From an optimization exercise on the open Yosys and OpenROAD flow, aimed at small area, a short achievable clock period and few clock cycles; shortcuts taken in it are not production practice. Where RTL was checked, it was by simulation tests only, not by an equivalence proof against the original. Not every run is shown, and edits may drop behaviour that the tests do not exercise. No functional check of the RTL was part of runs 4 to 7. Power figures rest on the tool's default switching activity, not on a simulated workload.

==> config.mk <==
export PLATFORM = sky130hd
export DESIGN_NAME = cpu20
export DESIGN_NICKNAME = cpu20
export VERILOG_FILES = /design/flow/design.v
export SDC_FILE = /design/flow/constraint.sdc
export NUM_CORES = 4
export LEC_CHECK = 0
export CAP_MARGIN = 20
export CORE_MARGIN = 2
export CORE_UTILIZATION = 40
export PLACE_DENSITY = 0.6
export SLEW_MARGIN = 20
==> constraint.sdc <==
create_clock -name core_clock -period 10.0 [get_ports {clk}]
set_input_delay 2.0000 -clock core_clock [delete_from_list [all_inputs] [get_ports {clk}]]
set_output_delay 2.0000 -clock core_clock [all_outputs]
set_load 0.01 [all_outputs]
==> design.v <==
module ALU (
    input [19:0] input1,        
    input [19:0] input2,        
    input [2:0] aluop,          
    output reg [19:0] aluOutput, 
    output reg ZeroFlag,         
    output reg NegativeFlag,    
    output reg PF                
);
always @(*) begin
    aluOutput = 20'b0;
    ZeroFlag = 1'b0;
    NegativeFlag = 1'b0;
    PF = 1'b0;
    case (aluop)
        3'b000: aluOutput = input1 + input2;          
        3'b001: aluOutput = input1 - input2;          
        3'b010: aluOutput = input1 | input2;          
        3'b011: aluOutput = ~(input1 & input2);       
        3'b100: aluOutput = input1 << input2[4:0];   
        default: aluOutput = 20'b0;                   
    endcase
    ZeroFlag = (aluOutput == 20'b0) ? 1'b1 : 1'b0;
    NegativeFlag = aluOutput[19];
    PF = ~(^aluOutput); 
end
endmodule
module RegisterFile (
    input clock,                
    input enable,             
    input writeEnable,        
    input [3:0] writeRegister, 
    input [19:0] WriteData,   
    input [3:0] ReadRegister1, 
    input [3:0] ReadRegister2, 
    output reg [19:0] ReadData1, 
    output reg [19:0] ReadData2  
);
    reg [19:0] registers [0:15];
    integer i;
    always @(posedge clock) begin
        if (writeEnable) begin
            registers[writeRegister] <= WriteData; 
        end
    end
    always @(*) begin
        ReadData1 = registers[ReadRegister1]; 
        ReadData2 = registers[ReadRegister2]; 
    end
endmodule
module ProgramCounter (
    input clock,                   
    input reset,                
    input pcWrite,               
    input branch,
    input enableJump,         
    input [19:0] pcIn,          
    input [19:0] branchAddress,
    input [19:0] JumpAddress, 
    output reg [19:0] pcOut      
);
    always @(posedge clock or posedge reset) begin
        if (reset) begin
            pcOut <= 20'b0; 
        end else if (branch | enableJump) begin
		if(branch)begin
		pcOut <= branchAddress;
		end else if(enableJump)begin
		pcOut <= JumpAddress; end 
        end else if (pcWrite) begin
            pcOut <= pcIn + 1; 
        end
    end
endmodule
module cpu20 (
    input             clk,
    input             reset,
    output     [11:0] imem_addr,
    input      [19:0] imem_data,
    output     [10:0] dmem_addr,
    output     [19:0] dmem_wdata,
    output            dmem_we,
    input      [19:0] dmem_rdata,
    output reg        halted
);
    localparam OP_ADD   = 5'b00000, OP_SUB   = 5'b00001, OP_OR    = 5'b00010,
               OP_NAND  = 5'b00011, OP_SLL   = 5'b00100, OP_ADDI  = 5'b00101,
               OP_ORI   = 5'b00110, OP_NANDI = 5'b00111, OP_SUBI  = 5'b01000,
               OP_SLLI  = 5'b01001, OP_LD    = 5'b01010, OP_ST    = 5'b01011,
               OP_JUMP  = 5'b01100, OP_BEQ   = 5'b01101, OP_BLT   = 5'b01110,
               OP_BGT   = 5'b01111, OP_BLE   = 5'b10000, OP_BGE   = 5'b10001;
    wire [19:0] instr  = imem_data;
    wire [4:0]  opcode = instr[19:15];
    wire [19:0] pc;
    localparam S_EXEC = 1'b0, S_NEXT = 1'b1;
    reg state;
    always @(posedge clk or posedge reset) begin
        if (reset)
            state <= S_EXEC;
        else
            state <= ~state;
    end
    wire in_exec = (state == S_EXEC);
    wire in_next = (state == S_NEXT);
    reg        is_rtype, is_itype, is_ld, is_st, is_jump, is_branch;
    reg [2:0]  aluop;
    always @(*) begin
        is_rtype  = 1'b0;
        is_itype  = 1'b0;
        is_ld     = 1'b0;
        is_st     = 1'b0;
        is_jump   = 1'b0;
        is_branch = 1'b0;
        aluop     = 3'b000;
        case (opcode)
            OP_ADD:   begin is_rtype = 1'b1; aluop = 3'b000; end
            OP_SUB:   begin is_rtype = 1'b1; aluop = 3'b001; end
            OP_OR:    begin is_rtype = 1'b1; aluop = 3'b010; end
            OP_NAND:  begin is_rtype = 1'b1; aluop = 3'b011; end
            OP_SLL:   begin is_rtype = 1'b1; aluop = 3'b100; end
            OP_ADDI:  begin is_itype = 1'b1; aluop = 3'b000; end
            OP_ORI:   begin is_itype = 1'b1; aluop = 3'b010; end
            OP_NANDI: begin is_itype = 1'b1; aluop = 3'b011; end
            OP_SUBI:  begin is_itype = 1'b1; aluop = 3'b001; end
            OP_SLLI:  begin is_itype = 1'b1; aluop = 3'b100; end
            OP_LD:    is_ld = 1'b1;
            OP_ST:    is_st = 1'b1;
            OP_JUMP:  is_jump = 1'b1;
            OP_BEQ, OP_BLT, OP_BGT, OP_BLE, OP_BGE: is_branch = 1'b1;
            default: ;
        endcase
    end
    wire [19:0] imm7   = {{13{instr[6]}}, instr[6:0]};
    wire [10:0] addr11 = instr[10:0];
    wire [3:0]  rs1 = (is_st | is_branch) ? instr[14:11] : instr[10:7];
    wire [3:0]  rs2 = is_branch ? instr[10:7] : instr[6:3];
    wire [3:0]  rd  = instr[14:11];
    wire [19:0] rdata1, rdata2;
    wire        reg_write = (is_rtype | is_itype | is_ld) & in_exec;
    wire [19:0] alu_out;
    wire [19:0] wb_data = is_ld ? dmem_rdata : alu_out;
    RegisterFile rf (
        .clock(clk),
        .enable(1'b1),
        .writeEnable(reg_write),
        .writeRegister(rd),
        .WriteData(wb_data),
        .ReadRegister1(rs1),
        .ReadRegister2(rs2),
        .ReadData1(rdata1),
        .ReadData2(rdata2)
    );
    wire [19:0] alu_in2 = is_itype ? imm7 : rdata2;
    wire        alu_zero, alu_neg, alu_parity;
    ALU alu (
        .input1(rdata1),
        .input2(alu_in2),
        .aluop(aluop),
        .aluOutput(alu_out),
        .ZeroFlag(alu_zero),
        .NegativeFlag(alu_neg),
        .PF(alu_parity)
    );
    wire equal   = (rdata1 == rdata2);
    wire lower   = ($signed(rdata1) < $signed(rdata2));
    wire greater = ($signed(rdata1) > $signed(rdata2));
    reg  take_branch;
    always @(*) begin
        case (opcode)
            OP_BEQ:  take_branch = equal;
            OP_BLT:  take_branch = lower;
            OP_BGT:  take_branch = greater;
            OP_BLE:  take_branch = lower | equal;
            OP_BGE:  take_branch = greater | equal;
            default: take_branch = 1'b0;
        endcase
    end
    reg comparison;
    always @(posedge clk) begin
        if (in_exec)
            comparison <= take_branch;
    end
    wire [19:0] branch_address = pc + imm7;
    wire [19:0] jump_address   = {9'b0, addr11};
    ProgramCounter pcu (
        .clock(clk),
        .reset(reset),
        .pcWrite(in_next),
        .branch(comparison & is_branch & in_next),
        .enableJump(is_jump & in_next),
        .pcIn(pc),
        .branchAddress(branch_address),
        .JumpAddress(jump_address),
        .pcOut(pc)
    );
    assign imem_addr = pc[11:0];
    assign dmem_addr  = addr11;
    assign dmem_wdata = rdata1;
    assign dmem_we    = is_st & in_exec;
    always @(posedge clk or posedge reset) begin
        if (reset)
            halted <= 1'b0;
        else if (in_next && is_jump && ({1'b0, addr11} == pc[11:0]))
            halted <= 1'b1;
    end
endmodule
==> run.sh <==
#!/bin/bash
# synth_recipe.tcl (not shown) runs the flow's synth.tcl, then flattens the netlist and writes it again
# the make line also repeats each setting of config.mk as NAME=value (left out here)
make -C /OpenROAD-flow-scripts/flow DESIGN_CONFIG=/design/flow/config.mk WORK_HOME=/design/flow/orfs CLKGATE_MAP_FILE= SYNTH_SCRIPT=/design/flow/synth_recipe.tcl finish
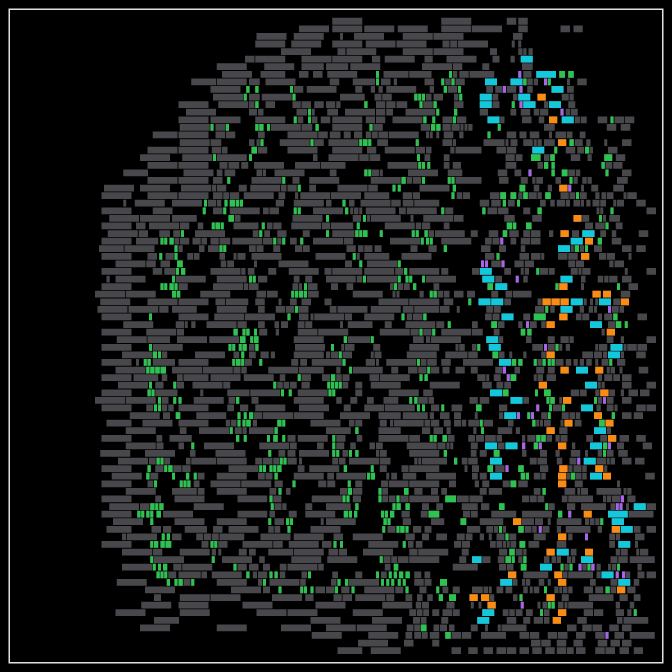
Run 1: selected gate families
Orange shows XOR/XNOR gates, cells 51. Purple shows inverters, cells 39, where a column on the right. Cyan shows adder and majority cells, cells 60, where a column on the right. Green shows NAND gates, cells 482.

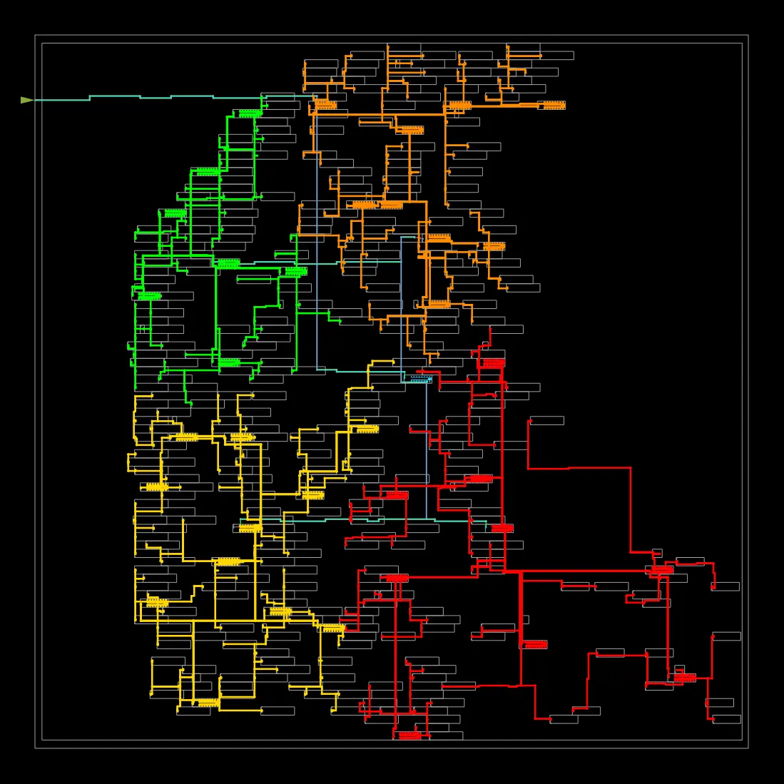
Run 1: CTS result over the die
Clock H-tree levels: 2
total clock sinks: 335

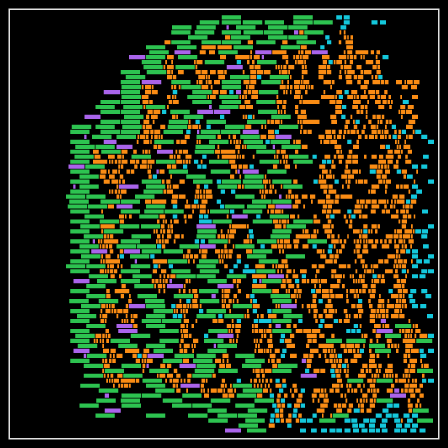
Run 1: placed cells, one colour a class
Purple shows clock drivers and dummy loads, cells 68, share of their area 5.2%. Green shows flip-flops, cells 335, share of their area 42%. Cyan shows other buffers and delay cells, cells 228, share of their area 8.3%. Orange shows all other logic, cells 1564, share of their area 45%.

run 1: per-stage QoR:
| step | util [%] | total power [µW] | instances | hold WS, ns |
|---|---|---|---|---|
| after floorplan | - | 3080 | 2042 | 0.503 |
| after global placement | 44.6 | 3810 | 2814 | 0.459 |
| after detailed placement | 44.6 | 3830 | 2815 | 0.463 |
| after CTS | 46.9 | 5230 | 2883 | 0.491 |
| after global routing | 46.9 | 5470 | 2883 | 0.522 |
| final | 46.9 | 5270 | 2883 | 0.497 |
run 1: cells by family (layout without fill, tap and decap cells):
group / count (synthesis) / after routing / share of synthesized area, %
muxes: 212 / 212 / 11.3
DFF: 335 / 335 / 47.3
and+or+nand+nor: 754 / 754 / 16.3
buffers and inverters: 182 / 335 / 4.08
xor gates and xnor gates: 51 / 51 / 2.11
AOI/OAI and AO/OA: 448 / 448 / 15.3
adders and majority gates: 60 / 60 / 3.61
run 1: routing by layer:
metal  GRT usage [%]  vias to the layer above
met5               0                        -
met4            16.7                        0
met3            5.20                      284
met2            46.5                     1269
met1            38.6                     9047
li1                -                     7995
run 1: final timing paths:
path | startpoint | to | slack, ns | cells after the start
max in group asynchronous | reset | pcu.pcOut[11] | 7.76 | 2
max | imem_data[16] | rf.registers[0][19] | 0.40 | 25
min reg2reg | halted | halted | 0.50 | 1
min in group asynchronous | reset | pcu.pcOut[1] | 1.81 | 2
max reg2reg | rf.registers[3][5] | rf.registers[0][19] | 3.74 | 22
min | halted | halted | 0.50 | 1
run 1: flip-flops by register name, indices dropped and copies added, names as in the netlist:
register      flops
state             1
pcu.pcOut        12
comparison        1
rf.registers    320
halted            1
run 1: power groups by stage:
stage / Sequential (µW) / Combinational [µW] / Clock, µW
after global placement: 1960 / 1840 / 0
after CTS: 1930 / 1880 / 1420
after global routing: 1940 / 2050 / 1470
after floorplan: 1950 / 1130 / 0
after detailed placement: 1960 / 1870 / 0
final: 1930 / 1920 / 1410
run 1: worst max-delay path, delay by kind of cell:
| family | cells | cell delay, ns |
|---|---|---|
| and+or+nand+nor | 6 | 2.28 |
| AOI/OAI and AO/OA | 10 | 3.12 |
| buffers and inverters | 3 | 1.14 |
| xor gates and xnor gates | 1 | 0.18 |
| muxes | 4 | 0.81 |
| adders and majority gates | 1 | 0.30 |
==> key figures, run 1 <==
Run status
  • Status: finished clean

Timing
  • Setup repair after global routing missed its margin: no
  • Final-report max-slew violation count: 0
  • Aggregate negative setup slack: 0 ns
  • Max Fclk: 104 MHz
  • Min setup slack post-route: 0.396 ns

Layout
  • Number of multi-input combinational cells: 1525
  • Clock-cell share of area: 5.00%
  • Non-CTS buffers: 228
  • Most common cell after layout, fill and taps aside: sky130_fd_sc_hd__nand2_1
  • Fraction of final layout cells with drive strength greater than 1: 14.2%
  • Finished Cell Area: 24600 µm²

Routing
  • Average wire length per cell after detail routing: 28.5 µm
  • Amount of wire on met2 after detailed routing: 36.5 mm
  • Iteration-0 DRC count of the detailed router: 2623

Logic synthesis
  • Cell type with the largest total area after synthesis: sky130_fd_sc_hd__edfxtp_1
  • Post-synth top cells: sky130_fd_sc_hd__nand2_1 (368), sky130_fd_sc_hd__edfxtp_1 (321), sky130_fd_sc_hd__mux2i_1 (155), sky130_fd_sc_hd__nor2_1 (131), sky130_fd_sc_hd__a21oi_1 (71)
  • Synth Flop Type: sky130_fd_sc_hd__edfxtp_1
  • Average size of a mapped cell: 10.4 µm²
  • Share of the synthesized area in the top cell type: 45.6%
  • Number of synthesized flops with an enable pin: 321
  • Total of warnings raised by yosys: 4

Worst setup path
  • Worst endpoint required time: 10.28 ns
  • Kind of critical path: primary input to flop
  • Kind of capture point of the worst setup path: flop

Power
  • Internal power consumption: 3390 µW
  • Pwr per Cell Area: 214 nW/µm²
  • Leakage component of the power: 0.00922 µW

Floorplanning
  • Core region area: 52400 µm²
  • Area of the die: 54700 µm²
  • Starting density of the core: 40.3%

CTS
  • Count of buffers added by post-CTS timing repair for setup: 0

Placed design
  • Final weighted congestion in routability-driven placement: 0.994
  • # port buffers: 86
Testbench counts for the RTL of run 1, summed over its fixed seeds: cycles 138,770.
Run 1, clock distribution:
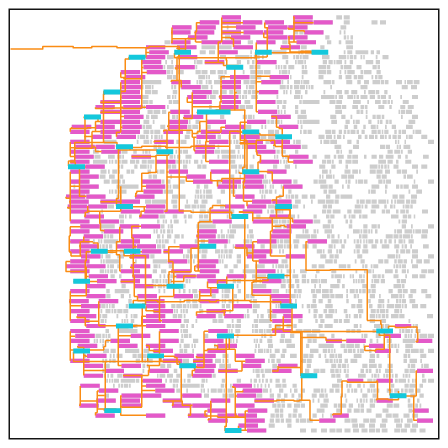

--- run 2 (changed files replaced; the others as in run 1) ---
removed: run.sh
==> design.v <==
module ALU (
    input      [19:0] input1,
    input      [19:0] input2,
    input      [4:0]  op,
    output reg [19:0] aluOutput
);
    wire [19:0] sum  = input1 + (op[1] ? ~input2 : input2) + {19'b0, op[1]};
    wire [19:0] shl  = input1 << input2[4:0];
    always @(*) begin
        aluOutput = ({20{op[0] | op[1]}} & sum)
                  | ({20{op[2]}} & (input1 | input2))
                  | ({20{op[3]}} & ~(input1 & input2))
                  | ({20{op[4]}} & shl);
    end
endmodule
module RegisterFile (
    input             clock,
    input             writeEnable,
    input      [3:0]  writeRegister,
    input      [19:0] WriteData,
    input      [3:0]  ReadRegister1,
    input      [3:0]  ReadRegister2,
    output     [19:0] ReadData1,
    output     [19:0] ReadData2
);
    reg [19:0] registers [0:15];
    always @(posedge clock) begin
        if (writeEnable)
            registers[writeRegister] <= WriteData;
    end
    assign ReadData1 = registers[ReadRegister1];
    assign ReadData2 = registers[ReadRegister2];
endmodule
module ProgramCounter (
    input             clock,
    input             reset,
    input             branch,
    input             enableJump,
    input      [11:0] branchAddress,
    input      [11:0] JumpAddress,
    output reg [11:0] pcOut
);
    always @(posedge clock or posedge reset) begin
        if (reset)
            pcOut <= 12'b0;
        else if (branch)
            pcOut <= branchAddress;
        else if (enableJump)
            pcOut <= JumpAddress;
        else
            pcOut <= pcOut + 12'd1;
    end
endmodule
module cpu20 (
    input             clk,
    input             reset,
    output     [11:0] imem_addr,
    input      [19:0] imem_data,
    output reg [10:0] dmem_addr,
    output     [19:0] dmem_wdata,
    output reg        dmem_we,
    input      [19:0] dmem_rdata,
    output reg        halted
);
    wire [19:0] instr  = imem_data;
    wire [4:0]  opcode = instr[19:15];
    wire [11:0] pc_f;
    wire f_rtype  = (opcode <= 5'd4);
    wire f_itype  = (opcode >= 5'd5) && (opcode <= 5'd9);
    wire f_ld     = (opcode == 5'd10);
    wire f_st     = (opcode == 5'd11);
    wire f_jump   = (opcode == 5'd12);
    wire f_br     = (opcode >= 5'd13) && (opcode <= 5'd17);
    reg [4:0] f_aluop;
    always @(*) begin
        case (opcode)
            5'd0, 5'd5: f_aluop = 5'b00001;
            5'd1, 5'd8: f_aluop = 5'b00010;
            5'd2, 5'd6: f_aluop = 5'b00100;
            5'd3, 5'd7: f_aluop = 5'b01000;
            5'd4, 5'd9: f_aluop = 5'b10000;
            default:    f_aluop = 5'b00000;
        endcase
    end
    reg [2:0] f_cond;    
    always @(*) begin
        case (opcode)
            5'd13:   f_cond = 3'b001;    
            5'd14:   f_cond = 3'b010;    
            5'd15:   f_cond = 3'b100;    
            5'd16:   f_cond = 3'b011;    
            5'd17:   f_cond = 3'b101;    
            default: f_cond = 3'b000;
        endcase
    end
    wire [3:0] f_rs1 = (f_st | f_br) ? instr[14:11] : instr[10:7];
    wire [3:0] f_rs2 = f_br ? instr[10:7] : instr[6:3];
    wire       f_halt = f_jump && (instr[10:0] == pc_f[10:0]) && !pc_f[11];
    reg [3:0]  x_rs1, x_rs2, x_rd;
    reg [6:0]  x_imm;
    reg        x_useimm, x_ld;
    reg [4:0]  x_aluop;
    reg        x_wen;        
    reg [2:0]  x_cond;       
    wire taken;
    always @(posedge clk or posedge reset) begin
        if (reset) begin
            x_wen   <= 1'b0;
            x_cond  <= 3'b000;
            dmem_we <= 1'b0;
            halted  <= 1'b0;
        end else begin
            x_wen   <= (f_rtype | f_itype | f_ld) & ~taken;
            x_cond  <= f_cond & {3{~taken}};
            dmem_we <= f_st & ~taken;
            if (f_halt & ~taken)
                halted <= 1'b1;
        end
    end
    always @(posedge clk) begin
        x_rs1     <= f_rs1;
        x_rs2     <= f_rs2;
        x_rd      <= instr[14:11];
        x_imm     <= instr[6:0];
        x_useimm  <= f_itype;
        x_ld      <= f_ld;
        x_aluop   <= f_aluop;
        dmem_addr <= instr[10:0];
    end
    wire [19:0] rdata1, rdata2, alu_out;
    wire [19:0] imm20   = {{13{x_imm[6]}}, x_imm};
    wire [19:0] wb_data = x_ld ? dmem_rdata : alu_out;
    RegisterFile rf (
        .clock(clk),
        .writeEnable(x_wen),
        .writeRegister(x_rd),
        .WriteData(wb_data),
        .ReadRegister1(x_rs1),
        .ReadRegister2(x_rs2),
        .ReadData1(rdata1),
        .ReadData2(rdata2)
    );
    ALU alu (
        .input1(rdata1),
        .input2(x_useimm ? imm20 : rdata2),
        .op(x_aluop),
        .aluOutput(alu_out)
    );
    wire equal = (rdata1 == rdata2);
    wire lower = ($signed(rdata1) < $signed(rdata2));
    wire greater = ~equal & ~lower;
    assign taken = (x_cond[0] & equal) | (x_cond[1] & lower) | (x_cond[2] & greater);
    wire [11:0] branch_target = pc_f + {{5{x_imm[6]}}, x_imm} - 12'd1;
    ProgramCounter pcu (
        .clock(clk),
        .reset(reset),
        .branch(taken),
        .enableJump(f_jump),
        .branchAddress(branch_target),
        .JumpAddress({1'b0, instr[10:0]}),
        .pcOut(pc_f)
    );
    assign imem_addr  = pc_f;
    assign dmem_wdata = rdata1;
endmodule
==> flow/run.sh <==
#!/bin/bash
# Standard synthesis, then the standard layout with repair_timing aiming for
# extra setup slack (a tighter internal target than the 10 ns clock).
set -euo pipefail
MARGIN=$(cat flow/margin.txt)
bash standard.sh synth > synth.log 2>&1
bash standard.sh SETUP_SLACK_MARGIN=$MARGIN finish > layout.log 2>&1
==> flow/margin.txt <==
6
==> standard.sh <==
#!/bin/bash
# synth_recipe.tcl (not shown) runs the flow's synth.tcl, then flattens the netlist and writes it again
# the make line also repeats each setting of config.mk as NAME=value (left out here)
make -C /OpenROAD-flow-scripts/flow DESIGN_CONFIG=/design/flow/config.mk WORK_HOME=/design/flow/orfs CLKGATE_MAP_FILE= SYNTH_SCRIPT=/design/flow/synth_recipe.tcl "${@:-finish}"
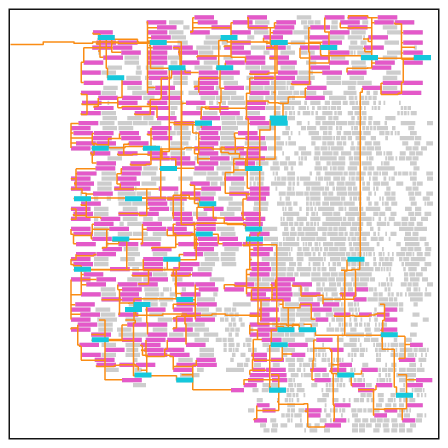
Run 2: clock distribution
Orange shows clock wires, length 4720 µm. Cyan shows cells driving clock nets, count 40. Magenta shows flip-flops, count 368.
Position of the flops: all over the die.
P_clk: 1500 µW
worst-case clock skew: 0.0229 ns
clock latency reported for the late side of the worst-skew pair: 0.57 ns
clock network fraction of design power: 27.4%

==> key figures, run 2 <==
Run status
  • Status: finished clean (unchanged)

Logic synthesis
  • Count leader, synth: sky130_fd_sc_hd__edfxtp_1 (was sky130_fd_sc_hd__nand2_1)
  • Share of the synthesized area in the top cell type: 46.6% (was 45.6%)
  • Cell type with the largest total area after synthesis: sky130_fd_sc_hd__edfxtp_1 (unchanged)
  • Number of synthesized flops with an enable pin: 320 (was 321)
  • Flip-flop and latch count after synthesis: 368 (was 335)
  • Synth Flop Type: sky130_fd_sc_hd__edfxtp_1 (unchanged)
  • Total of warnings raised by yosys: 4 (unchanged)
  • Average size of a mapped cell: 14.7 µm² (was 10.4 µm²)
  • Post-synth top cells: sky130_fd_sc_hd__edfxtp_1 (320), sky130_fd_sc_hd__mux4_2 (191), sky130_fd_sc_hd__mux2i_1 (79), sky130_fd_sc_hd__a21oi_1 (72), sky130_fd_sc_hd__inv_1 (71) (was sky130_fd_sc_hd__nand2_1 (368), sky130_fd_sc_hd__edfxtp_1 (321), sky130_fd_sc_hd__mux2i_1 (155), sky130_fd_sc_hd__nor2_1 (131), sky130_fd_sc_hd__a21oi_1 (71))
  • Count of distinct cell types in the synthesized netlist: 68 (was 95)
  • Nets in the synthesized netlist: 1507 (was 2143)

Layout
  • Final net count: 1794 (was 2267)
  • Largest Register: rf.registers (unchanged)
  • Fraction of final layout cells with drive strength greater than 1: 40.7% (was 14.2%)
  • Area of the multi-input gates: 10800 µm² (was 10400 µm²)
  • Max FFs per register: 320 (unchanged)
  • Top Registers: rf.registers: 320 flops, pcu.pcOut: 12 flops, x_imm: 6 flops (was rf.registers: 320 flops, pcu.pcOut: 12 flops)
  • Commonest non-fill, non-tap cells in the layout: sky130_fd_sc_hd__edfxtp_1 (320), sky130_fd_sc_hd__mux4_2 (191), sky130_fd_sc_hd__buf_4 (116) (was sky130_fd_sc_hd__nand2_1 (367), sky130_fd_sc_hd__edfxtp_1 (321), sky130_fd_sc_hd__mux2i_1 (149))
  • Combined flip-flop and latch cell area: 10700 µm² (was 9990 µm²)
  • Ant diodes: 0 (unchanged)

Floorplanning
  • Row cnt: 83 (was 84)
  • IO Count: 87 (unchanged)
  • Area of the die: 53400 µm² (was 54700 µm²)
  • Core region area: 51100 µm² (was 52400 µm²)
  • Starting density of the core: 40.4% (was 40.3%)
  • Die X: 231 µm (was 234 µm)

Routing
  • Total detailed-routing wirelength: 70.9 mm (was 82.3 mm)
  • Average wire length per cell after detail routing: 29.6 µm (was 28.5 µm)
  • Iteration-0 DRC count of the detailed router: 1903 (was 2623)

Global routing
  • First-pass GRT wire length: 99.1 mm (was 118 mm)
  • Antenna violations before repair: 2 (was 1)

Worst setup path
  • Critical Path AT: 2.72 ns (was 9.88 ns)
  • Kind of critical path: flop to output port (was primary input to flop)
  • Buffers & Inverters on Critical Path: 6 (was 3)
  • Worst endpoint required time: 8.00 ns (was 10.28 ns)
  • Dominant delay contributor by cell family on the critical path: multiplexers (was compound AO/OA/AOI/OAI gates)
  • Kind of capture point of the worst setup path: output port (was flop)
  • Critical Path Max Stage Delay: 0.56 ns (was 0.75 ns)
  • Cell at the slowest stage of the critical path: sky130_fd_sc_hd__mux4_2 (was sky130_fd_sc_hd__clkdlybuf4s50_1)

CTS
  • Cts bufs inserted: 40 (was 37)
  • Clock H-tree levels: 2 (unchanged)
  • Hold-fix buffers, CTS: 0 (unchanged)
  • Buffers from clock root to sink, at most: 3 (unchanged)
  • Total clock sinks: 368 (was 335)

Timing
  • Setup repair after global routing missed its margin: yes (was no)
  • Minimum clock period after layout: 4.72 ns (was 9.60 ns)
  • Aggregate negative setup slack: 0 ns (unchanged)
  • Final-report max-slew violation count: 0 (unchanged)
  • Max Fclk: 212 MHz (was 104 MHz)
  • Final setup viols: 0 (unchanged)

Power
  • Pwr per Cell Area: 199 nW/µm² (was 214 nW/µm²)
  • Leakage component of the power: 0.00997 µW (was 0.00922 µW)

Placed design
  • Final weighted congestion in routability-driven placement: 0.929 (was 0.994)
  • Total placed cells including tap cells: 2119 (was 2815)
  • # port buffers: 86 (unchanged)

Hold path
  • Kind of path behind the tightest hold check: flop to flop (unchanged)

Job
  • # Max-Cap Violations: 0 (unchanged)
Testbench counts for the RTL of run 2, summed over its fixed seeds: cycles 76,491.
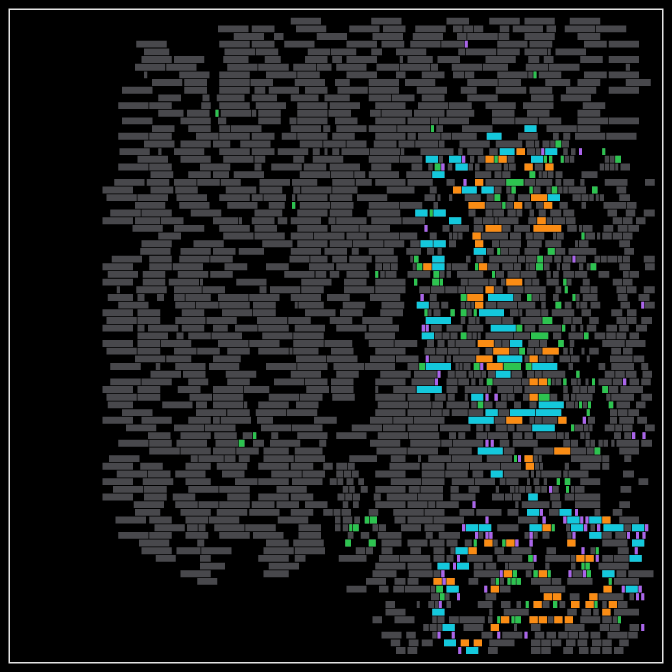
Run 2: selected gate families
Cyan shows adder and majority cells, cells 65, where a column on the right. Green shows NAND gates, cells 109. Orange shows XOR/XNOR gates, cells 66, where a column on the right. Purple shows inverters, cells 72.
most common cell after layout, fill and taps aside: sky130_fd_sc_hd__edfxtp_1
Final Instance Count excl. Fillers: 2397
proportion of cell area occupied by multi-input gates: 39.2%

==> run 2: what timing repair did <==
item,in CTS,in global routing
gates resized for setup,277,121
setup endpoints to repair,358,310
pin swaps,37,49
buffers inserted,117,58
cloned,26,6
==> run 2: cells by family after synthesis <==
kind of cell,count (synthesis),share of synthesized area [%]
simple gates,238,5.55
flops,368,51.7
xor+xnor,66,2.80
fa+ha+maj,65,4.00
buf+inv,154,3.11
compound gates,206,6.18
mux,304,26.7
==> run 2: layout make-up <==
cell class,count,share of cell area (%)
tap,680,3.09
inverter,72,0.983
clock inverter,19,0.842
timing repair buffer,313,13.1
clock buffer,52,3.88
sequential,368,38.9
multi-input combinational,893,39.2
==> run 2: where the power goes <==
part | internal (µW) | switching, µW
Combinational | 1030 | 1080
Clock | 884 | 611
Sequential | 1780 | 72.9
==> run 2: final timing paths <==
check	startpoint	to	depth (start not counted)	slack [ns]
worst min register to register	halted	halted	1	0.51
worst max-delay path	flop	dmem_wdata[6]	8	5.28
max in group asynchronous	reset	x_cond[0]	2	7.60
worst max register to register	flop	pcu.pcOut[4]	18	5.30
min in group asynchronous	reset	x_cond[2]	2	1.88
worst min-delay path	halted	halted	1	0.51
==> run 2: per-layer routing <==
metal | GRT usage (%) | share of wire (%) | vias up
li1 | - | - | 6203
met1 | 34.9 | 40 | 7705
met2 | 41.7 | 47 | 832
met3 | 5.49 | 9.5 | 149
met4 | 7.82 | 3.3 | 0
met5 | 0 | 0 | -
==> run 2: worst register-to-register path, delay by kind of cell (launching register included) <==
kind                     cells  cell delay (ns)
buffers and inverters        9             1.19
adder cells (fa/ha/maj)      1             0.33
flip-flops                   1             0.38
multiplexers                 5             1.97
AO/OA/AOI/OAI                3             0.75
==> run 2: through the flow <==
step | hold WS (ns) | power [µW] | setup slack [ns] | instance area (µm²) | util (%)
2_1_floorplan | 0.513 | 2940 | 5.54 | 21000 | -
6_report | 0.506 | 5460 | 5.28 | 27500 | 53.8
4_1_cts | 0.506 | 5220 | 5.29 | 26300 | 51.4
5_1_grt | 0.527 | 5680 | 5.16 | 27500 | 53.8
3_3_place_gp | 0.484 | 3350 | 3.86 | 22500 | 44.0
3_5_place_dp | 0.483 | 3370 | 3.77 | 22500 | 44.0
==> run 2 -> run 3 <==
==> run.sh (new file) <==
#!/bin/bash
# synth_recipe.tcl (not shown) runs the flow's synth.tcl, then flattens the netlist and writes it again
# the make line also repeats each setting of config.mk as NAME=value (left out here)
make -C /OpenROAD-flow-scripts/flow DESIGN_CONFIG=/design/flow/config.mk WORK_HOME=/design/flow/orfs CLKGATE_MAP_FILE= SYNTH_SCRIPT=/design/flow/synth_recipe.tcl finish
removed: flow/run.sh
removed: flow/margin.txt
removed: standard.sh
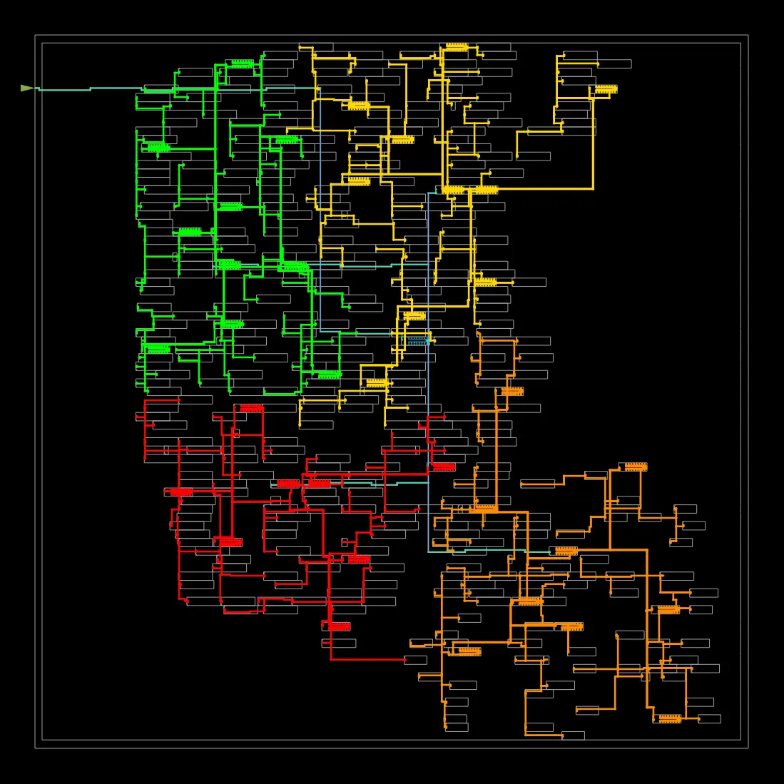
Run 3: CTS result over the die
number of sequential cells in the layout: 368
CTS root buf: sky130_fd_sc_hd__clkbuf_16
cts bufs inserted: 38
total clock sinks: 368

==> key figures, run 3 <==
Logic synthesis
  • Number of synthesized flops with an enable pin: 320 (unchanged)
  • Post-synth top cells: sky130_fd_sc_hd__edfxtp_1 (320), sky130_fd_sc_hd__mux4_2 (191), sky130_fd_sc_hd__mux2i_1 (79), sky130_fd_sc_hd__a21oi_1 (72), sky130_fd_sc_hd__inv_1 (71) (unchanged)
  • Count of distinct cell types in the synthesized netlist: 68 (unchanged)
  • Flip-flop and latch count after synthesis: 368 (unchanged)
  • Total of warnings raised by yosys: 4 (unchanged)

Worst setup path
  • Kind of critical path: flop to flop (was flop to output port)
  • Critical Path AT: 6.54 ns (was 2.72 ns)

Layout
  • Share of the core filled with cells in the final layout: 46.1% (was 53.8%)
  • Max FFs per register: 320 (unchanged)
  • Largest Register: rf.registers (unchanged)
  • Finished Cell Area: 23600 µm² (was 27500 µm²)
  • Commonest non-fill, non-tap cells in the layout: sky130_fd_sc_hd__edfxtp_1 (320), sky130_fd_sc_hd__mux4_2 (191), sky130_fd_sc_hd__clkdlybuf4s50_1 (86) (was sky130_fd_sc_hd__edfxtp_1 (320), sky130_fd_sc_hd__mux4_2 (191), sky130_fd_sc_hd__buf_4 (116))
  • Final net count: 1589 (was 1794)

Power
  • Pwr per Cell Area: 202 nW/µm² (was 199 nW/µm²)

CTS
  • Resize count post-CTS: 0 (was 277)
  • Clock latency reported for the late side of the worst-skew pair: 0.56 ns (was 0.57 ns)
  • Hold-fix buffers, CTS: 0 (unchanged)
  • Buffers from clock root to sink, at most: 3 (unchanged)

Hold path
  • WHS Path Cells: 1 (unchanged)

Floorplanning
  • Area of the die: 53400 µm² (unchanged)
  • Die X: 231 µm (unchanged)

Timing
  • Aggregate negative setup slack: 0 ns (unchanged)
  • Worst hold slack after final layout: 0.481 ns (was 0.506 ns)
  • Final setup viols: 0 (unchanged)
  • Max Fclk: 157 MHz (was 212 MHz)

Placed design
  • Final weighted congestion in routability-driven placement: 0.928 (was 0.929)
  • Worst slack at placement: 3.33 ns (was 3.77 ns)
  • Total placed cells including tap cells: 2122 (was 2119)
  • # port buffers: 86 (unchanged)
  • DP Area: 22300 µm² (was 22500 µm²)

Global routing
  • Antenna violations before repair: 1 (was 2)

Run status
  • Status: finished clean (unchanged)

Routing
  • Total detailed-routing wirelength: 58.7 mm (was 70.9 mm)
  • Iteration-0 DRC count of the detailed router: 1722 (was 1903)
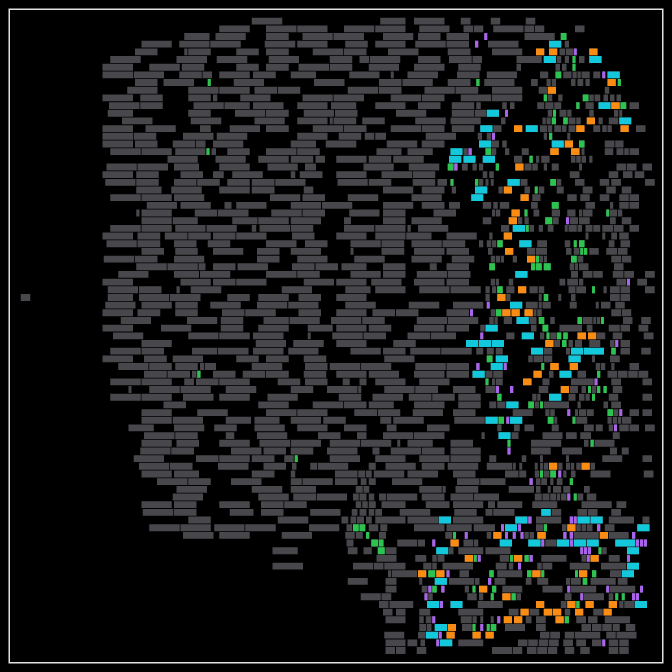
Run 3: selected gate families
Orange shows XOR/XNOR gates, cells 66, where a column on the right. Purple shows inverters, cells 72. Green shows NAND gates, cells 108. Cyan shows adder and majority cells, cells 65.
proportion of cell area occupied by multi-input gates: 39.9%
Final Instance Count excl. Fillers: 2188

## run 3: worst max path at each step
| stage | startpoint | to | depth (start not counted) |
|---|---|---|---|
| final | flop | rf.registers[12][19] | 15 |
| after global routing | flop | rf.registers[12][19] | 15 |
| after floorplan | flop | pcu.pcOut[6] | 16 |
| after detailed placement | flop | rf.registers[4][11] | 15 |
| after CTS | flop | rf.registers[5][11] | 15 |
| after global placement | flop | rf.registers[4][11] | 15 |
## run 3: area by class of cell
cell class / instances / area, µm² / share of cell area (%)
clock buffer: 47 / 1010 / 4.27
clock inverter: 18 / 215 / 0.913
inverter: 72 / 270 / 1.15
multi-input combinational: 879 / 9390 / 39.9
sequential: 368 / 10700 / 45.3
tap: 680 / 851 / 3.61
timing repair buffer: 124 / 1150 / 4.86
## run 3: critical path, cell delays in order, from the launching register on
cell                       delay, ns
sky130_fd_sc_hd__dfxtp_4        0.80
sky130_fd_sc_hd__buf_4          0.49
sky130_fd_sc_hd__mux4_2         0.57
sky130_fd_sc_hd__mux4_2         0.57
sky130_fd_sc_hd__mux2i_4        0.80
sky130_fd_sc_hd__xnor2_1        0.23
sky130_fd_sc_hd__ha_1           0.26
sky130_fd_sc_hd__a21oi_1        0.14
sky130_fd_sc_hd__nor2b_1        0.06
sky130_fd_sc_hd__o21ai_0        0.16
sky130_fd_sc_hd__nand2b_1       0.12
sky130_fd_sc_hd__o41a_2         0.47
sky130_fd_sc_hd__a21oi_2        0.21
sky130_fd_sc_hd__o21a_1         0.21
sky130_fd_sc_hd__mux2_1         0.33
sky130_fd_sc_hd__a211o_1        0.49
## run 3: power breakdown
group	internal [µW]	switching, µW
clock	841	584
sequential	1780	84.7
combinational	646	814
total	3270	1480
## run 3: kinds of logic (layout without fill, tap and decap cells)
kind of cell / count (synthesis) / count (layout) / synth area share (%)
AO/OA/AOI/OAI: 206 / 206 / 6.18
XOR/XNOR: 66 / 66 / 2.80
adder cells (fa/ha/maj): 65 / 65 / 4.00
buffers and inverters: 154 / 261 / 3.11
flip-flops: 368 / 368 / 51.7
multiplexers: 304 / 304 / 26.7
AND/OR/NAND/NOR: 238 / 238 / 5.55
## run 3: metal layers
metal | GRT usage (%) | up-vias | part of all wire [%]
li1 | - | 5731 | -
met1 | 29.9 | 6839 | 41
met2 | 37.8 | 507 | 49
met3 | 2.95 | 122 | 6.0
met4 | 7.36 | 0 | 3.2
met5 | 0 | - | 0
==> run 4: a larger rewrite; changed files in full <==
removed: run.sh
==> design.v <==
module ALU (
    input      [19:0] input1,
    input      [19:0] input2,
    input      [4:0]  op,
    output reg [19:0] aluOutput
);
    wire [19:0] sum  = input1 + (op[1] ? ~input2 : input2) + {19'b0, op[1]};
    wire [19:0] shl  = input1 << input2[4:0];
    always @(*) begin
        aluOutput = ({20{op[0] | op[1]}} & sum)
                  | ({20{op[2]}} & (input1 | input2))
                  | ({20{op[3]}} & ~(input1 & input2))
                  | ({20{op[4]}} & shl);
    end
endmodule
module RegisterFile (
    input             clock,
    input             writeEnable,
    input      [3:0]  writeRegister,
    input      [19:0] WriteData,
    input      [3:0]  ReadRegister1,
    input      [3:0]  ReadRegister2,
    output     [19:0] ReadData1,
    output     [19:0] ReadData2
);
    reg [19:0] registers [0:15];
    always @(posedge clock) begin
        if (writeEnable)
            registers[writeRegister] <= WriteData;
    end
    assign ReadData1 = registers[ReadRegister1];
    assign ReadData2 = registers[ReadRegister2];
endmodule
module ProgramCounter (
    input             clock,
    input             reset,
    input             mispredict,
    input      [11:0] recoverAddress,
    input             redirect,
    input      [11:0] redirectAddress,
    output reg [11:0] pcOut
);
    always @(posedge clock or posedge reset) begin
        if (reset)
            pcOut <= 12'b0;
        else if (mispredict)
            pcOut <= recoverAddress;
        else if (redirect)
            pcOut <= redirectAddress;
        else
            pcOut <= pcOut + 12'd1;
    end
endmodule
module cpu20 (
    input             clk,
    input             reset,
    output     [11:0] imem_addr,
    input      [19:0] imem_data,
    output reg [10:0] dmem_addr,
    output     [19:0] dmem_wdata,
    output reg        dmem_we,
    input      [19:0] dmem_rdata,
    output reg        halted
);
    wire        misp;         
    wire [11:0] pc_f;
    wire [19:0] instr  = imem_data;
    wire [4:0]  opcode = instr[19:15];
    wire f_rtype = (opcode <= 5'd4);
    wire f_itype = (opcode >= 5'd5) && (opcode <= 5'd9);
    wire f_ld    = (opcode == 5'd10);
    wire f_st    = (opcode == 5'd11);
    wire f_jump  = (opcode == 5'd12);
    wire f_br    = (opcode >= 5'd13) && (opcode <= 5'd17);
    wire f_pred  = f_br & instr[6];             
    reg [4:0] f_aluop;
    always @(*) begin
        case (opcode)
            5'd0, 5'd5: f_aluop = 5'b00001;
            5'd1, 5'd8: f_aluop = 5'b00010;
            5'd2, 5'd6: f_aluop = 5'b00100;
            5'd3, 5'd7: f_aluop = 5'b01000;
            5'd4, 5'd9: f_aluop = 5'b10000;
            default:    f_aluop = 5'b00000;
        endcase
    end
    reg [2:0] f_cond;
    always @(*) begin
        case (opcode)
            5'd13:   f_cond = 3'b001;    
            5'd14:   f_cond = 3'b010;    
            5'd15:   f_cond = 3'b100;    
            5'd16:   f_cond = 3'b011;    
            5'd17:   f_cond = 3'b101;    
            default: f_cond = 3'b000;
        endcase
    end
    wire [2:0] f_mcond = f_pred ? ~f_cond : f_cond;
    wire [3:0] f_rs1 = (f_st | f_br) ? instr[14:11] : instr[10:7];
    wire [3:0] f_rs2 = (f_st | f_br) ? instr[10:7]  : instr[6:3];
    wire       f_halt = f_jump && (instr[10:0] == pc_f[10:0]) && !pc_f[11];
    wire [11:0] f_imm12 = {{5{instr[6]}}, instr[6:0]};
    wire [11:0] redirect_address = f_jump ? {1'b0, instr[10:0]} : pc_f + f_imm12;
    reg [3:0]  r_rs1, r_rs2, r_rd;
    reg [6:0]  r_imm;
    reg        r_useimm, r_ld, r_pred;
    reg [4:0]  r_aluop;
    reg        r_wen, r_st, r_halt;      
    reg [2:0]  r_mcond;
    always @(posedge clk or posedge reset) begin
        if (reset) begin
            r_wen   <= 1'b0;
            r_st    <= 1'b0;
            r_halt  <= 1'b0;
            r_mcond <= 3'b000;
        end else begin
            r_wen   <= (f_rtype | f_itype | f_ld) & ~misp;
            r_st    <= f_st & ~misp;
            r_halt  <= f_halt & ~misp;
            r_mcond <= f_mcond & {3{~misp}};
        end
    end
    always @(posedge clk) begin
        r_rs1    <= f_rs1;
        r_rs2    <= f_rs2;
        r_rd     <= instr[14:11];
        r_imm    <= instr[6:0];
        r_useimm <= f_itype;
        r_ld     <= f_ld;
        r_pred   <= f_pred;
        r_aluop  <= f_aluop;
    end
    wire [19:0] rdata1, rdata2;
    reg  [19:0] x_a, x_b;
    reg  [3:0]  x_rd;
    reg  [4:0]  x_aluop;
    reg         x_ld;
    reg         x_wen;
    reg  [2:0]  x_mcond;
    reg  [11:0] x_alt;
    wire [19:0] x_res;
    wire        fwd1 = x_wen && (x_rd == r_rs1);
    wire        fwd2 = x_wen && (x_rd == r_rs2);
    wire [19:0] r_imm20 = {{13{r_imm[6]}}, r_imm};
    wire [11:0] r_alt = r_pred ? pc_f - r_imm20[11:0] + 12'd1
                               : pc_f + r_imm20[11:0] - 12'd1;
    always @(posedge clk or posedge reset) begin
        if (reset) begin
            x_wen   <= 1'b0;
            x_mcond <= 3'b000;
            dmem_we <= 1'b0;
            halted  <= 1'b0;
        end else begin
            x_wen   <= r_wen & ~misp;
            x_mcond <= r_mcond & {3{~misp}};
            dmem_we <= r_st & ~misp;
            if (r_halt & ~misp)
                halted <= 1'b1;
        end
    end
    always @(posedge clk) begin
        x_a       <= fwd1 ? x_res : rdata1;
        x_b       <= r_useimm ? r_imm20 : (fwd2 ? x_res : rdata2);
        x_rd      <= r_rd;
        x_aluop   <= r_aluop;
        x_ld      <= r_ld;
        x_alt     <= r_alt;
        dmem_addr <= {(r_st ? r_rs2 : r_rs1), r_imm};
    end
    wire [19:0] alu_out;
    ALU alu (
        .input1(x_a),
        .input2(x_b),
        .op(x_aluop),
        .aluOutput(alu_out)
    );
    assign x_res = x_ld ? dmem_rdata : alu_out;
    RegisterFile rf (
        .clock(clk),
        .writeEnable(x_wen),
        .writeRegister(x_rd),
        .WriteData(x_res),
        .ReadRegister1(r_rs1),
        .ReadRegister2(r_rs2),
        .ReadData1(rdata1),
        .ReadData2(rdata2)
    );
    wire equal   = (x_a == x_b);
    wire lower   = ($signed(x_a) < $signed(x_b));
    wire greater = ~equal & ~lower;
    assign misp  = (x_mcond[0] & equal) | (x_mcond[1] & lower) | (x_mcond[2] & greater);
    ProgramCounter pcu (
        .clock(clk),
        .reset(reset),
        .mispredict(misp),
        .recoverAddress(x_alt),
        .redirect(f_jump | f_pred),
        .redirectAddress(redirect_address),
        .pcOut(pc_f)
    );
    assign imem_addr  = pc_f;
    assign dmem_wdata = x_a;
endmodule
==> flow/run.sh <==
#!/bin/bash
# Standard synthesis, then the standard layout with repair_timing aiming for
# extra setup slack (a tighter internal target than the 10 ns clock).
set -euo pipefail
MARGIN=$(cat flow/margin.txt)
bash standard.sh synth > synth.log 2>&1
bash standard.sh SETUP_SLACK_MARGIN=$MARGIN finish > layout.log 2>&1
==> flow/margin.txt <==
6
==> standard.sh <==
#!/bin/bash
# synth_recipe.tcl (not shown) runs the flow's synth.tcl, then flattens the netlist and writes it again
# the make line also repeats each setting of config.mk as NAME=value (left out here)
make -C /OpenROAD-flow-scripts/flow DESIGN_CONFIG=/design/flow/config.mk WORK_HOME=/design/flow/orfs CLKGATE_MAP_FILE= SYNTH_SCRIPT=/design/flow/synth_recipe.tcl "${@:-finish}"
==> key figures, run 4 <==
Floorplanning
  • Area of the die: 61200 µm² (was 53400 µm²)
  • Die X: 247 µm (was 231 µm)
  • Core region area: 58800 µm² (was 51100 µm²)

Logic synthesis
  • Count leader, synth: sky130_fd_sc_hd__edfxtp_1 (unchanged)
  • Count of distinct cell types in the synthesized netlist: 79 (was 68)
  • Share of the synthesized area in the top cell type: 40.5% (was 46.6%)
  • Cell type with the largest total area after synthesis: sky130_fd_sc_hd__edfxtp_1 (unchanged)
  • Total of warnings raised by yosys: 4 (unchanged)
  • Flip-flop and latch count after synthesis: 428 (was 368)
  • Synth Flop Type: sky130_fd_sc_hd__edfxtp_1 (unchanged)
  • Nets in the synthesized netlist: 1886 (was 1507)

Worst setup path
  • Kind of critical path: flop to flop (unchanged)
  • Critical Path AT: 5.09 ns (was 6.54 ns)
  • Buffers & Inverters on Critical Path: 6 (was 1)
  • Critical Path Max Stage Delay: 0.57 ns (was 0.80 ns)
  • Minimum setup slack among reg-to-reg paths: 5.36 ns (was 3.63 ns)

Timing
  • Aggregate negative setup slack: 0 ns (unchanged)
  • Final-report max-slew violation count: 0 (unchanged)
  • Setup repair after global routing missed its margin: yes (was no)
  • Final setup viols: 0 (unchanged)
  • Worst hold slack after final layout: 0.327 ns (was 0.481 ns)
  • Min setup slack post-route: 5.36 ns (was 3.63 ns)
  • Worst-case clock skew: 0.0199 ns (was 0.0259 ns)

Layout
  • Ant diodes: 0 (unchanged)
  • Top Registers: rf.registers: 320 flops, x_b: 20 flops (was rf.registers: 320 flops, pcu.pcOut: 12 flops, x_imm: 6 flops)
  • Max FFs per register: 320 (unchanged)

Power
  • Leakage component of the power: 0.0114 µW (was 0.00829 µW)
  • Total power after layout: 6430 µW (was 4750 µW)
  • Clock network fraction of design power: 25.5% (was 30.0%)
  • Logic gate share of total power: 40.0% (was 30.7%)

CTS
  • Cts bufs inserted: 44 (was 38)
  • CTS root buf: sky130_fd_sc_hd__clkbuf_16 (unchanged)

Placed design
  • Worst slack at placement: 3.77 ns (was 3.33 ns)
  • Final weighted congestion in routability-driven placement: 0.959 (was 0.928)
  • # port buffers: 86 (unchanged)

Job
  • # Max-Cap Violations: 0 (unchanged)

Run status
  • Status: finished clean (unchanged)

Routing
  • Average wire length per cell after detail routing: 27.3 µm (was 26.8 µm)
[run 4: cell types whose count changed in the layout (fill, tap and decap cells not counted), moves of 34 or more]
| cell | change |
|---|---|
| sky130_fd_sc_hd__buf_4 | +117 |
| sky130_fd_sc_hd__ha_1 | +54 |
| sky130_fd_sc_hd__buf_6 | +50 |
| sky130_fd_sc_hd__inv_1 | +41 |
| sky130_fd_sc_hd__dfxtp_1 | +54 |
| sky130_fd_sc_hd__mux2i_1 | -52 |
| sky130_fd_sc_hd__buf_12 | +34 |
[run 4: how the worst max path moves through the flow]
stage / from / endpoint / depth (start not counted)
after floorplan: flop / pcu.pcOut[10] / 16
after global placement: flop / pcu.pcOut[11] / 13
after detailed placement: flop / pcu.pcOut[1] / 13
after CTS: flop / dmem_wdata[10] / 7
after global routing: flop / pcu.pcOut[6] / 17
final: flop / pcu.pcOut[9] / 17
[run 4: logic make-up (layout without fill, tap and decap cells)]
| logic type | after synthesis | in the layout | synth area share [%] |
|---|---|---|---|
| DFF | 428 | 428 | 50.2 |
| xor gates and xnor gates | 83 | 83 | 3.07 |
| buffers and inverters | 225 | 534 | 3.98 |
| muxes | 277 | 278 | 21.8 |
| AOI/OAI and AO/OA | 277 | 280 | 8.05 |
| and+or+nand+nor | 279 | 279 | 5.50 |
| adders and majority gates | 138 | 138 | 7.40 |
[run 4: final cells by class]
class	instances	area share [%]
multi-input combinational	1058	39.6
sequential	428	39.2
timing repair buffer	325	11.8
clock buffer	59	3.95
tap	773	3.18
inverter	131	1.67
clock inverter	19	0.650
[run 4: metal layers]
metal / global-route usage [%] / up-vias / part of all wire (%)
li1: - / 7161 / -
met1: 33.4 / 8663 / 41
met2: 39.3 / 889 / 47
met3: 4.31 / 149 / 8.9
met4: 8.21 / 0 / 3.1
met5: 0 / - / 0
[run 4: power groups by stage]
stage | registers, µW | logic, µW | clock network (µW)
final | 2220 | 2570 | 1640
after global routing | 2230 | 2770 | 1730
after detailed placement | 2260 | 1940 | 0
after floorplan | 2200 | 1400 | 0
after CTS | 2210 | 2340 | 1660
after global placement | 2260 | 1920 | 0
[run 4: timing repair]
action,4_1_cts,5_1_grt
endpoints found under the setup margin,384,303
gates resized for setup,282,90
pin swaps,43,50
buffers inserted,134,47
gates cloned,14,4
[run 4: metrics by stage]
stage,instance area (µm²),std cells
floorplan,23900,1707
global placement,25600,2516
detailed placement,25600,2516
CTS,29500,2742
global route,30400,2793
finish,30400,2793
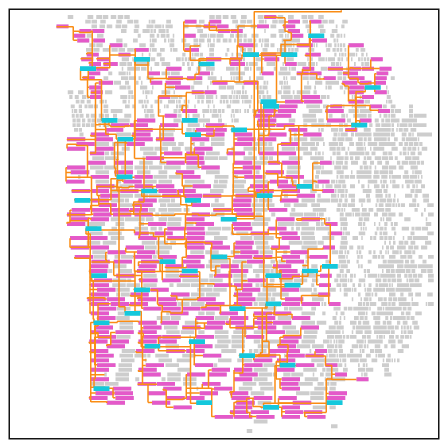
Run 4: clock distribution
Orange shows clock wires, length 5350 µm. Magenta shows flip-flops, count 428. Cyan shows cells driving clock nets, count 44.
There are 45 routed clock nets.

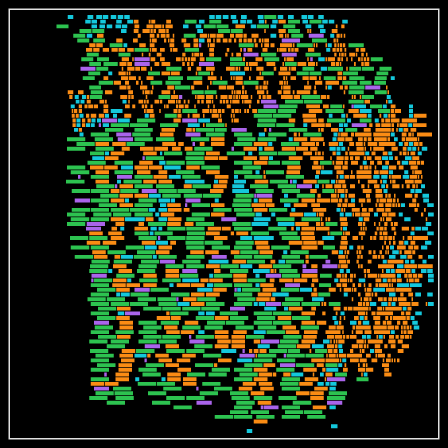
Run 4: placed cells, one colour a class
Orange shows all other logic, cells 1189, share of their area 43%. Green shows flip-flops, cells 428, share of their area 40%. Cyan shows other buffers and delay cells, cells 325, share of their area 12%. Purple shows clock drivers and dummy loads, cells 78, share of their area 4.8%.
fraction of area in registers: 39.2%
row cnt: 89
share of the core filled with cells in the final layout: 51.7%
Finished Cell Area: 30400 µm²

==> run 4 -> run 5 <==
--- a/design.v
+++ b/design.v
@@ -23,13 +23,55 @@
     output     [19:0] ReadData1,
     output     [19:0] ReadData2
 );
-    reg [19:0] registers [0:15];
+    reg [19:0] r0, r1, r2, r3, r4, r5, r6, r7,
+               r8, r9, r10, r11, r12, r13, r14, r15;
     always @(posedge clock) begin
-        if (writeEnable)
-            registers[writeRegister] <= WriteData;
-    end
-    assign ReadData1 = registers[ReadRegister1];
-    assign ReadData2 = registers[ReadRegister2];
+        if (writeEnable) begin
+            case (writeRegister)
+                4'd0:  r0  <= WriteData;
+                4'd1:  r1  <= WriteData;
+                4'd2:  r2  <= WriteData;
+                4'd3:  r3  <= WriteData;
+                4'd4:  r4  <= WriteData;
+                4'd5:  r5  <= WriteData;
+                4'd6:  r6  <= WriteData;
+                4'd7:  r7  <= WriteData;
+                4'd8:  r8  <= WriteData;
+                4'd9:  r9  <= WriteData;
+                4'd10: r10 <= WriteData;
+                4'd11: r11 <= WriteData;
+                4'd12: r12 <= WriteData;
+                4'd13: r13 <= WriteData;
+                4'd14: r14 <= WriteData;
+                default: r15 <= WriteData;
+            endcase
+        end
+    end
+    function [19:0] sel;
+        input [3:0] a;
+        begin
+            case (a)
+                4'd0:  sel = r0;
+                4'd1:  sel = r1;
+                4'd2:  sel = r2;
+                4'd3:  sel = r3;
+                4'd4:  sel = r4;
+                4'd5:  sel = r5;
+                4'd6:  sel = r6;
+                4'd7:  sel = r7;
+                4'd8:  sel = r8;
+                4'd9:  sel = r9;
+                4'd10: sel = r10;
+                4'd11: sel = r11;
+                4'd12: sel = r12;
+                4'd13: sel = r13;
+                4'd14: sel = r14;
+                default: sel = r15;
+            endcase
+        end
+    endfunction
+    assign ReadData1 = sel(ReadRegister1);
+    assign ReadData2 = sel(ReadRegister2);
 endmodule
 module ProgramCounter (
     input             clock,
==> key figures, run 5 <==
Run status
  • Status: finished clean (unchanged)

Global routing
  • Met1 capacity usage during global routing: 38.2% (was 33.4%)
  • Antenna violations before repair: 0 (unchanged)
  • Global-route track usage on met3: 7.88% (was 4.31%)
  • GR peak layer: met2 (unchanged)
  • Met2 Track Usage GR: 42.4% (was 39.3%)
  • First-pass GRT wire length: 124 mm (was 109 mm)

Routing
  • Iteration-0 DRC count of the detailed router: 2892 (was 1804)
  • Total detailed-routing wirelength: 86.1 mm (was 76.2 mm)
  • Average wire length per cell after detail routing: 29.8 µm (was 27.3 µm)

Logic synthesis
  • Synth Area in Compound Gates: 19.5% (was 8.05%)
  • Cell type with the largest total area after synthesis: sky130_fd_sc_hd__edfxtp_1 (unchanged)
  • Total of warnings raised by yosys: 4 (unchanged)
  • Post-synth top cells: sky130_fd_sc_hd__edfxtp_1 (320), sky130_fd_sc_hd__a22oi_1 (172), sky130_fd_sc_hd__ha_1 (135), sky130_fd_sc_hd__inv_1 (121), sky130_fd_sc_hd__a21oi_1 (112) (was sky130_fd_sc_hd__edfxtp_1 (320), sky130_fd_sc_hd__mux4_2 (185), sky130_fd_sc_hd__ha_1 (133), sky130_fd_sc_hd__inv_1 (124), sky130_fd_sc_hd__nor2_1 (103))
  • Average size of a mapped cell: 11.4 µm² (was 13.9 µm²)
  • Flip-flop and latch count after synthesis: 444 (was 428)
  • Count of distinct cell types in the synthesized netlist: 73 (was 79)
  • Share of the synthesized area in the top cell type: 41.9% (was 40.5%)
  • Synth Flop Type: sky130_fd_sc_hd__edfxtp_1 (unchanged)
  • Xor and xnor fraction of the mapped netlist area: 3.28% (was 3.07%)
  • Number of synthesized flops with an enable pin: 320 (unchanged)

Power
  • Logic gate share of total power: 32.8% (was 40.0%)
  • Register share of total power: 38.7% (was 34.5%)
  • Total power after layout: 6190 µW (was 6430 µW)
  • Switching part of the total: 35.0% (was 33.4%)
  • Reported net switching power: 2170 µW (was 2150 µW)
  • Internal power consumption: 4030 µW (was 4280 µW)
  • Leakage component of the power: 0.00990 µW (was 0.0114 µW)

Timing
  • Worst-case clock skew: 0.0235 ns (was 0.0199 ns)
  • Final setup viols: 0 (unchanged)
  • Worst hold slack after final layout: 0.326 ns (was 0.327 ns)
  • Aggregate negative setup slack: 0 ns (unchanged)
  • Minimum clock period after layout: 4.05 ns (was 4.64 ns)

Placed design
  • Worst slack at placement: 4.89 ns (was 3.77 ns)
  • # port buffers: 86 (unchanged)
  • Final weighted congestion in routability-driven placement: 0.950 (was 0.959)
  • Total placed cells including tap cells: 2796 (was 2516)

Floorplanning
  • Core region area: 56600 µm² (was 58800 µm²)
  • IO Count: 87 (unchanged)
  • Starting density of the core: 40.5% (was 40.3%)
  • Area of the die: 59300 µm² (was 61200 µm²)
  • Die X: 244 µm (was 247 µm)

CTS
  • Buffers from clock root to sink, at most: 3 (unchanged)
  • Total clock sinks: 444 (was 428)
  • Clock latency reported for the late side of the worst-skew pair: 0.61 ns (was 0.58 ns)
  • CTS root buf: sky130_fd_sc_hd__clkbuf_16 (unchanged)

Layout
  • Final Instance Count excl. Fillers: 2887 (was 2793)
  • Commonest non-fill, non-tap cells in the layout: sky130_fd_sc_hd__edfxtp_1 (320), sky130_fd_sc_hd__a22oi_1 (172), sky130_fd_sc_hd__ha_1 (134) (was sky130_fd_sc_hd__edfxtp_1 (320), sky130_fd_sc_hd__mux4_2 (185), sky130_fd_sc_hd__buf_4 (154))
  • Ant diodes: 0 (unchanged)
  • Final net count: 2274 (was 2167)

Worst setup path
  • Reg-to-reg critical path startpoint: x_a[12]
  • Depth of the most critical reg-to-reg path: 12 (was 17)
  • Worst endpoint required time: 10.48 ns (was 10.45 ns)
  • Kind of critical path: primary input to flop (was flop to flop)
  • Kind of capture point of the worst setup path: flop (unchanged)
  • Capture instance of the worst register-to-register path: pcu.pcOut[2] (was pcu.pcOut[9])

Job
  • # Max-Cap Violations: 0 (unchanged)

Hold path
  • Endpoint with the worst hold slack: x_rd[0] (was x_aluop[1])
  • Hold path startpoint: r_rd[0] (was r_aluop[1])
## run 5: cell types whose count changed after synthesis, sizes merged, moves of 16 or more
| cell | previous run | this run |
|---|---|---|
| mux4 | 185 | 9 |
| a22oi | 4 | 172 |
| a221oi | 4 | 60 |
| a21oi | 61 | 112 |
| a22o | 5 | 53 |
| clkbuf | 48 | 93 |
| nand3 | 19 | 60 |
| nand4 | 5 | 44 |
| nand2 | 55 | 87 |
| buf | 46 | 17 |
| o22ai | 23 | 48 |
| mux2i | 46 | 23 |
| mux2 | 46 | 29 |
| dfxtp | 84 | 100 |
## run 5: worst max-delay path by stage
stage                                to
after global routing      pcu.pcOut[11]
after CTS                 pcu.pcOut[11]
after detailed placement  pcu.pcOut[11]
after global placement    pcu.pcOut[11]
final                     pcu.pcOut[11]
after floorplan               rf.r0[17]
## run 5: worst max-delay path, cell delays in order
cell                              delay (ns)
sky130_fd_sc_hd__clkdlybuf4s50_1        0.68
sky130_fd_sc_hd__nor4b_4                0.48
sky130_fd_sc_hd__o21ai_1                0.12
sky130_fd_sc_hd__buf_4                  0.22
sky130_fd_sc_hd__nand2_1                0.34
sky130_fd_sc_hd__o22ai_1                0.15
sky130_fd_sc_hd__a311o_1                0.27
sky130_fd_sc_hd__mux2_2                 0.26
## run 5: repair_timing
item                       4_1_cts  5_1_grt
setup endpoints to repair       44      133
gates resized for setup          6       19
cloned                           1        0
setup buffers                    0        4
pin swaps                        0        3
## run 5: power by group through the flow
stage | logic [µW] | clock network, µW | registers, µW
6_report | 2030 | 1760 | 2400
3_3_place_gp | 1920 | 0 | 2430
2_1_floorplan | 1350 | 0 | 2340
4_1_cts | 1970 | 1780 | 2390
5_1_grt | 2220 | 1860 | 2410
3_5_place_dp | 1950 | 0 | 2430
## run 5: metal layers
metal,vias to the layer above,part of all wire [%],routed length (µm)
li1,7956,-,-
met1,9257,39,33600
met2,1401,44,37800
met3,261,13,11000
met4,0,4.3,3670
met5,-,0,0
## run 5: cell type report
type	instances	area (µm²)	area share [%]
tap	756	946	3.55
sequential	444	12200	45.8
inverter	123	462	1.73
timing repair buffer	144	1320	4.93
multi-input combinational	1334	10200	38.2
clock buffer	53	1180	4.41
clock inverter	33	367	1.37
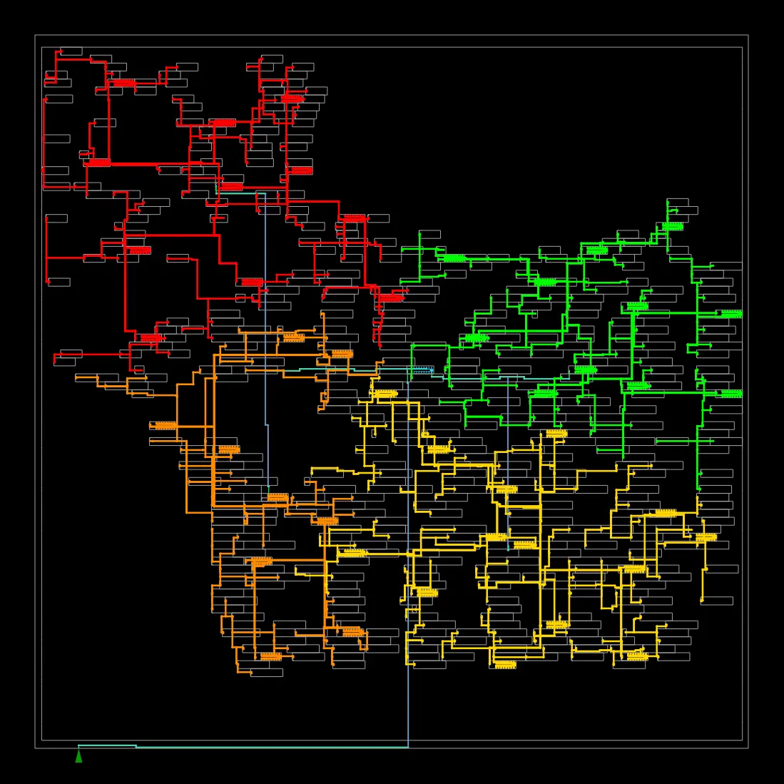
Run 5: CTS result over the die
number of sequential cells in the layout: 444
cts bufs inserted: 46

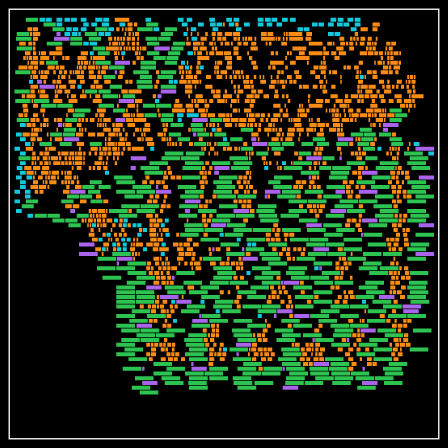
Run 5: placed cells, one colour a class
Green shows flip-flops, cells 444, share of their area 47%. Cyan shows other buffers and delay cells, cells 144, share of their area 5.1%. Purple shows clock drivers and dummy loads, cells 86, share of their area 6.0%. Orange shows all other logic, cells 1457, share of their area 41%.
Finished Cell Area: 26700 µm²
share of the core filled with cells in the final layout: 47.1%

Run 5, clock distribution:
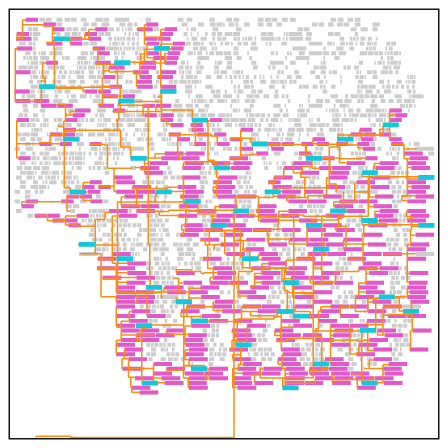

==> run 5 -> run 6 <==
==> flow/margin.txt (replaced) <==
7
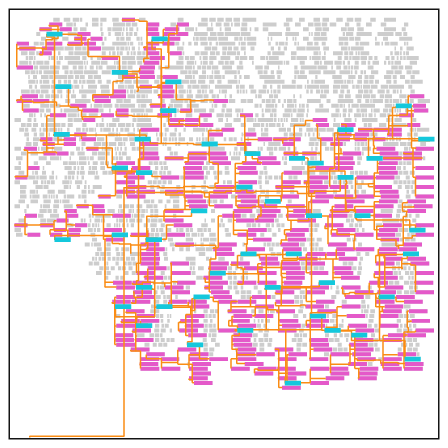
Run 6: clock distribution
Orange shows clock wires, length 5340 µm. Cyan shows cells driving clock nets, count 47. Magenta shows flip-flops, count 444.
Position of the flops: all over the die. There are 48 routed clock nets.

==> key figures, run 6 <==
Logic synthesis
  • Number of synthesized flops with an enable pin: 320 (unchanged)
  • Flip-flop and latch count after synthesis: 444 (unchanged)
  • Count leader, synth: sky130_fd_sc_hd__edfxtp_1 (unchanged)
  • Synth Flop Type: sky130_fd_sc_hd__edfxtp_1 (unchanged)
  • Cell type with the largest total area after synthesis: sky130_fd_sc_hd__edfxtp_1 (unchanged)

Floorplanning
  • Die X: 244 µm (unchanged)
  • Area of the die: 59300 µm² (unchanged)
  • Starting density of the core: 40.5% (unchanged)
  • IO Count: 87 (unchanged)

Worst setup path
  • Dominant delay contributor by cell family on the critical path: compound AO/OA/AOI/OAI gates (was buffers and inverters)
  • Chain of cells forming the critical path: xor2_2, ha_1, a21o_1, a21o_1, a221o_1, a211o_4, a211oi_4, xnor2_2, a221oi_4, buf_12, a21oi_4, buf_12 (was clkdlybuf4s50_1, nor4b_4, o21ai_1, buf_4, nand2_1, o22ai_1, a311o_1, mux2_2)
  • Kind of critical path: flop to flop (was primary input to flop)
  • Critical Path AT: 3.80 ns (was 4.53 ns)
  • Kind of capture point of the worst setup path: flop (unchanged)
  • Cell at the slowest stage of the critical path: sky130_fd_sc_hd__dfxtp_4 (was sky130_fd_sc_hd__clkdlybuf4s50_1)
  • Worst endpoint required time: 10.33 ns (was 10.48 ns)
  • Critical Path Max Stage Delay: 0.40 ns (was 0.68 ns)

Job
  • # Max-Cap Violations: 0 (unchanged)

CTS
  • CTS root buf: sky130_fd_sc_hd__clkbuf_16 (unchanged)
  • Hold-fix buffers, CTS: 0 (unchanged)
  • Clock latency reported for the late side of the worst-skew pair: 0.61 ns (about the same)
  • Total clock sinks: 444 (unchanged)
  • Buffers from clock root to sink, at most: 3 (unchanged)
  • Clock H-tree levels: 2 (unchanged)
  • Cts bufs inserted: 47 (was 46)

Layout
  • Ant diodes: 0 (unchanged)
  • Combined flip-flop and latch cell area: 12300 µm² (was 12200 µm²)
  • Finished Cell Area: 29300 µm² (was 26700 µm²)
  • Fraction of final layout cells with drive strength greater than 1: 27.9% (was 11.5%)

Run status
  • Status: finished clean (unchanged)

Timing
  • Max Fclk: 288 MHz (was 247 MHz)
  • Final-report max-slew violation count: 0 (unchanged)
  • Worst-case clock skew: 0.0366 ns (was 0.0235 ns)
  • Minimum clock period after layout: 3.48 ns (was 4.05 ns)

Placed design
  • # port buffers: 86 (unchanged)
  • DP Area: 25200 µm² (was 25000 µm²)
  • Final weighted congestion in routability-driven placement: 0.953 (was 0.950)

Global routing
  • Global-route track usage on met3: 7.91% (was 7.88%)
  • GR peak layer: met2 (unchanged)
  • Antenna violations before repair: 0 (unchanged)
  • Met2 Track Usage GR: 45.5% (was 42.4%)

Power
  • Pwr per Cell Area: 236 nW/µm² (was 232 nW/µm²)
  • Leakage component of the power: 0.0110 µW (was 0.00990 µW)
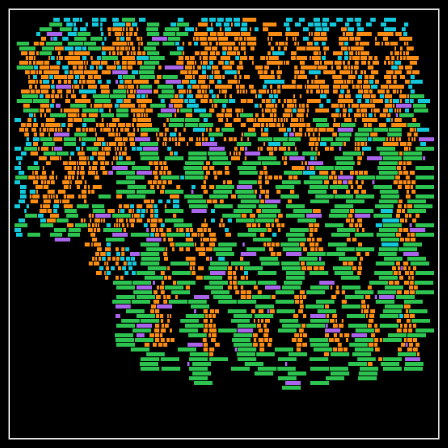
Run 6: placed cells, one colour a class
Orange shows all other logic, cells 1464, share of their area 42%. Purple shows clock drivers and dummy loads, cells 86, share of their area 5.3%. Cyan shows other buffers and delay cells, cells 282, share of their area 9.6%. Green shows flip-flops, cells 444, share of their area 44%.
share of the core filled with cells in the final layout: 51.7%
core region area: 56600 µm²
row cnt: 87
fraction of area in registers: 42.2%

run 6: layer usage:
| layer | vias up | routed length [µm] |
|---|---|---|
| met5 | - | 0 |
| met4 | 0 | 5390 |
| met3 | 342 | 11700 |
| met2 | 1550 | 40300 |
| met1 | 9611 | 34100 |
| li1 | 8246 | - |
run 6: timing repair:
action                                  CTS  global route
hold endpoints to repair                  0             0
cloned                                   11             1
gates resized for setup                 475           104
endpoints found under the setup margin  389           298
buffers inserted                        106            27
pin swaps                                63            43
run 6: worst reg2reg max path, delay by kind of cell, from the launching register on:
family | cells | cell delay, ns
compound gates | 7 | 1.82
xor+xnor | 2 | 0.30
fa+ha+maj | 1 | 0.36
buf+inv | 2 | 0.34
flops | 1 | 0.40
run 6: kinds of logic (layout without fill, tap and decap cells):
kind of cell	Yosys count	count (layout)	share of synthesized area [%]
xor+xnor	86	86	3.28
flops	444	444	53.2
simple gates	419	421	8.91
fa+ha+maj	140	140	7.75
mux	61	61	3.46
buf+inv	233	491	3.92
compound gates	627	633	19.5
run 6: stage by stage:
stage                     setup WS [ns]  total power (µW)  hold slack, ns  instances
after global placement             5.30              4400           0.312       2800
after CTS                          6.65              6650           0.327       3004
after global routing               6.45              7190           0.330       3032
after detailed placement           5.22              4420           0.313       2801
after floorplan                    6.15              3740           0.310       2010
final                              6.52              6920           0.321       3032
run 6: power by group:
part / total (µW) / internal (µW) / switching (µW)
clock network: 1710 / 974 / 737
registers: 2340 / 2200 / 142
logic: 2870 / 1320 / 1550
run 6: path summary, 6_finish.rpt:
check,start,cells after the start,slack [ns],end
max,x_aluop[1],12,6.52,rf.r11[19]
min,r_aluop[0],0,0.32,x_aluop[0]
max reg2reg,x_aluop[1],12,6.52,rf.r11[19]
min reg2reg,r_aluop[0],0,0.32,x_aluop[0]
max in group asynchronous,reset,2,7.36,pcu.pcOut[8]
min in group asynchronous,reset,2,1.95,x_mcond[0]
run 6: layout make-up:
type | instances | area share, %
Clock buffer | 65 | 4.62
Clock inverter | 21 | 0.522
Inverter | 123 | 1.65
Multi-Input combinational cell | 1341 | 38.5
Sequential cell | 444 | 42.2
Tap cell | 756 | 3.23
Timing Repair Buffer | 282 | 9.28
Run 6, selected gate families:
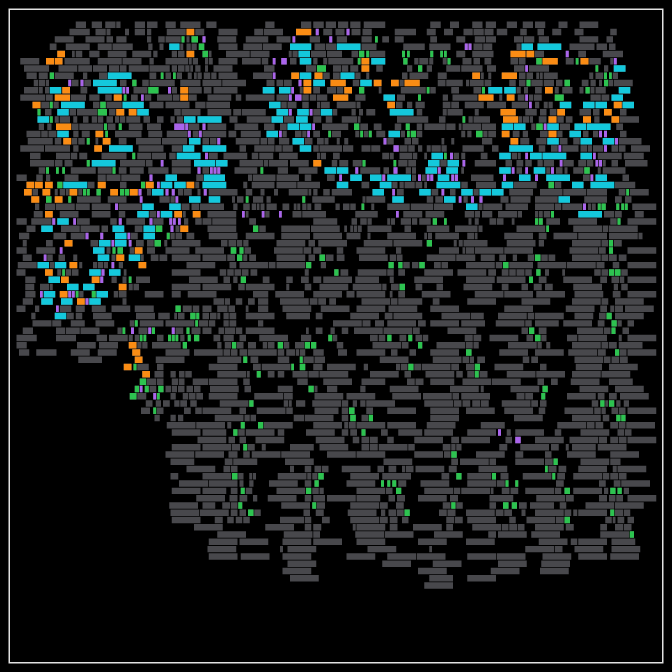

==> run 6 -> run 7 <==
==> flow/margin.txt (replaced) <==
6.5
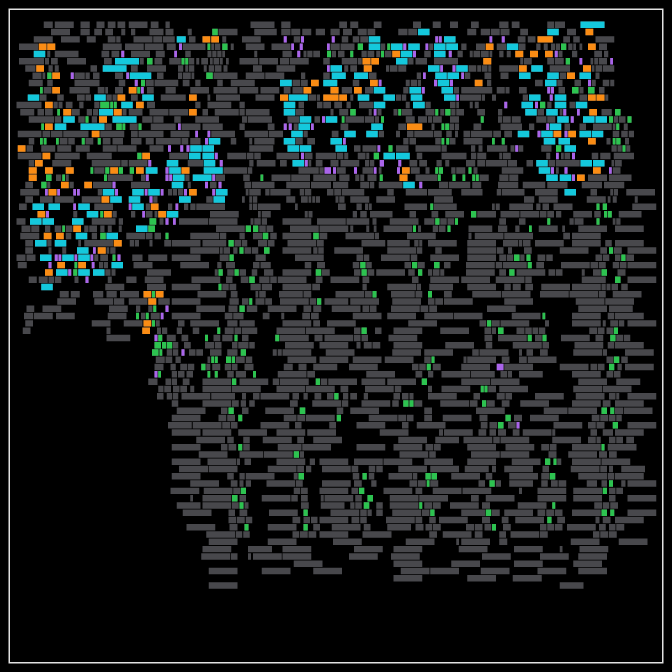
Run 7: selected gate families
Green shows NAND gates, cells 216. Cyan shows adder and majority cells, cells 140. Orange shows XOR/XNOR gates, cells 86. Purple shows inverters, cells 123.
Final Instance Count excl. Fillers: 2921
proportion of cell area occupied by multi-input gates: 38.5%

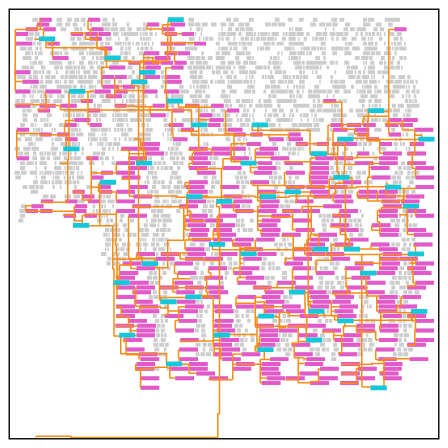
Run 7: clock distribution
Cyan shows cells driving clock nets, count 46. Magenta shows flip-flops, count 444. Orange shows clock wires, length 5570 µm.
There are 47 routed clock nets.
P_clk: 1680 µW
clock latency reported for the late side of the worst-skew pair: 0.61 ns
clock network fraction of design power: 26.7%

==> key figures, run 7 <==
Run status
  • Status: finished clean (unchanged)

Logic synthesis
  • Total of warnings raised by yosys: 4 (unchanged)
  • Cell type with the largest total area after synthesis: sky130_fd_sc_hd__edfxtp_1 (unchanged)
  • Flip-flop and latch count after synthesis: 444 (unchanged)
  • Synth Flop Type: sky130_fd_sc_hd__edfxtp_1 (unchanged)
  • Number of synthesized flops with an enable pin: 320 (unchanged)
  • Share of the synthesized area in the top cell type: 41.9% (unchanged)
  • Count of distinct cell types in the synthesized netlist: 73 (unchanged)

Placed design
  • Total placed cells including tap cells: 2799 (was 2801)
  • Final weighted congestion in routability-driven placement: 0.962 (was 0.953)

Routing
  • Total detailed-routing wirelength: 87.9 mm (was 91.4 mm)
  • Iteration-0 DRC count of the detailed router: 3179 (was 3154)

Power
  • Pwr per Cell Area: 231 nW/µm² (was 236 nW/µm²)
  • Leakage component of the power: 0.0101 µW (was 0.0110 µW)
  • Total power after layout: 6290 µW (was 6920 µW)

Job
  • # Max-Cap Violations: 0 (unchanged)

Worst setup path
  • Worst endpoint required time: 10.48 ns (was 10.33 ns)
  • Critical Path Max Stage Delay: 0.43 ns (was 0.40 ns)
  • Cell at the slowest stage of the critical path: sky130_fd_sc_hd__nor4b_4 (was sky130_fd_sc_hd__dfxtp_4)
  • Kind of critical path: primary input to flop (was flop to flop)
  • Critical Path AT: 4.03 ns (was 3.80 ns)
  • Kind of capture point of the worst setup path: flop (unchanged)

Layout
  • Commonest non-fill, non-tap cells in the layout: sky130_fd_sc_hd__edfxtp_1 (320), sky130_fd_sc_hd__a22oi_1 (172), sky130_fd_sc_hd__ha_1 (125) (was sky130_fd_sc_hd__edfxtp_1 (320), sky130_fd_sc_hd__a22oi_1 (172), sky130_fd_sc_hd__buf_4 (151))
  • Most common cell after layout, fill and taps aside: sky130_fd_sc_hd__edfxtp_1 (unchanged)
  • Final net count: 2310 (was 2420)
  • Ant diodes: 0 (unchanged)
  • Finished Cell Area: 27300 µm² (was 29300 µm²)

CTS
  • Clock H-tree levels: 2 (unchanged)
  • CTS root buf: sky130_fd_sc_hd__clkbuf_16 (unchanged)
  • Total clock sinks: 444 (unchanged)
  • Cts bufs inserted: 46 (was 47)
  • Hold-fix buffers, CTS: 0 (unchanged)
  • Buffers from clock root to sink, at most: 3 (unchanged)

Timing
  • Worst-case clock skew: 0.0306 ns (was 0.0366 ns)
  • Setup repair after global routing missed its margin: yes (unchanged)
  • Final setup viols: 0 (unchanged)

Floorplanning
  • Core region area: 56600 µm² (unchanged)
  • Row cnt: 87 (unchanged)

Hold path
  • Kind of path behind the tightest hold check: flop to flop (unchanged)

Global routing
  • Antenna violations before repair: 0 (unchanged)
-- run 7: cell counts after synthesis --
Identical to the previous run, type by type.
-- run 7: worst paths after layout --
check	from	endpoint	slack, ns	cells past startpoint
hold reg to reg	r_aluop[4]	x_aluop[4]	0.32	0
setup reg to reg	x_b[0]	rf.r0[8]	6.55	10
hold / removal	r_aluop[4]	x_aluop[4]	0.32	0
min in group asynchronous	reset	x_wen	1.82	2
max in group asynchronous	reset	pcu.pcOut[0]	7.69	2
setup / recovery	imem_data[16]	pcu.pcOut[11]	6.44	8
-- run 7: what timing repair did --
action                     in CTS  in global routing
setup endpoints to repair     273                173
gates cloned                    3                  4
gates resized for setup       142                 54
buffers inserted               18                 13
pin swaps                      13                 19
-- run 7: layer usage --
| metal | vias to the layer above | wire, µm | track usage (%) |
|---|---|---|---|
| li1 | 8035 | - | - |
| met1 | 9338 | 34000 | 37.9 |
| met2 | 1468 | 38400 | 43.1 |
| met3 | 310 | 10700 | 7.20 |
| met4 | 0 | 4890 | 14.8 |
| met5 | - | 0 | 0 |
-- run 7: logic make-up (layout without fill, tap and decap cells) --
| logic type | after synthesis | in the layout | share of synthesized area [%] |
|---|---|---|---|
| XOR/XNOR | 86 | 86 | 3.28 |
| AO/OA/AOI/OAI | 627 | 629 | 19.5 |
| adder cells (fa/ha/maj) | 140 | 140 | 7.75 |
| multiplexers | 61 | 61 | 3.46 |
| AND/OR/NAND/NOR | 419 | 421 | 8.91 |
| flip-flops | 444 | 444 | 53.2 |
| buffers and inverters | 233 | 384 | 3.92 |
-- run 7: where the power goes --
group	switching (µW)	internal, µW
Clock	743	937
Combinational	1300	939
Sequential	182	2190
-- run 7: stage by stage --
step / utilization (%) / hold WS, ns / setup WS (ns)
floorplan: - / 0.310 / 6.15
global placement: 44.3 / 0.312 / 5.34
detailed placement: 44.3 / 0.315 / 5.27
CTS: 47.6 / 0.326 / 6.31
global route: 48.2 / 0.329 / 6.34
finish: 48.2 / 0.322 / 6.44
-- run 7: cell type report --
type	count	area, µm²	area share, %
clock buffer	60	1210	4.45
clock inverter	24	233	0.853
inverter	123	470	1.72
multi-input combinational	1337	10500	38.5
sequential	444	12300	45.1
tap	756	946	3.47
timing repair buffer	177	1620	5.92
-- run 7: critical path, delay by kind of cell --
family	cells	cell delay, ns
AOI/OAI and AO/OA	3	0.51
buffers and inverters	2	0.61
muxes	1	0.26
and+or+nand+nor	2	0.65
Run 7, CTS result over the die:
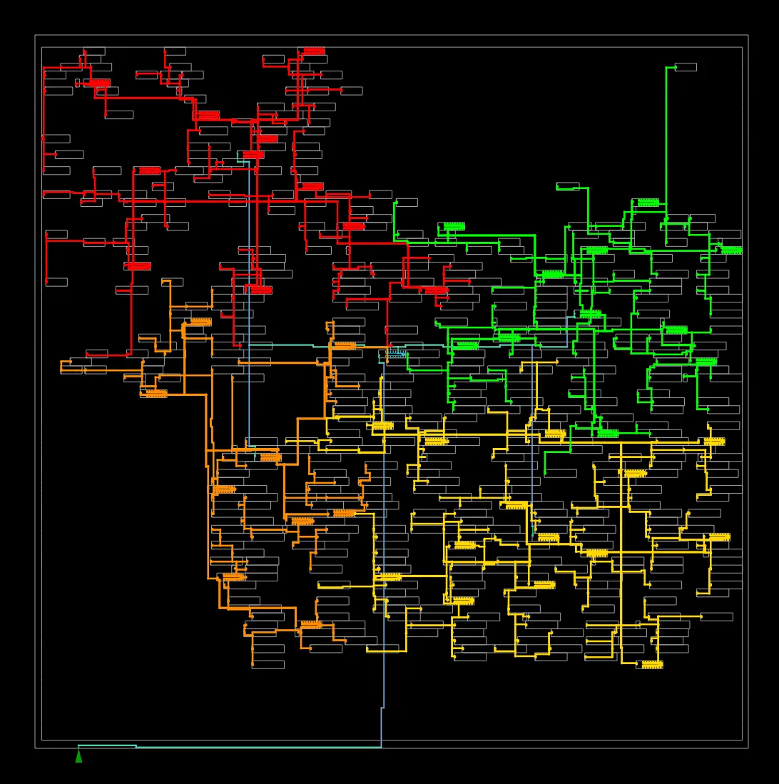

==> run 7 -> run 8 <==
--- a/design.v
+++ b/design.v
@@ -114,7 +114,7 @@
     wire f_st    = (opcode == 5'd11);
     wire f_jump  = (opcode == 5'd12);
     wire f_br    = (opcode >= 5'd13) && (opcode <= 5'd17);
-    wire f_pred  = f_br & instr[6];             
+    wire f_same  = (instr[14:11] == instr[10:7]);
     reg [4:0] f_aluop;
     always @(*) begin
         case (opcode)
@@ -137,6 +137,7 @@
             default: f_cond = 3'b000;
         endcase
     end
+    wire f_pred  = f_br & (f_same ? f_cond[0] : instr[6]);
     wire [2:0] f_mcond = f_pred ? ~f_cond : f_cond;
     wire [3:0] f_rs1 = (f_st | f_br) ? instr[14:11] : instr[10:7];
     wire [3:0] f_rs2 = (f_st | f_br) ? instr[10:7]  : instr[6:3];
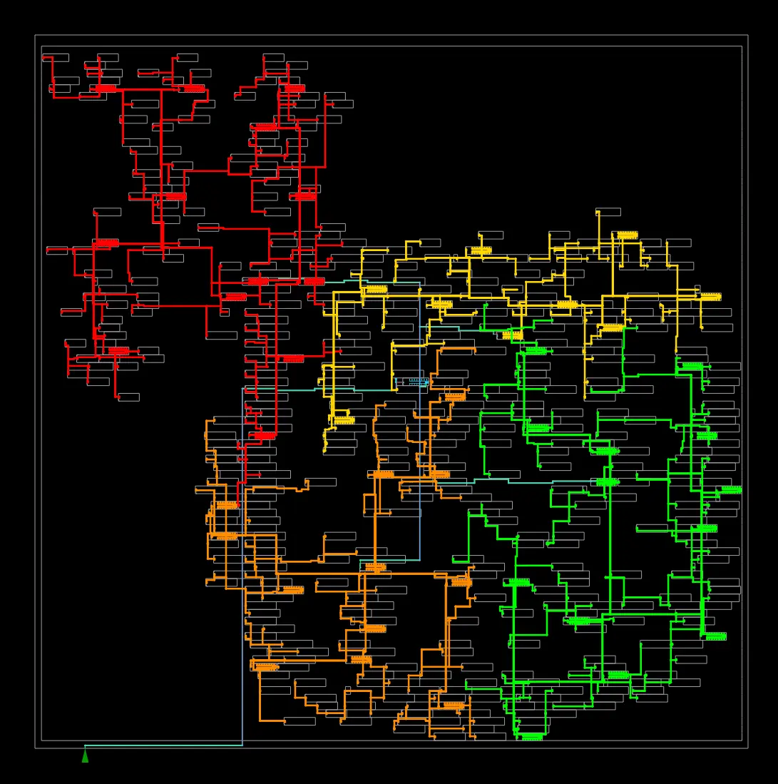
Run 8: CTS result over the die
cts bufs inserted: 48
total clock sinks: 444

==> key figures, run 8 <==
Run status
  • Status: finished clean (unchanged)

Worst setup path
  • Depth of the most critical reg-to-reg path: 6 (was 10)
  • Critical Path Max Stage Delay: 0.77 ns (was 0.43 ns)
  • Critical Path AT: 4.15 ns (was 4.03 ns)
  • Chain of cells forming the critical path: buf_4, nand2b_1, nor2_1, a2111oi_0, a21oi_1, a211o_1 (was dlygate4sd2_1, nor4b_4, o21ai_1, buf_4, nand2_2, o22ai_1, a311o_1, mux2_2)
  • Kind of critical path: flop to flop (was primary input to flop)
  • Dominant delay contributor by cell family on the critical path: simple AND/OR/NAND/NOR gates (unchanged)
  • Cell at the slowest stage of the critical path: sky130_fd_sc_hd__nor2_1 (was sky130_fd_sc_hd__nor4b_4)

Layout
  • Final net count: 2535 (was 2310)
  • Fraction of final layout cells with drive strength greater than 1: 16.6% (was 16.4%)
  • Ant diodes: 0 (unchanged)

Logic synthesis
  • Nets in the synthesized netlist: 2426 (was 2191)
  • Count of distinct cell types in the synthesized netlist: 82 (was 73)
  • Flip-flop and latch count after synthesis: 444 (unchanged)

Floorplanning
  • Die X: 251 µm (was 244 µm)
  • Starting density of the core: 40.5% (about the same)

CTS
  • Clock H-tree levels: 2 (unchanged)
  • CTS root buf: sky130_fd_sc_hd__clkbuf_16 (unchanged)
  • Buffers from clock root to sink, at most: 3 (unchanged)

Routing
  • Total detailed-routing wirelength: 102 mm (was 87.9 mm)
  • Average wire length per cell after detail routing: 32.0 µm (was 30.1 µm)

Power
  • Internal power consumption: 4220 µW (was 4070 µW)
  • Switching part of the total: 35.9% (was 35.3%)
  • Total combinational power: 2390 µW (was 2230 µW)
  • Logic gate share of total power: 36.2% (was 35.5%)

Timing
  • Worst hold slack after final layout: 0.326 ns (was 0.322 ns)
  • Max Fclk: 275 MHz (was 281 MHz)
  • Final setup viols: 0 (unchanged)

Global routing
  • Met2 Track Usage GR: 47.5% (was 43.1%)
  • Met1 capacity usage during global routing: 42.2% (was 37.9%)
  • Antenna violations before repair: 3 (was 0)

Placed design
  • Final weighted congestion in routability-driven placement: 0.990 (was 0.962)
Testbench counts for the RTL of run 8, summed over its fixed seeds: cycles 76,573.
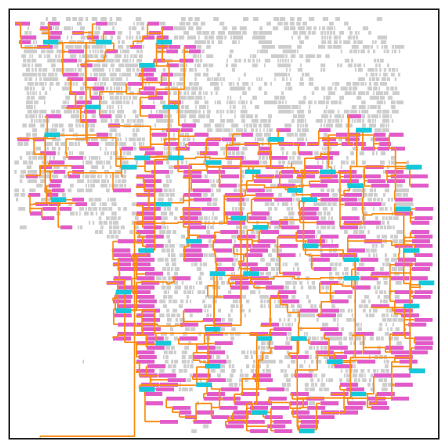
Run 8: clock distribution
Cyan shows cells driving clock nets, count 48. Orange shows clock wires, length 5900 µm. Magenta shows flip-flops, count 444.
Position of the flops: all over the die. There are 49 routed clock nets.
clock network fraction of design power: 28.0%
P_clk: 1840 µW
worst-case clock skew: 0.0386 ns

==> run 8: cell types whose count changed after synthesis, moves of 18 or more <==
cell | previous run | this run
sky130_fd_sc_hd__mux2_2 | 20 | 40
sky130_fd_sc_hd__nor2b_1 | 12 | 31
sky130_fd_sc_hd__nand2_1 | 87 | 141
sky130_fd_sc_hd__a22oi_1 | 172 | 121
sky130_fd_sc_hd__nor2_1 | 107 | 150
sky130_fd_sc_hd__o21ai_0 | 52 | 100
sky130_fd_sc_hd__a221oi_1 | 60 | 32
sky130_fd_sc_hd__nand4_1 | 44 | 15
sky130_fd_sc_hd__a32oi_1 | 1 | 30
sky130_fd_sc_hd__a22o_1 | 53 | 35
==> run 8: cell families after synthesis <==
family / after synthesis / share of synthesized area [%]
buffers and inverters: 256 / 4.13
multiplexers: 100 / 5.37
AND/OR/NAND/NOR: 530 / 10.3
flip-flops: 444 / 49.9
adder cells (fa/ha/maj): 140 / 7.26
AO/OA/AOI/OAI: 684 / 19.8
XOR/XNOR: 91 / 3.25
==> run 8: worst paths after layout <==
kind / from / end
worst max-delay path: r_rs2[1] / x_b[17]
worst min-delay path: r_aluop[0] / x_aluop[0]
worst max register to register: r_rs2[1] / x_b[17]
worst min register to register: r_aluop[0] / x_aluop[0]
max in group asynchronous: reset / pcu.pcOut[11]
min in group asynchronous: reset / pcu.pcOut[10]
==> run 8: area by class of cell <==
class	instances	area (µm²)
Timing Repair Buffer	186	1570
Sequential cell	444	12300
Fill cell	5509	31800
Inverter	127	495
Timing Repair inverter	1	7.51
Tap cell	782	978
Clock inverter	21	249
Clock buffer	67	1360
Multi-Input combinational cell	1546	11700
==> run 8: through the flow <==
step,cell area (µm²),utilization [%],setup WS [ns],std cells,power (µW)
CTS,28500,47.2,6.45,3164,6490
detailed placement,26500,43.8,4.74,3052,4580
global route,28700,47.4,6.33,3174,6870
finish,28700,47.4,6.37,3174,6590
global placement,26500,43.8,4.74,3052,4570
floorplan,24600,-,6.37,2245,3820
==> run 8: repair_timing <==
item                       4_1_cts  5_1_grt
setup endpoints to repair      237      129
pin swaps                        2        8
buffers inserted                22        9
cloned                           2        1
gates resized for setup        149       55
==> run 8: routing by layer <==
metal  part of all wire [%]  routed length [µm]  vias up
li1                       -                   -     8848
met5                  0.079                  80        -
met1                     39               39100    10400
met4                    5.9                6030        8
met3                     12               12700      416
met2                     43               43700     1678
==> run 8 -> run 9 <==
==> flow/run.sh (replaced) <==
#!/bin/bash
# Standard synthesis, then the standard layout with repair_timing aiming for
# extra setup slack (a tighter internal target than the 10 ns clock), sizing
# not limited to same-footprint cells, and port buffers of a fixed type.
set -euo pipefail
MARGIN=$(cat flow/margin.txt)
bash standard.sh synth > synth.log 2>&1
bash standard.sh SETUP_SLACK_MARGIN=$MARGIN MATCH_CELL_FOOTPRINT=0 \
  "BUFFER_PORTS_ARGS=-buffer_cell sky130_fd_sc_hd__buf_4" finish > layout.log 2>&1
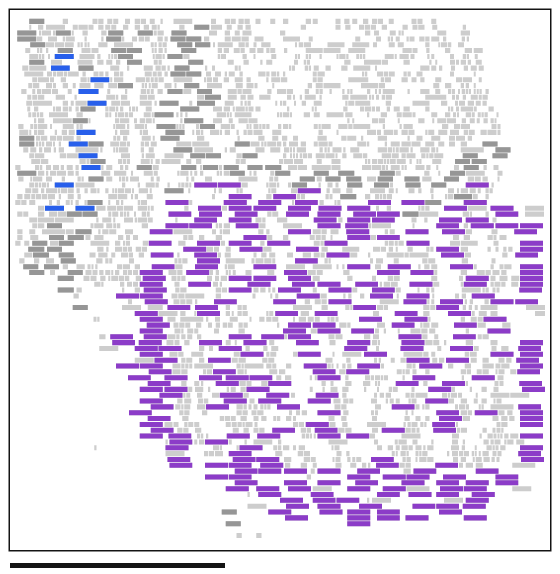
Run 9: sequential cells coloured by instance or generate block
The bar under the picture is 100 µm long.
Purple shows rf, sequential cells 320. Blue shows pcu, sequential cells 12, where top left.
Another 112 sequential cells are not coloured.

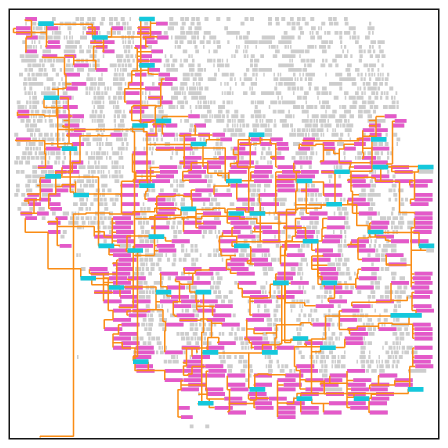
Run 9: clock distribution
Magenta shows flip-flops, count 444. Orange shows clock wires, length 5880 µm. Cyan shows cells driving clock nets, count 48.
Position of the flops: all over the die. There are 49 routed clock nets.
P_clk: 1910 µW
worst-case clock skew: 0.0287 ns
clock network fraction of design power: 29.1%

==> key figures, run 9 <==
Floorplanning
  • IO Count: 87 (unchanged)
  • Area of the die: 63200 µm² (unchanged)
  • Row cnt: 90 (unchanged)
  • Core region area: 60500 µm² (unchanged)

Timing
  • Worst hold slack after final layout: 0.315 ns (was 0.326 ns)
  • Setup repair after global routing missed its margin: no (was yes)
  • Max Fclk: 278 MHz (was 275 MHz)
  • Minimum clock period after layout: 3.60 ns (was 3.63 ns)
  • Min setup slack post-route: 6.40 ns (was 6.37 ns)
  • Aggregate negative setup slack: 0 ns (unchanged)
  • Final-report max-slew violation count: 0 (unchanged)

Layout
  • Most common cell after layout, fill and taps aside: sky130_fd_sc_hd__edfxtp_1 (unchanged)

Worst setup path
  • Most used cell along the critical path: sky130_fd_sc_hd__buf_4
  • Buffers & Inverters on Critical Path: 3 (was 1)
  • Kind of critical path: flop to flop (unchanged)
  • Critical Path Max Stage Delay: 0.51 ns (was 0.77 ns)
  • Cell at the slowest stage of the critical path: sky130_fd_sc_hd__nand2b_2 (was sky130_fd_sc_hd__nor2_1)
  • Chain of cells forming the critical path: buf_4, buf_6, nand2b_2, nor2_1, buf_4, a32o_1, a221oi_1, o2111ai_1, o22ai_1, o21a_1, mux2i_1 (was buf_4, nand2b_1, nor2_1, a2111oi_0, a21oi_1, a211o_1)
  • Dominant delay contributor by cell family on the critical path: compound AO/OA/AOI/OAI gates (was simple AND/OR/NAND/NOR gates)
  • Reg-to-reg critical path startpoint: r_rs2[3] (was r_rs2[1])
  • Minimum setup slack among reg-to-reg paths: 6.40 ns (was 6.37 ns)
  • Critical Path AT: 4.06 ns (was 4.15 ns)
  • Critical path capture point: x_b[3] (was x_b[17])
  • Capture instance of the worst register-to-register path: x_b[3] (was x_b[17])
  • Worst endpoint required time: 10.46 ns (was 10.52 ns)

CTS
  • Buffers from clock root to sink, at most: 3 (unchanged)
  • Cts bufs inserted: 48 (unchanged)
  • Clock latency reported for the late side of the worst-skew pair: 0.61 ns (about the same)

Global routing
  • First-pass GRT wire length: 141 mm (was 144 mm)
  • Antenna violations before repair: 0 (was 3)

Placed design
  • # port buffers: 86 (unchanged)
  • Worst slack at placement: 5.35 ns (was 4.74 ns)
  • Final weighted congestion in routability-driven placement: 1.00 (was 0.990)

Run status
  • Status: finished clean (unchanged)

Routing
  • Average wire length per cell after detail routing: 31.7 µm (was 32.0 µm)
  • Total detailed-routing wirelength: 100 mm (was 102 mm)
  • Iteration-0 DRC count of the detailed router: 3768 (was 3403)

Logic synthesis
  • Number of synthesized flops with an enable pin: 320 (unchanged)
  • Total of warnings raised by yosys: 4 (unchanged)
  • Share of the synthesized area in the top cell type: 39.2% (unchanged)
  • Nets in the synthesized netlist: 2426 (unchanged)
  • Count leader, synth: sky130_fd_sc_hd__edfxtp_1 (unchanged)
  • Cell type with the largest total area after synthesis: sky130_fd_sc_hd__edfxtp_1 (unchanged)
  • Count of distinct cell types in the synthesized netlist: 82 (unchanged)

Job
  • # Max-Cap Violations: 0 (unchanged)

Power
  • Total power after layout: 6560 µW (was 6590 µW)
==> run 9: cell counts after synthesis <==
No cell type changed its count.
==> run 9: worst min path at each step <==
stage	startpoint	end	slack, ns	cells past startpoint
after floorplan	r_aluop[0]	x_aluop[0]	0.31	0
after global placement	r_aluop[3]	x_aluop[3]	0.31	0
after detailed placement	r_aluop[2]	x_aluop[2]	0.31	0
after CTS	r_rd[3]	x_rd[3]	0.31	0
after global routing	r_rd[3]	x_rd[3]	0.31	0
final	r_rd[3]	x_rd[3]	0.31	0
==> run 9: area by class of cell <==
type                       instances  area [µm²]  share of cell area (%)
clock buffer                      66        1350                    4.77
clock inverter                    22         323                    1.14
timing repair buffer             171        1350                    4.77
tap                              782         978                    3.45
sequential                       444       12200                    43.2
multi-input combinational       1545       11600                    40.9
inverter                         127         492                    1.74
==> run 9: worst register-to-register path, delay by kind of cell, from the launching register on <==
family,cells,cell delay (ns)
compound gates,5,1.36
buf+inv,3,1.11
simple gates,2,0.62
flops,1,0.31
mux,1,0.08
==> run 9: per-stage QoR <==
stage / cells / area (µm²)
finish: 3157 / 28300
global placement: 3053 / 26300
floorplan: 2245 / 24600
CTS: 3150 / 28200
global route: 3157 / 28300
detailed placement: 3053 / 26300
==> run 9: metal layers <==
metal	vias up	global-route usage [%]	share of wire, %
met3	415	8.12	13
met5	-	0	0
met2	1656	45.7	42
met1	10300	41.1	38
li1	8802	-	-
met4	0	16.5	6.5
==> run 9: cell families after synthesis <==
group	share of synthesized area, %
AO/OA/AOI/OAI	19.8
AND/OR/NAND/NOR	10.3
flip-flops	49.9
buffers and inverters	4.13
adder cells (fa/ha/maj)	7.26
multiplexers	5.37
XOR/XNOR	3.25
==> run 9: where the power goes <==
group	internal, µW	total (µW)	leakage [µW]	switching, µW
clock	1130	1910	0.000809	775
sequential	2180	2400	0.00410	217
combinational	912	2250	0.00566	1340
total	4220	6560	0.0106	2330
==> run 9: timing repair <==
action                                  CTS  global route
setup buffers                             9             7
pin swaps                                 2             1
hold endpoints to repair                  0             0
resized for setup                        33            28
endpoints found under the setup margin  210           168
cloned                                    0             0
hold buffers                              0             0
Run 9, CTS result over the die:
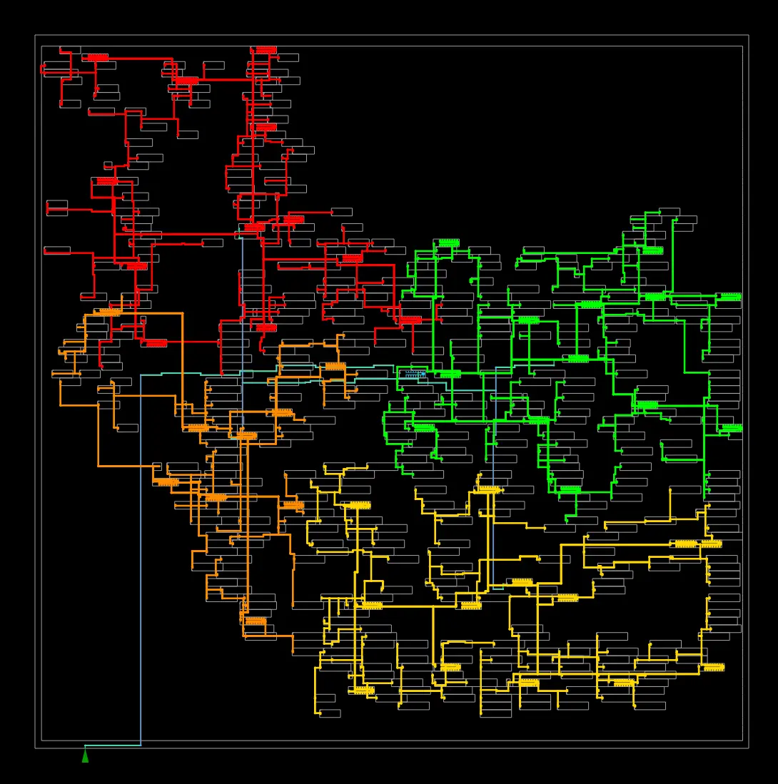

==> run 9 -> run 10 <==
--- a/design.v
+++ b/design.v
@@ -47,31 +47,22 @@
             endcase
         end
     end
-    function [19:0] sel;
-        input [3:0] a;
-        begin
-            case (a)
-                4'd0:  sel = r0;
-                4'd1:  sel = r1;
-                4'd2:  sel = r2;
-                4'd3:  sel = r3;
-                4'd4:  sel = r4;
-                4'd5:  sel = r5;
-                4'd6:  sel = r6;
-                4'd7:  sel = r7;
-                4'd8:  sel = r8;
-                4'd9:  sel = r9;
-                4'd10: sel = r10;
-                4'd11: sel = r11;
-                4'd12: sel = r12;
-                4'd13: sel = r13;
-                4'd14: sel = r14;
-                default: sel = r15;
-            endcase
-        end
-    endfunction
-    assign ReadData1 = sel(ReadRegister1);
-    assign ReadData2 = sel(ReadRegister2);
+    wire [319:0] all = {r15, r14, r13, r12, r11, r10, r9, r8,
+                        r7, r6, r5, r4, r3, r2, r1, r0};
+    RegisterRead port1 (.sel(16'b1 << ReadRegister1), .regs(all), .data(ReadData1));
+    RegisterRead port2 (.sel(16'b1 << ReadRegister2), .regs(all), .data(ReadData2));
+endmodule
+module RegisterRead (
+    input      [15:0]  sel,
+    input      [319:0] regs,
+    output reg [19:0]  data
+);
+    integer i;
+    always @(*) begin
+        data = 20'b0;
+        for (i = 0; i < 16; i = i + 1)
+            data = data | (regs[20*i +: 20] & {20{sel[i]}});
+    end
 endmodule
 module ProgramCounter (
     input             clock,
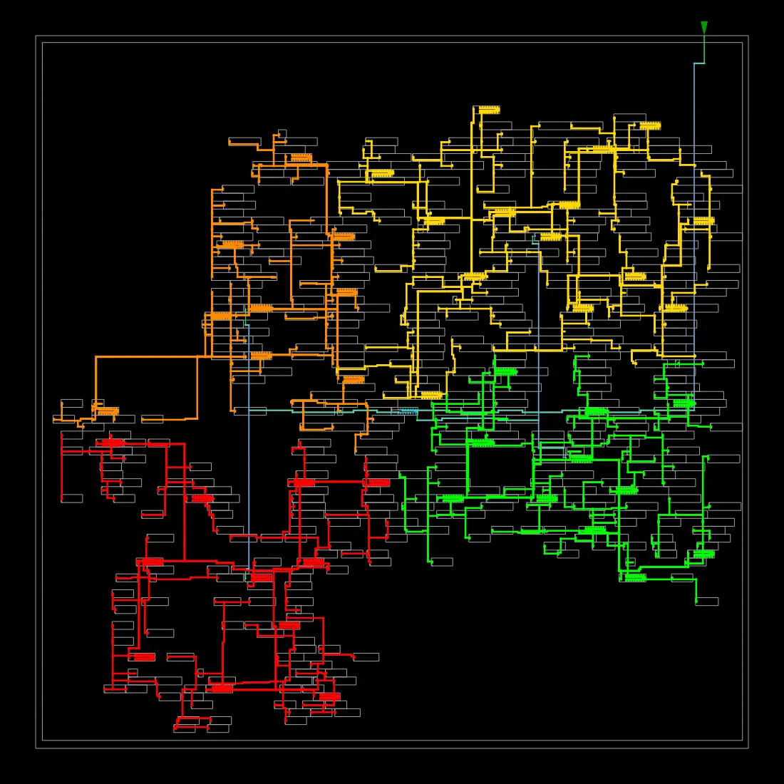
Run 10: CTS result over the die
cts bufs inserted: 46

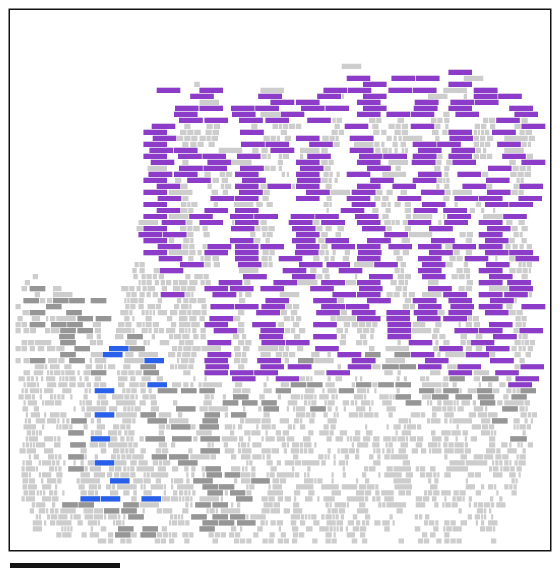
Run 10: sequential cells coloured by instance or generate block
The bar under the picture is 50 µm long.
Blue shows pcu, sequential cells 12, where bottom left. Purple shows rf, sequential cells 320.
Another 112 sequential cells are not coloured.

==> key figures, run 10 <==
Routing
  • Met1 wire length: 32.9 mm (was 38.0 mm)
  • Routed length on met3: 10.2 mm (was 13.2 mm)
  • Average wire length per cell after detail routing: 29.0 µm (was 31.7 µm)

CTS
  • Buffers from clock root to sink, at most: 3 (unchanged)

Run status
  • Status: finished clean (unchanged)

Timing
  • Aggregate negative setup slack: 0 ns (unchanged)
  • Max Fclk: 282 MHz (was 278 MHz)
  • Final-report max-slew violation count: 0 (unchanged)
  • Final setup viols: 0 (unchanged)

Hold path
  • Kind of path behind the tightest hold check: flop to flop (unchanged)

Floorplanning
  • IO Count: 87 (unchanged)
  • Area of the die: 59800 µm² (was 63200 µm²)

Power
  • Logic gate share of total power: 32.9% (was 34.4%)
  • Internal power consumption: 4220 µW (about the same)
  • Leakage component of the power: 0.0102 µW (was 0.0106 µW)

Logic synthesis
  • Number of synthesized flops with an enable pin: 320 (unchanged)
  • Basic-gate share of the synthesized area counting and, or, nand and nor cells: 8.79% (was 10.3%)
  • Average size of a mapped cell: 11.6 µm² (was 10.9 µm²)
  • Arithmetic-cell share of the synthesized area counting full adders, half adders and majority gates: 7.59% (was 7.26%)
  • Share of the synthesized area in the top cell type: 41.6% (was 39.2%)
  • Flip-flop and latch count after synthesis: 444 (unchanged)
  • Count of distinct cell types in the synthesized netlist: 73 (was 82)

Global routing
  • Met1 capacity usage during global routing: 37.2% (was 41.1%)
  • Met2 Track Usage GR: 41.5% (was 45.7%)

Layout
  • Fraction of final layout cells with drive strength greater than 1: 19.0% (was 17.5%)
  • Final net count: 2265 (was 2518)

Worst setup path
  • Dominant delay contributor by cell family on the critical path: compound AO/OA/AOI/OAI gates (unchanged)
  • Worst endpoint required time: 10.47 ns (was 10.46 ns)
  • Critical Path AT: 4.02 ns (was 4.06 ns)
Testbench counts for the RTL of run 10, summed over its fixed seeds: cycles 76,573.
-- run 10: cell count changes after synthesis, sizes merged, moves of 29 or more --
cell    delta
o22ai     -37
a22o      +70
o21ai     -45
a221oi    +74
nor2      -50
a32oi     -29
a21oi     -46
nand2     -78
-- run 10: final timing paths --
| check | cells after the start | from | slack [ns] | end |
|---|---|---|---|---|
| max | 12 | imem_data[0] | 6.46 | pcu.pcOut[10] |
| min | 0 | r_ld | 0.33 | x_ld |
| max reg2reg | 11 | x_b[0] | 6.60 | rf.r14[10] |
| min reg2reg | 0 | r_ld | 0.33 | x_ld |
| max in group asynchronous | 3 | reset | 8.05 | x_wen |
| min in group asynchronous | 2 | reset | 1.46 | pcu.pcOut[0] |
-- run 10: worst reg2reg max path: cells and delay by family (launching register included) --
family	cells	cell delay, ns
AOI/OAI and AO/OA	5	1.15
and+or+nand+nor	1	0.06
adders and majority gates	1	0.45
buffers and inverters	2	0.50
xor gates and xnor gates	1	0.14
muxes	1	0.41
DFF	1	0.35
-- run 10: per-stage QoR --
| stage | hold slack [ns] | util (%) | area, µm² |
|---|---|---|---|
| after floorplan | 0.310 | - | 23200 |
| after global placement | 0.312 | 43.5 | 25000 |
| after detailed placement | 0.312 | 43.5 | 25000 |
| after CTS | 0.325 | 46.8 | 26900 |
| after global routing | 0.335 | 47.4 | 27200 |
| final | 0.326 | 47.4 | 27200 |
-- run 10: cell families (layout without fill, tap and decap cells) --
| kind of cell | count (synthesis) | in the layout |
|---|---|---|
| compound gates | 597 | 597 |
| flops | 444 | 444 |
| simple gates | 407 | 407 |
| buf+inv | 242 | 377 |
| fa+ha+maj | 138 | 138 |
| xor+xnor | 88 | 88 |
| mux | 73 | 73 |
-- run 10: repair_timing --
item                       4_1_cts  5_1_grt
cloned                           1        3
buffers inserted                 4       16
pin swaps                        5       16
gates resized for setup         25       45
setup endpoints to repair      194      174
-- run 10: final cells by class --
| type | instances | area, µm² | share of cell area [%] |
|---|---|---|---|
| multi-input cells | 1303 | 10500 | 38.7 |
| repair buffers | 166 | 1340 | 4.91 |
| repair inverters | 1 | 7.51 | 0.0276 |
| inverters | 124 | 480 | 1.76 |
| well taps | 765 | 957 | 3.51 |
| flip-flops and latches | 444 | 12200 | 44.9 |
| clock inverters | 26 | 374 | 1.37 |
| clock buffers | 60 | 1320 | 4.84 |
==> run 10 -> run 11 <==
==> flow/margin.txt (replaced) <==
6.9
--- a/config.mk
+++ b/config.mk
@@ -10,3 +10,4 @@
 export CORE_UTILIZATION = 40
 export PLACE_DENSITY = 0.6
 export SLEW_MARGIN = 20
+export SYNTH_HIERARCHICAL = 1
==> key figures, run 11 <==
Routing
  • Iteration-0 DRC count of the detailed router: 2006 (was 2570)
  • Routed length on met3: 7.86 mm (was 10.2 mm)
  • Total detailed-routing wirelength: 81.9 mm (was 83.7 mm)
  • Topmost layer with routed signal wires: met5 (was met4)
  • Average wire length per cell after detail routing: 28.2 µm (was 29.0 µm)
  • Met1 wire length: 33.3 mm (was 32.9 mm)

Placed design
  • Final weighted congestion in routability-driven placement: 0.884 (was 0.916)
  • Total placed cells including tap cells: 2729 (was 2778)
  • # port buffers: 86 (unchanged)

Hold path
  • Kind of path behind the tightest hold check: flop to flop (unchanged)

Worst setup path
  • Critical Path AT: 3.74 ns (was 4.02 ns)
  • Worst endpoint required time: 10.49 ns (was 10.47 ns)
  • Kind of capture point of the worst setup path: flop (unchanged)
  • Critical Path Max Stage Delay: 0.35 ns (was 0.33 ns)
  • Chain of cells forming the critical path: buf_8, ha_4, inv_2, fa_2, nor2b_2, o21ai_2, a21boi_2, o41ai_2, o21ba_2, xor2_2, a21oi_1, a22oi_1, o21ai_1 (was buf_4, ha_4, inv_2, fa_2, inv_1, a21o_1, nand4_1, a31oi_2, a31oi_1, xnor2_1, a221o_1, mux2_4)
  • Dominant delay contributor by cell family on the critical path: compound AO/OA/AOI/OAI gates (unchanged)
  • Cell at the slowest stage of the critical path: sky130_fd_sc_hd__fa_2 (unchanged)

Timing
  • Worst-case clock skew: 0.0327 ns (was 0.0288 ns)
  • Final setup viols: 0 (unchanged)
  • Setup repair after global routing missed its margin: yes (unchanged)
  • Max Fclk: 308 MHz (was 282 MHz)
  • Aggregate negative setup slack: 0 ns (unchanged)
  • Final-report max-slew violation count: 0 (unchanged)
  • Worst hold slack after final layout: 0.325 ns (was 0.326 ns)

Power
  • Leakage component of the power: 0.0102 µW (about the same)
  • Pwr per Cell Area: 241 nW/µm² (was 235 nW/µm²)
  • Total power after layout: 6730 µW (was 6390 µW)

Logic synthesis
  • Flip-flop and latch count after synthesis: 444 (unchanged)
  • Share of the synthesized area in the top cell type: 41.3% (was 41.6%)
  • Number of synthesized flops with an enable pin: 320 (unchanged)
  • Cell area after technology mapping: 23300 µm² (was 23100 µm²)
  • Post-synth top cells: sky130_fd_sc_hd__edfxtp_1 (320), sky130_fd_sc_hd__a221oi_1 (160), sky130_fd_sc_hd__a22o_1 (160), sky130_fd_sc_hd__dfxtp_1 (100), sky130_fd_sc_hd__nand2_1 (97) (was sky130_fd_sc_hd__edfxtp_1 (320), sky130_fd_sc_hd__ha_1 (133), sky130_fd_sc_hd__inv_1 (124), sky130_fd_sc_hd__a22oi_1 (115), sky130_fd_sc_hd__a221oi_1 (108))
  • Count of distinct cell types in the synthesized netlist: 88 (was 73)
  • Count leader, synth: sky130_fd_sc_hd__edfxtp_1 (unchanged)
  • Total of warnings raised by yosys: 11 (was 5)
  • Synth Flop Type: sky130_fd_sc_hd__edfxtp_1 (unchanged)
  • Average size of a mapped cell: 12.0 µm² (was 11.6 µm²)
  • Nets in the synthesized netlist: 2086 (was 2168)

CTS
  • Hold-fix buffers, CTS: 0 (unchanged)
  • Total clock sinks: 444 (unchanged)
  • Clock H-tree levels: 2 (unchanged)
  • Clock latency reported for the late side of the worst-skew pair: 0.62 ns (was 0.61 ns)

Floorplanning
  • IO Count: 87 (unchanged)
  • Core region area: 57600 µm² (was 57500 µm²)
  • Starting density of the core: 40.4% (was 40.2%)
  • Area of the die: 60100 µm² (was 59800 µm²)

Layout
  • Ant diodes: 0 (unchanged)
  • Area of the multi-input gates: 10800 µm² (was 10500 µm²)
  • Fraction of final layout cells with drive strength greater than 1: 25.5% (was 19.0%)
  • Commonest non-fill, non-tap cells in the layout: sky130_fd_sc_hd__edfxtp_1 (320), sky130_fd_sc_hd__a22o_1 (160), sky130_fd_sc_hd__buf_4 (160) (was sky130_fd_sc_hd__edfxtp_1 (320), sky130_fd_sc_hd__buf_4 (155), sky130_fd_sc_hd__ha_1 (126))
  • Final net count: 2247 (was 2265)
  • Combined flip-flop and latch cell area: 12300 µm² (was 12200 µm²)

Global routing
  • First-pass GRT wire length: 117 mm (was 121 mm)
  • Antenna violations before repair: 1 (was 0)

Job
  • # Max-Cap Violations: 0 (unchanged)

Run status
  • Status: finished clean (unchanged)
run 11: path summary, 6_finish.rpt:
kind | slack [ns] | cells past startpoint | start | end
worst max-delay path | 6.75 | 13 | imem_data[0] | pcu.pcOut[8]
worst min-delay path | 0.32 | 0 | r_aluop[2] | x_aluop[2]
worst max register to register | 6.89 | 12 | x_aluop[1] | x_b[9]
worst min register to register | 0.32 | 0 | r_aluop[2] | x_aluop[2]
max in group asynchronous | 8.23 | 2 | reset | pcu.pcOut[9]
min in group asynchronous | 1.42 | 2 | reset | pcu.pcOut[5]
run 11: report_power, final:
| group | switching [µW] | internal (µW) |
|---|---|---|
| clock network | 746 | 962 |
| logic | 1500 | 1160 |
| registers | 159 | 2210 |
| total | 2410 | 4330 |
run 11: cells by family after synthesis:
kind of cell,Yosys count,share of synthesized area (%)
AOI/OAI and AO/OA,604,20.0
xor gates and xnor gates,84,3.16
adders and majority gates,98,5.40
buffers and inverters,203,4.63
DFF,444,52.5
muxes,117,5.46
and+or+nand+nor,396,8.89
run 11: area by class of cell:
type | count | area share [%]
Timing Repair Buffer | 221 | 7.33
Tap cell | 765 | 3.42
Sequential cell | 444 | 44.1
Inverter | 93 | 1.26
Clock buffer | 68 | 4.64
Multi-Input combinational cell | 1300 | 38.6
Clock inverter | 18 | 0.676
run 11: per-stage QoR:
stage | util, % | worst slack [ns] | area (µm²)
2_1_floorplan | - | 6.30 | 23500
3_3_place_gp | 43.1 | 5.66 | 24800
3_5_place_dp | 43.1 | 5.68 | 24800
4_1_cts | 47.3 | 6.77 | 27200
5_1_grt | 48.6 | 6.66 | 28000
6_report | 48.6 | 6.75 | 28000
run 11: what timing repair did:
action / CTS / global route
pin swaps: 21 / 30
resized for setup: 133 / 87
cloned: 2 / 2
endpoints found under the setup margin: 360 / 227
buffers inserted: 56 / 34
run 11: per-module statistics from Yosys (local to each module, per instance):
| module | times used | area [µm²] |
|---|---|---|
| ProgramCounter | 1 | 738 |
| cpu20 | 1 | 6390 |
| RegisterRead | 2 | 1800 |
| RegisterFile | 1 | 9930 |
| ALU | 1 | 2610 |
run 11: layer usage:
metal | GRT usage (%) | vias to the layer above
li1 | - | 8013
met3 | 5.35 | 202
met5 | 0 | -
met1 | 35.4 | 9102
met4 | 11.9 | 2
met2 | 41.5 | 1042
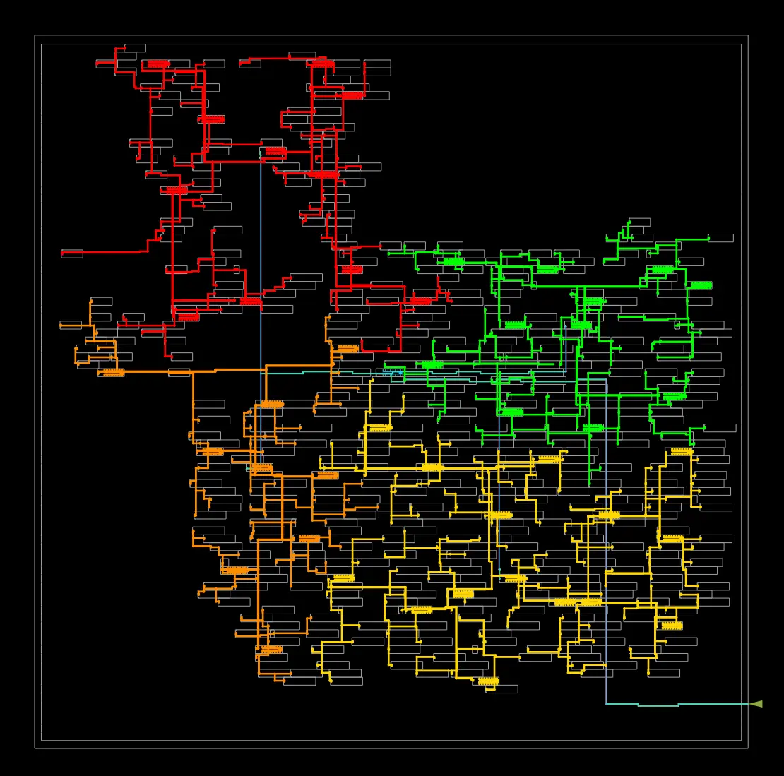
Run 11: CTS result over the die
cts bufs inserted: 47

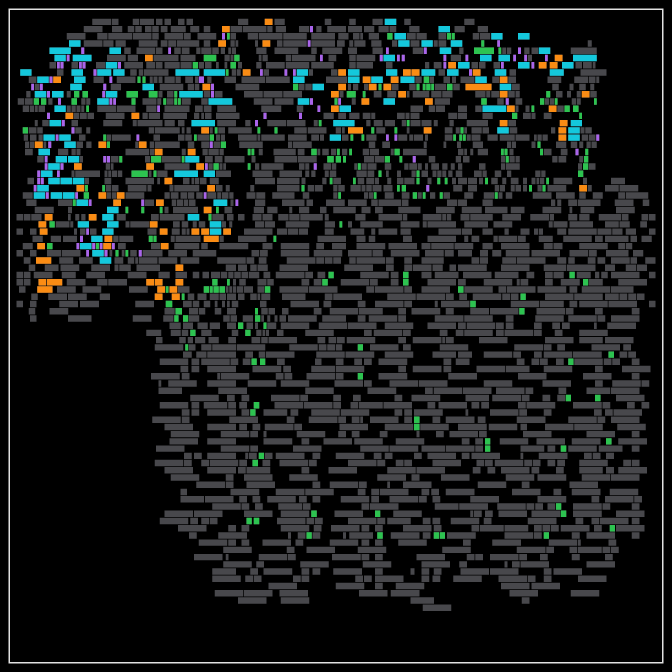
Run 11: selected gate families
Orange shows XOR/XNOR gates, cells 84. Green shows NAND gates, cells 193. Purple shows inverters, cells 93, where a band across the top. Cyan shows adder and majority cells, cells 98.
proportion of cell area occupied by multi-input gates: 38.6%
Final Instance Count excl. Fillers: 2909


==> notes/layouts.md <==
Pictures saved along the way, in no particular order.

CTS result over the die.
image #1
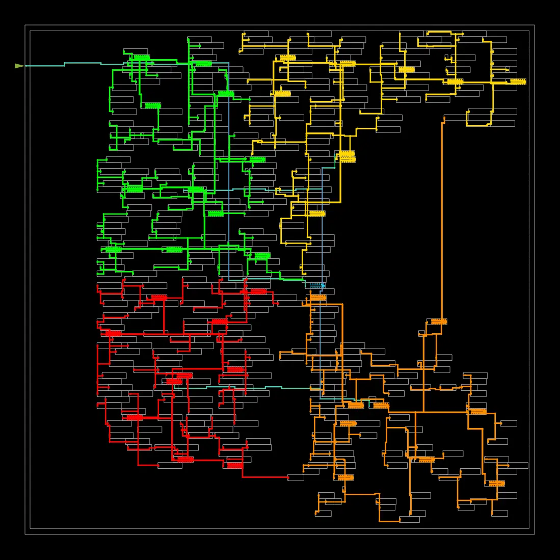
image #2
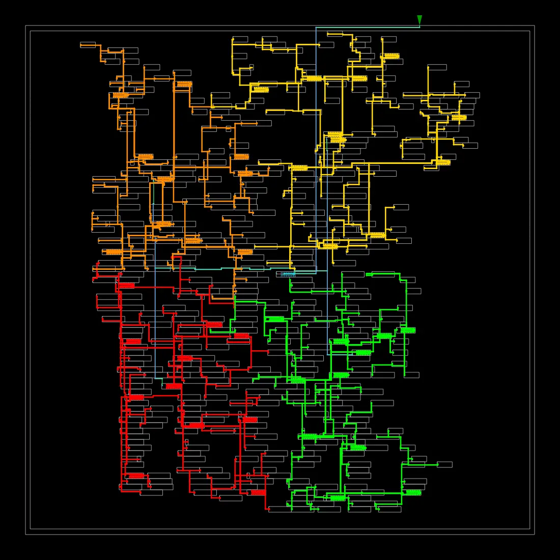
image #3
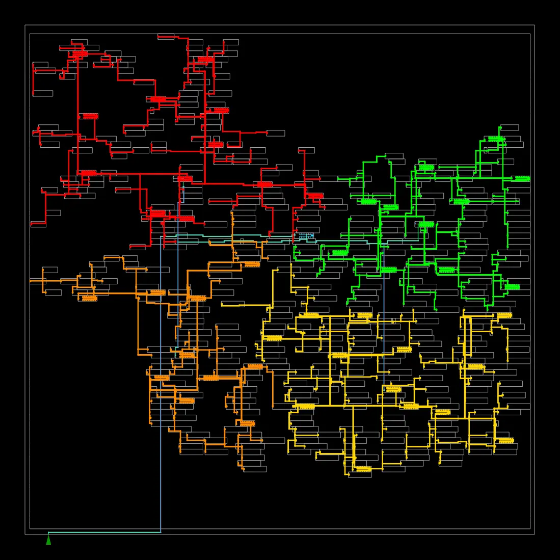
Run 2 is image #1.
Run 4 is image #2.
Run 6 is image #3.


==> notes/layouts.md <==
Pictures saved along the way, in no particular order.

Placed cells, one colour a class.
panel A
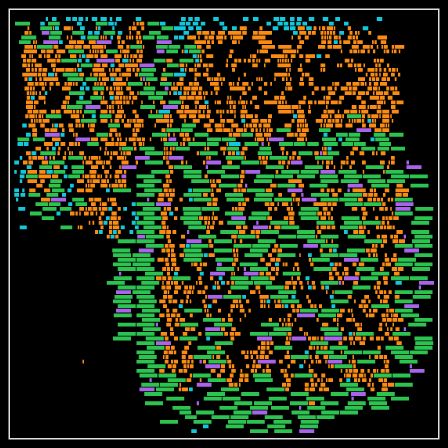
panel B
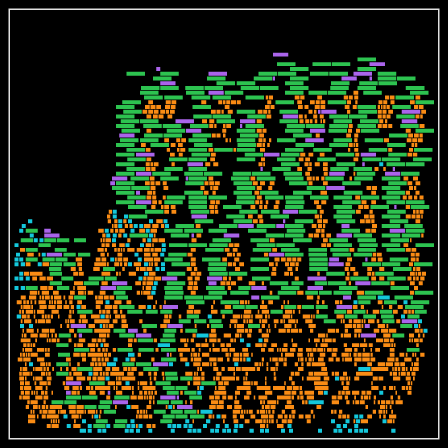
panel C
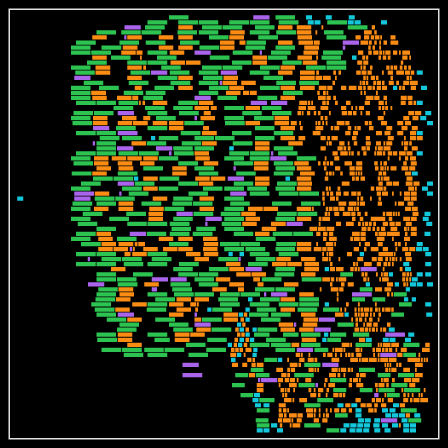
run 3 -> panel C
run 10 -> panel B
run 8 -> panel A

[afterwards: timing with drivers on the ports]
How much do the figures lean on ideal ports? The routed layouts below were timed once more, with nothing changed but the port constraints. Step 1 sets driving cells, clkbuf_16 on the clock port and buf_2 on the other inputs (assumed; they add their load-dependent delay and slew). Step 2 times the ports against the registers' clock, not the clock port: input delays grow and output delays shrink by t, the midpoint of the rising clock arrivals with the driver on. Three values: ideal, step 1, step 2; two values: the first two.
| run | t, ns | slack for setup (ns) | hold slack, ns | latest minus earliest clock arrival (ns) | pins driven straight from the clock port |
|---|---|---|---|---|---|
| run 1 | 0.617 | 0.396 / 0.427 / -0.190 | 0.497 / 0.497 / 0.497 | 0.046 / 0.045 | 1 |
| run 2 | 0.617 | 5.277 / 5.215 / 5.302 | 0.506 / 0.506 / 0.506 | 0.023 / 0.023 | 1 |
| run 3 | 0.599 | 3.629 / 3.629 / 3.629 | 0.481 / 0.481 / 0.481 | 0.026 / 0.025 | 1 |
| run 4 | 0.621 | 5.361 / 5.335 / 4.934 | 0.327 / 0.327 / 0.327 | 0.020 / 0.020 | 1 |
| run 5 | 0.651 | 5.953 / 5.982 / 5.331 | 0.326 / 0.326 / 0.326 | 0.028 / 0.029 | 1 |
| run 6 | 0.655 | 6.524 / 6.524 / 5.958 | 0.321 / 0.321 / 0.321 | 0.043 / 0.043 | 1 |
| run 7 | 0.653 | 6.444 / 6.471 / 5.818 | 0.322 / 0.322 / 0.322 | 0.034 / 0.033 | 1 |
| run 8 | 0.653 | 6.369 / 6.369 / 5.880 | 0.326 / 0.326 / 0.326 | 0.039 / 0.039 | 1 |
| run 9 | 0.654 | 6.398 / 6.398 / 5.987 | 0.315 / 0.315 / 0.315 | 0.032 / 0.032 | 1 |
| run 10 | 0.659 | 6.458 / 6.430 / 5.840 | 0.326 / 0.326 / 0.326 | 0.041 / 0.041 | 1 |
| run 11 | 0.667 | 6.754 / 6.742 / 6.103 | 0.325 / 0.325 / 0.325 | 0.035 / 0.035 | 1 |
Met with ideal ports but missed after step 2: setup timing in run 1. The setup slack of run 11, which loses most, moves by -0.012 ns with the drivers and by -0.651 ns with both steps.
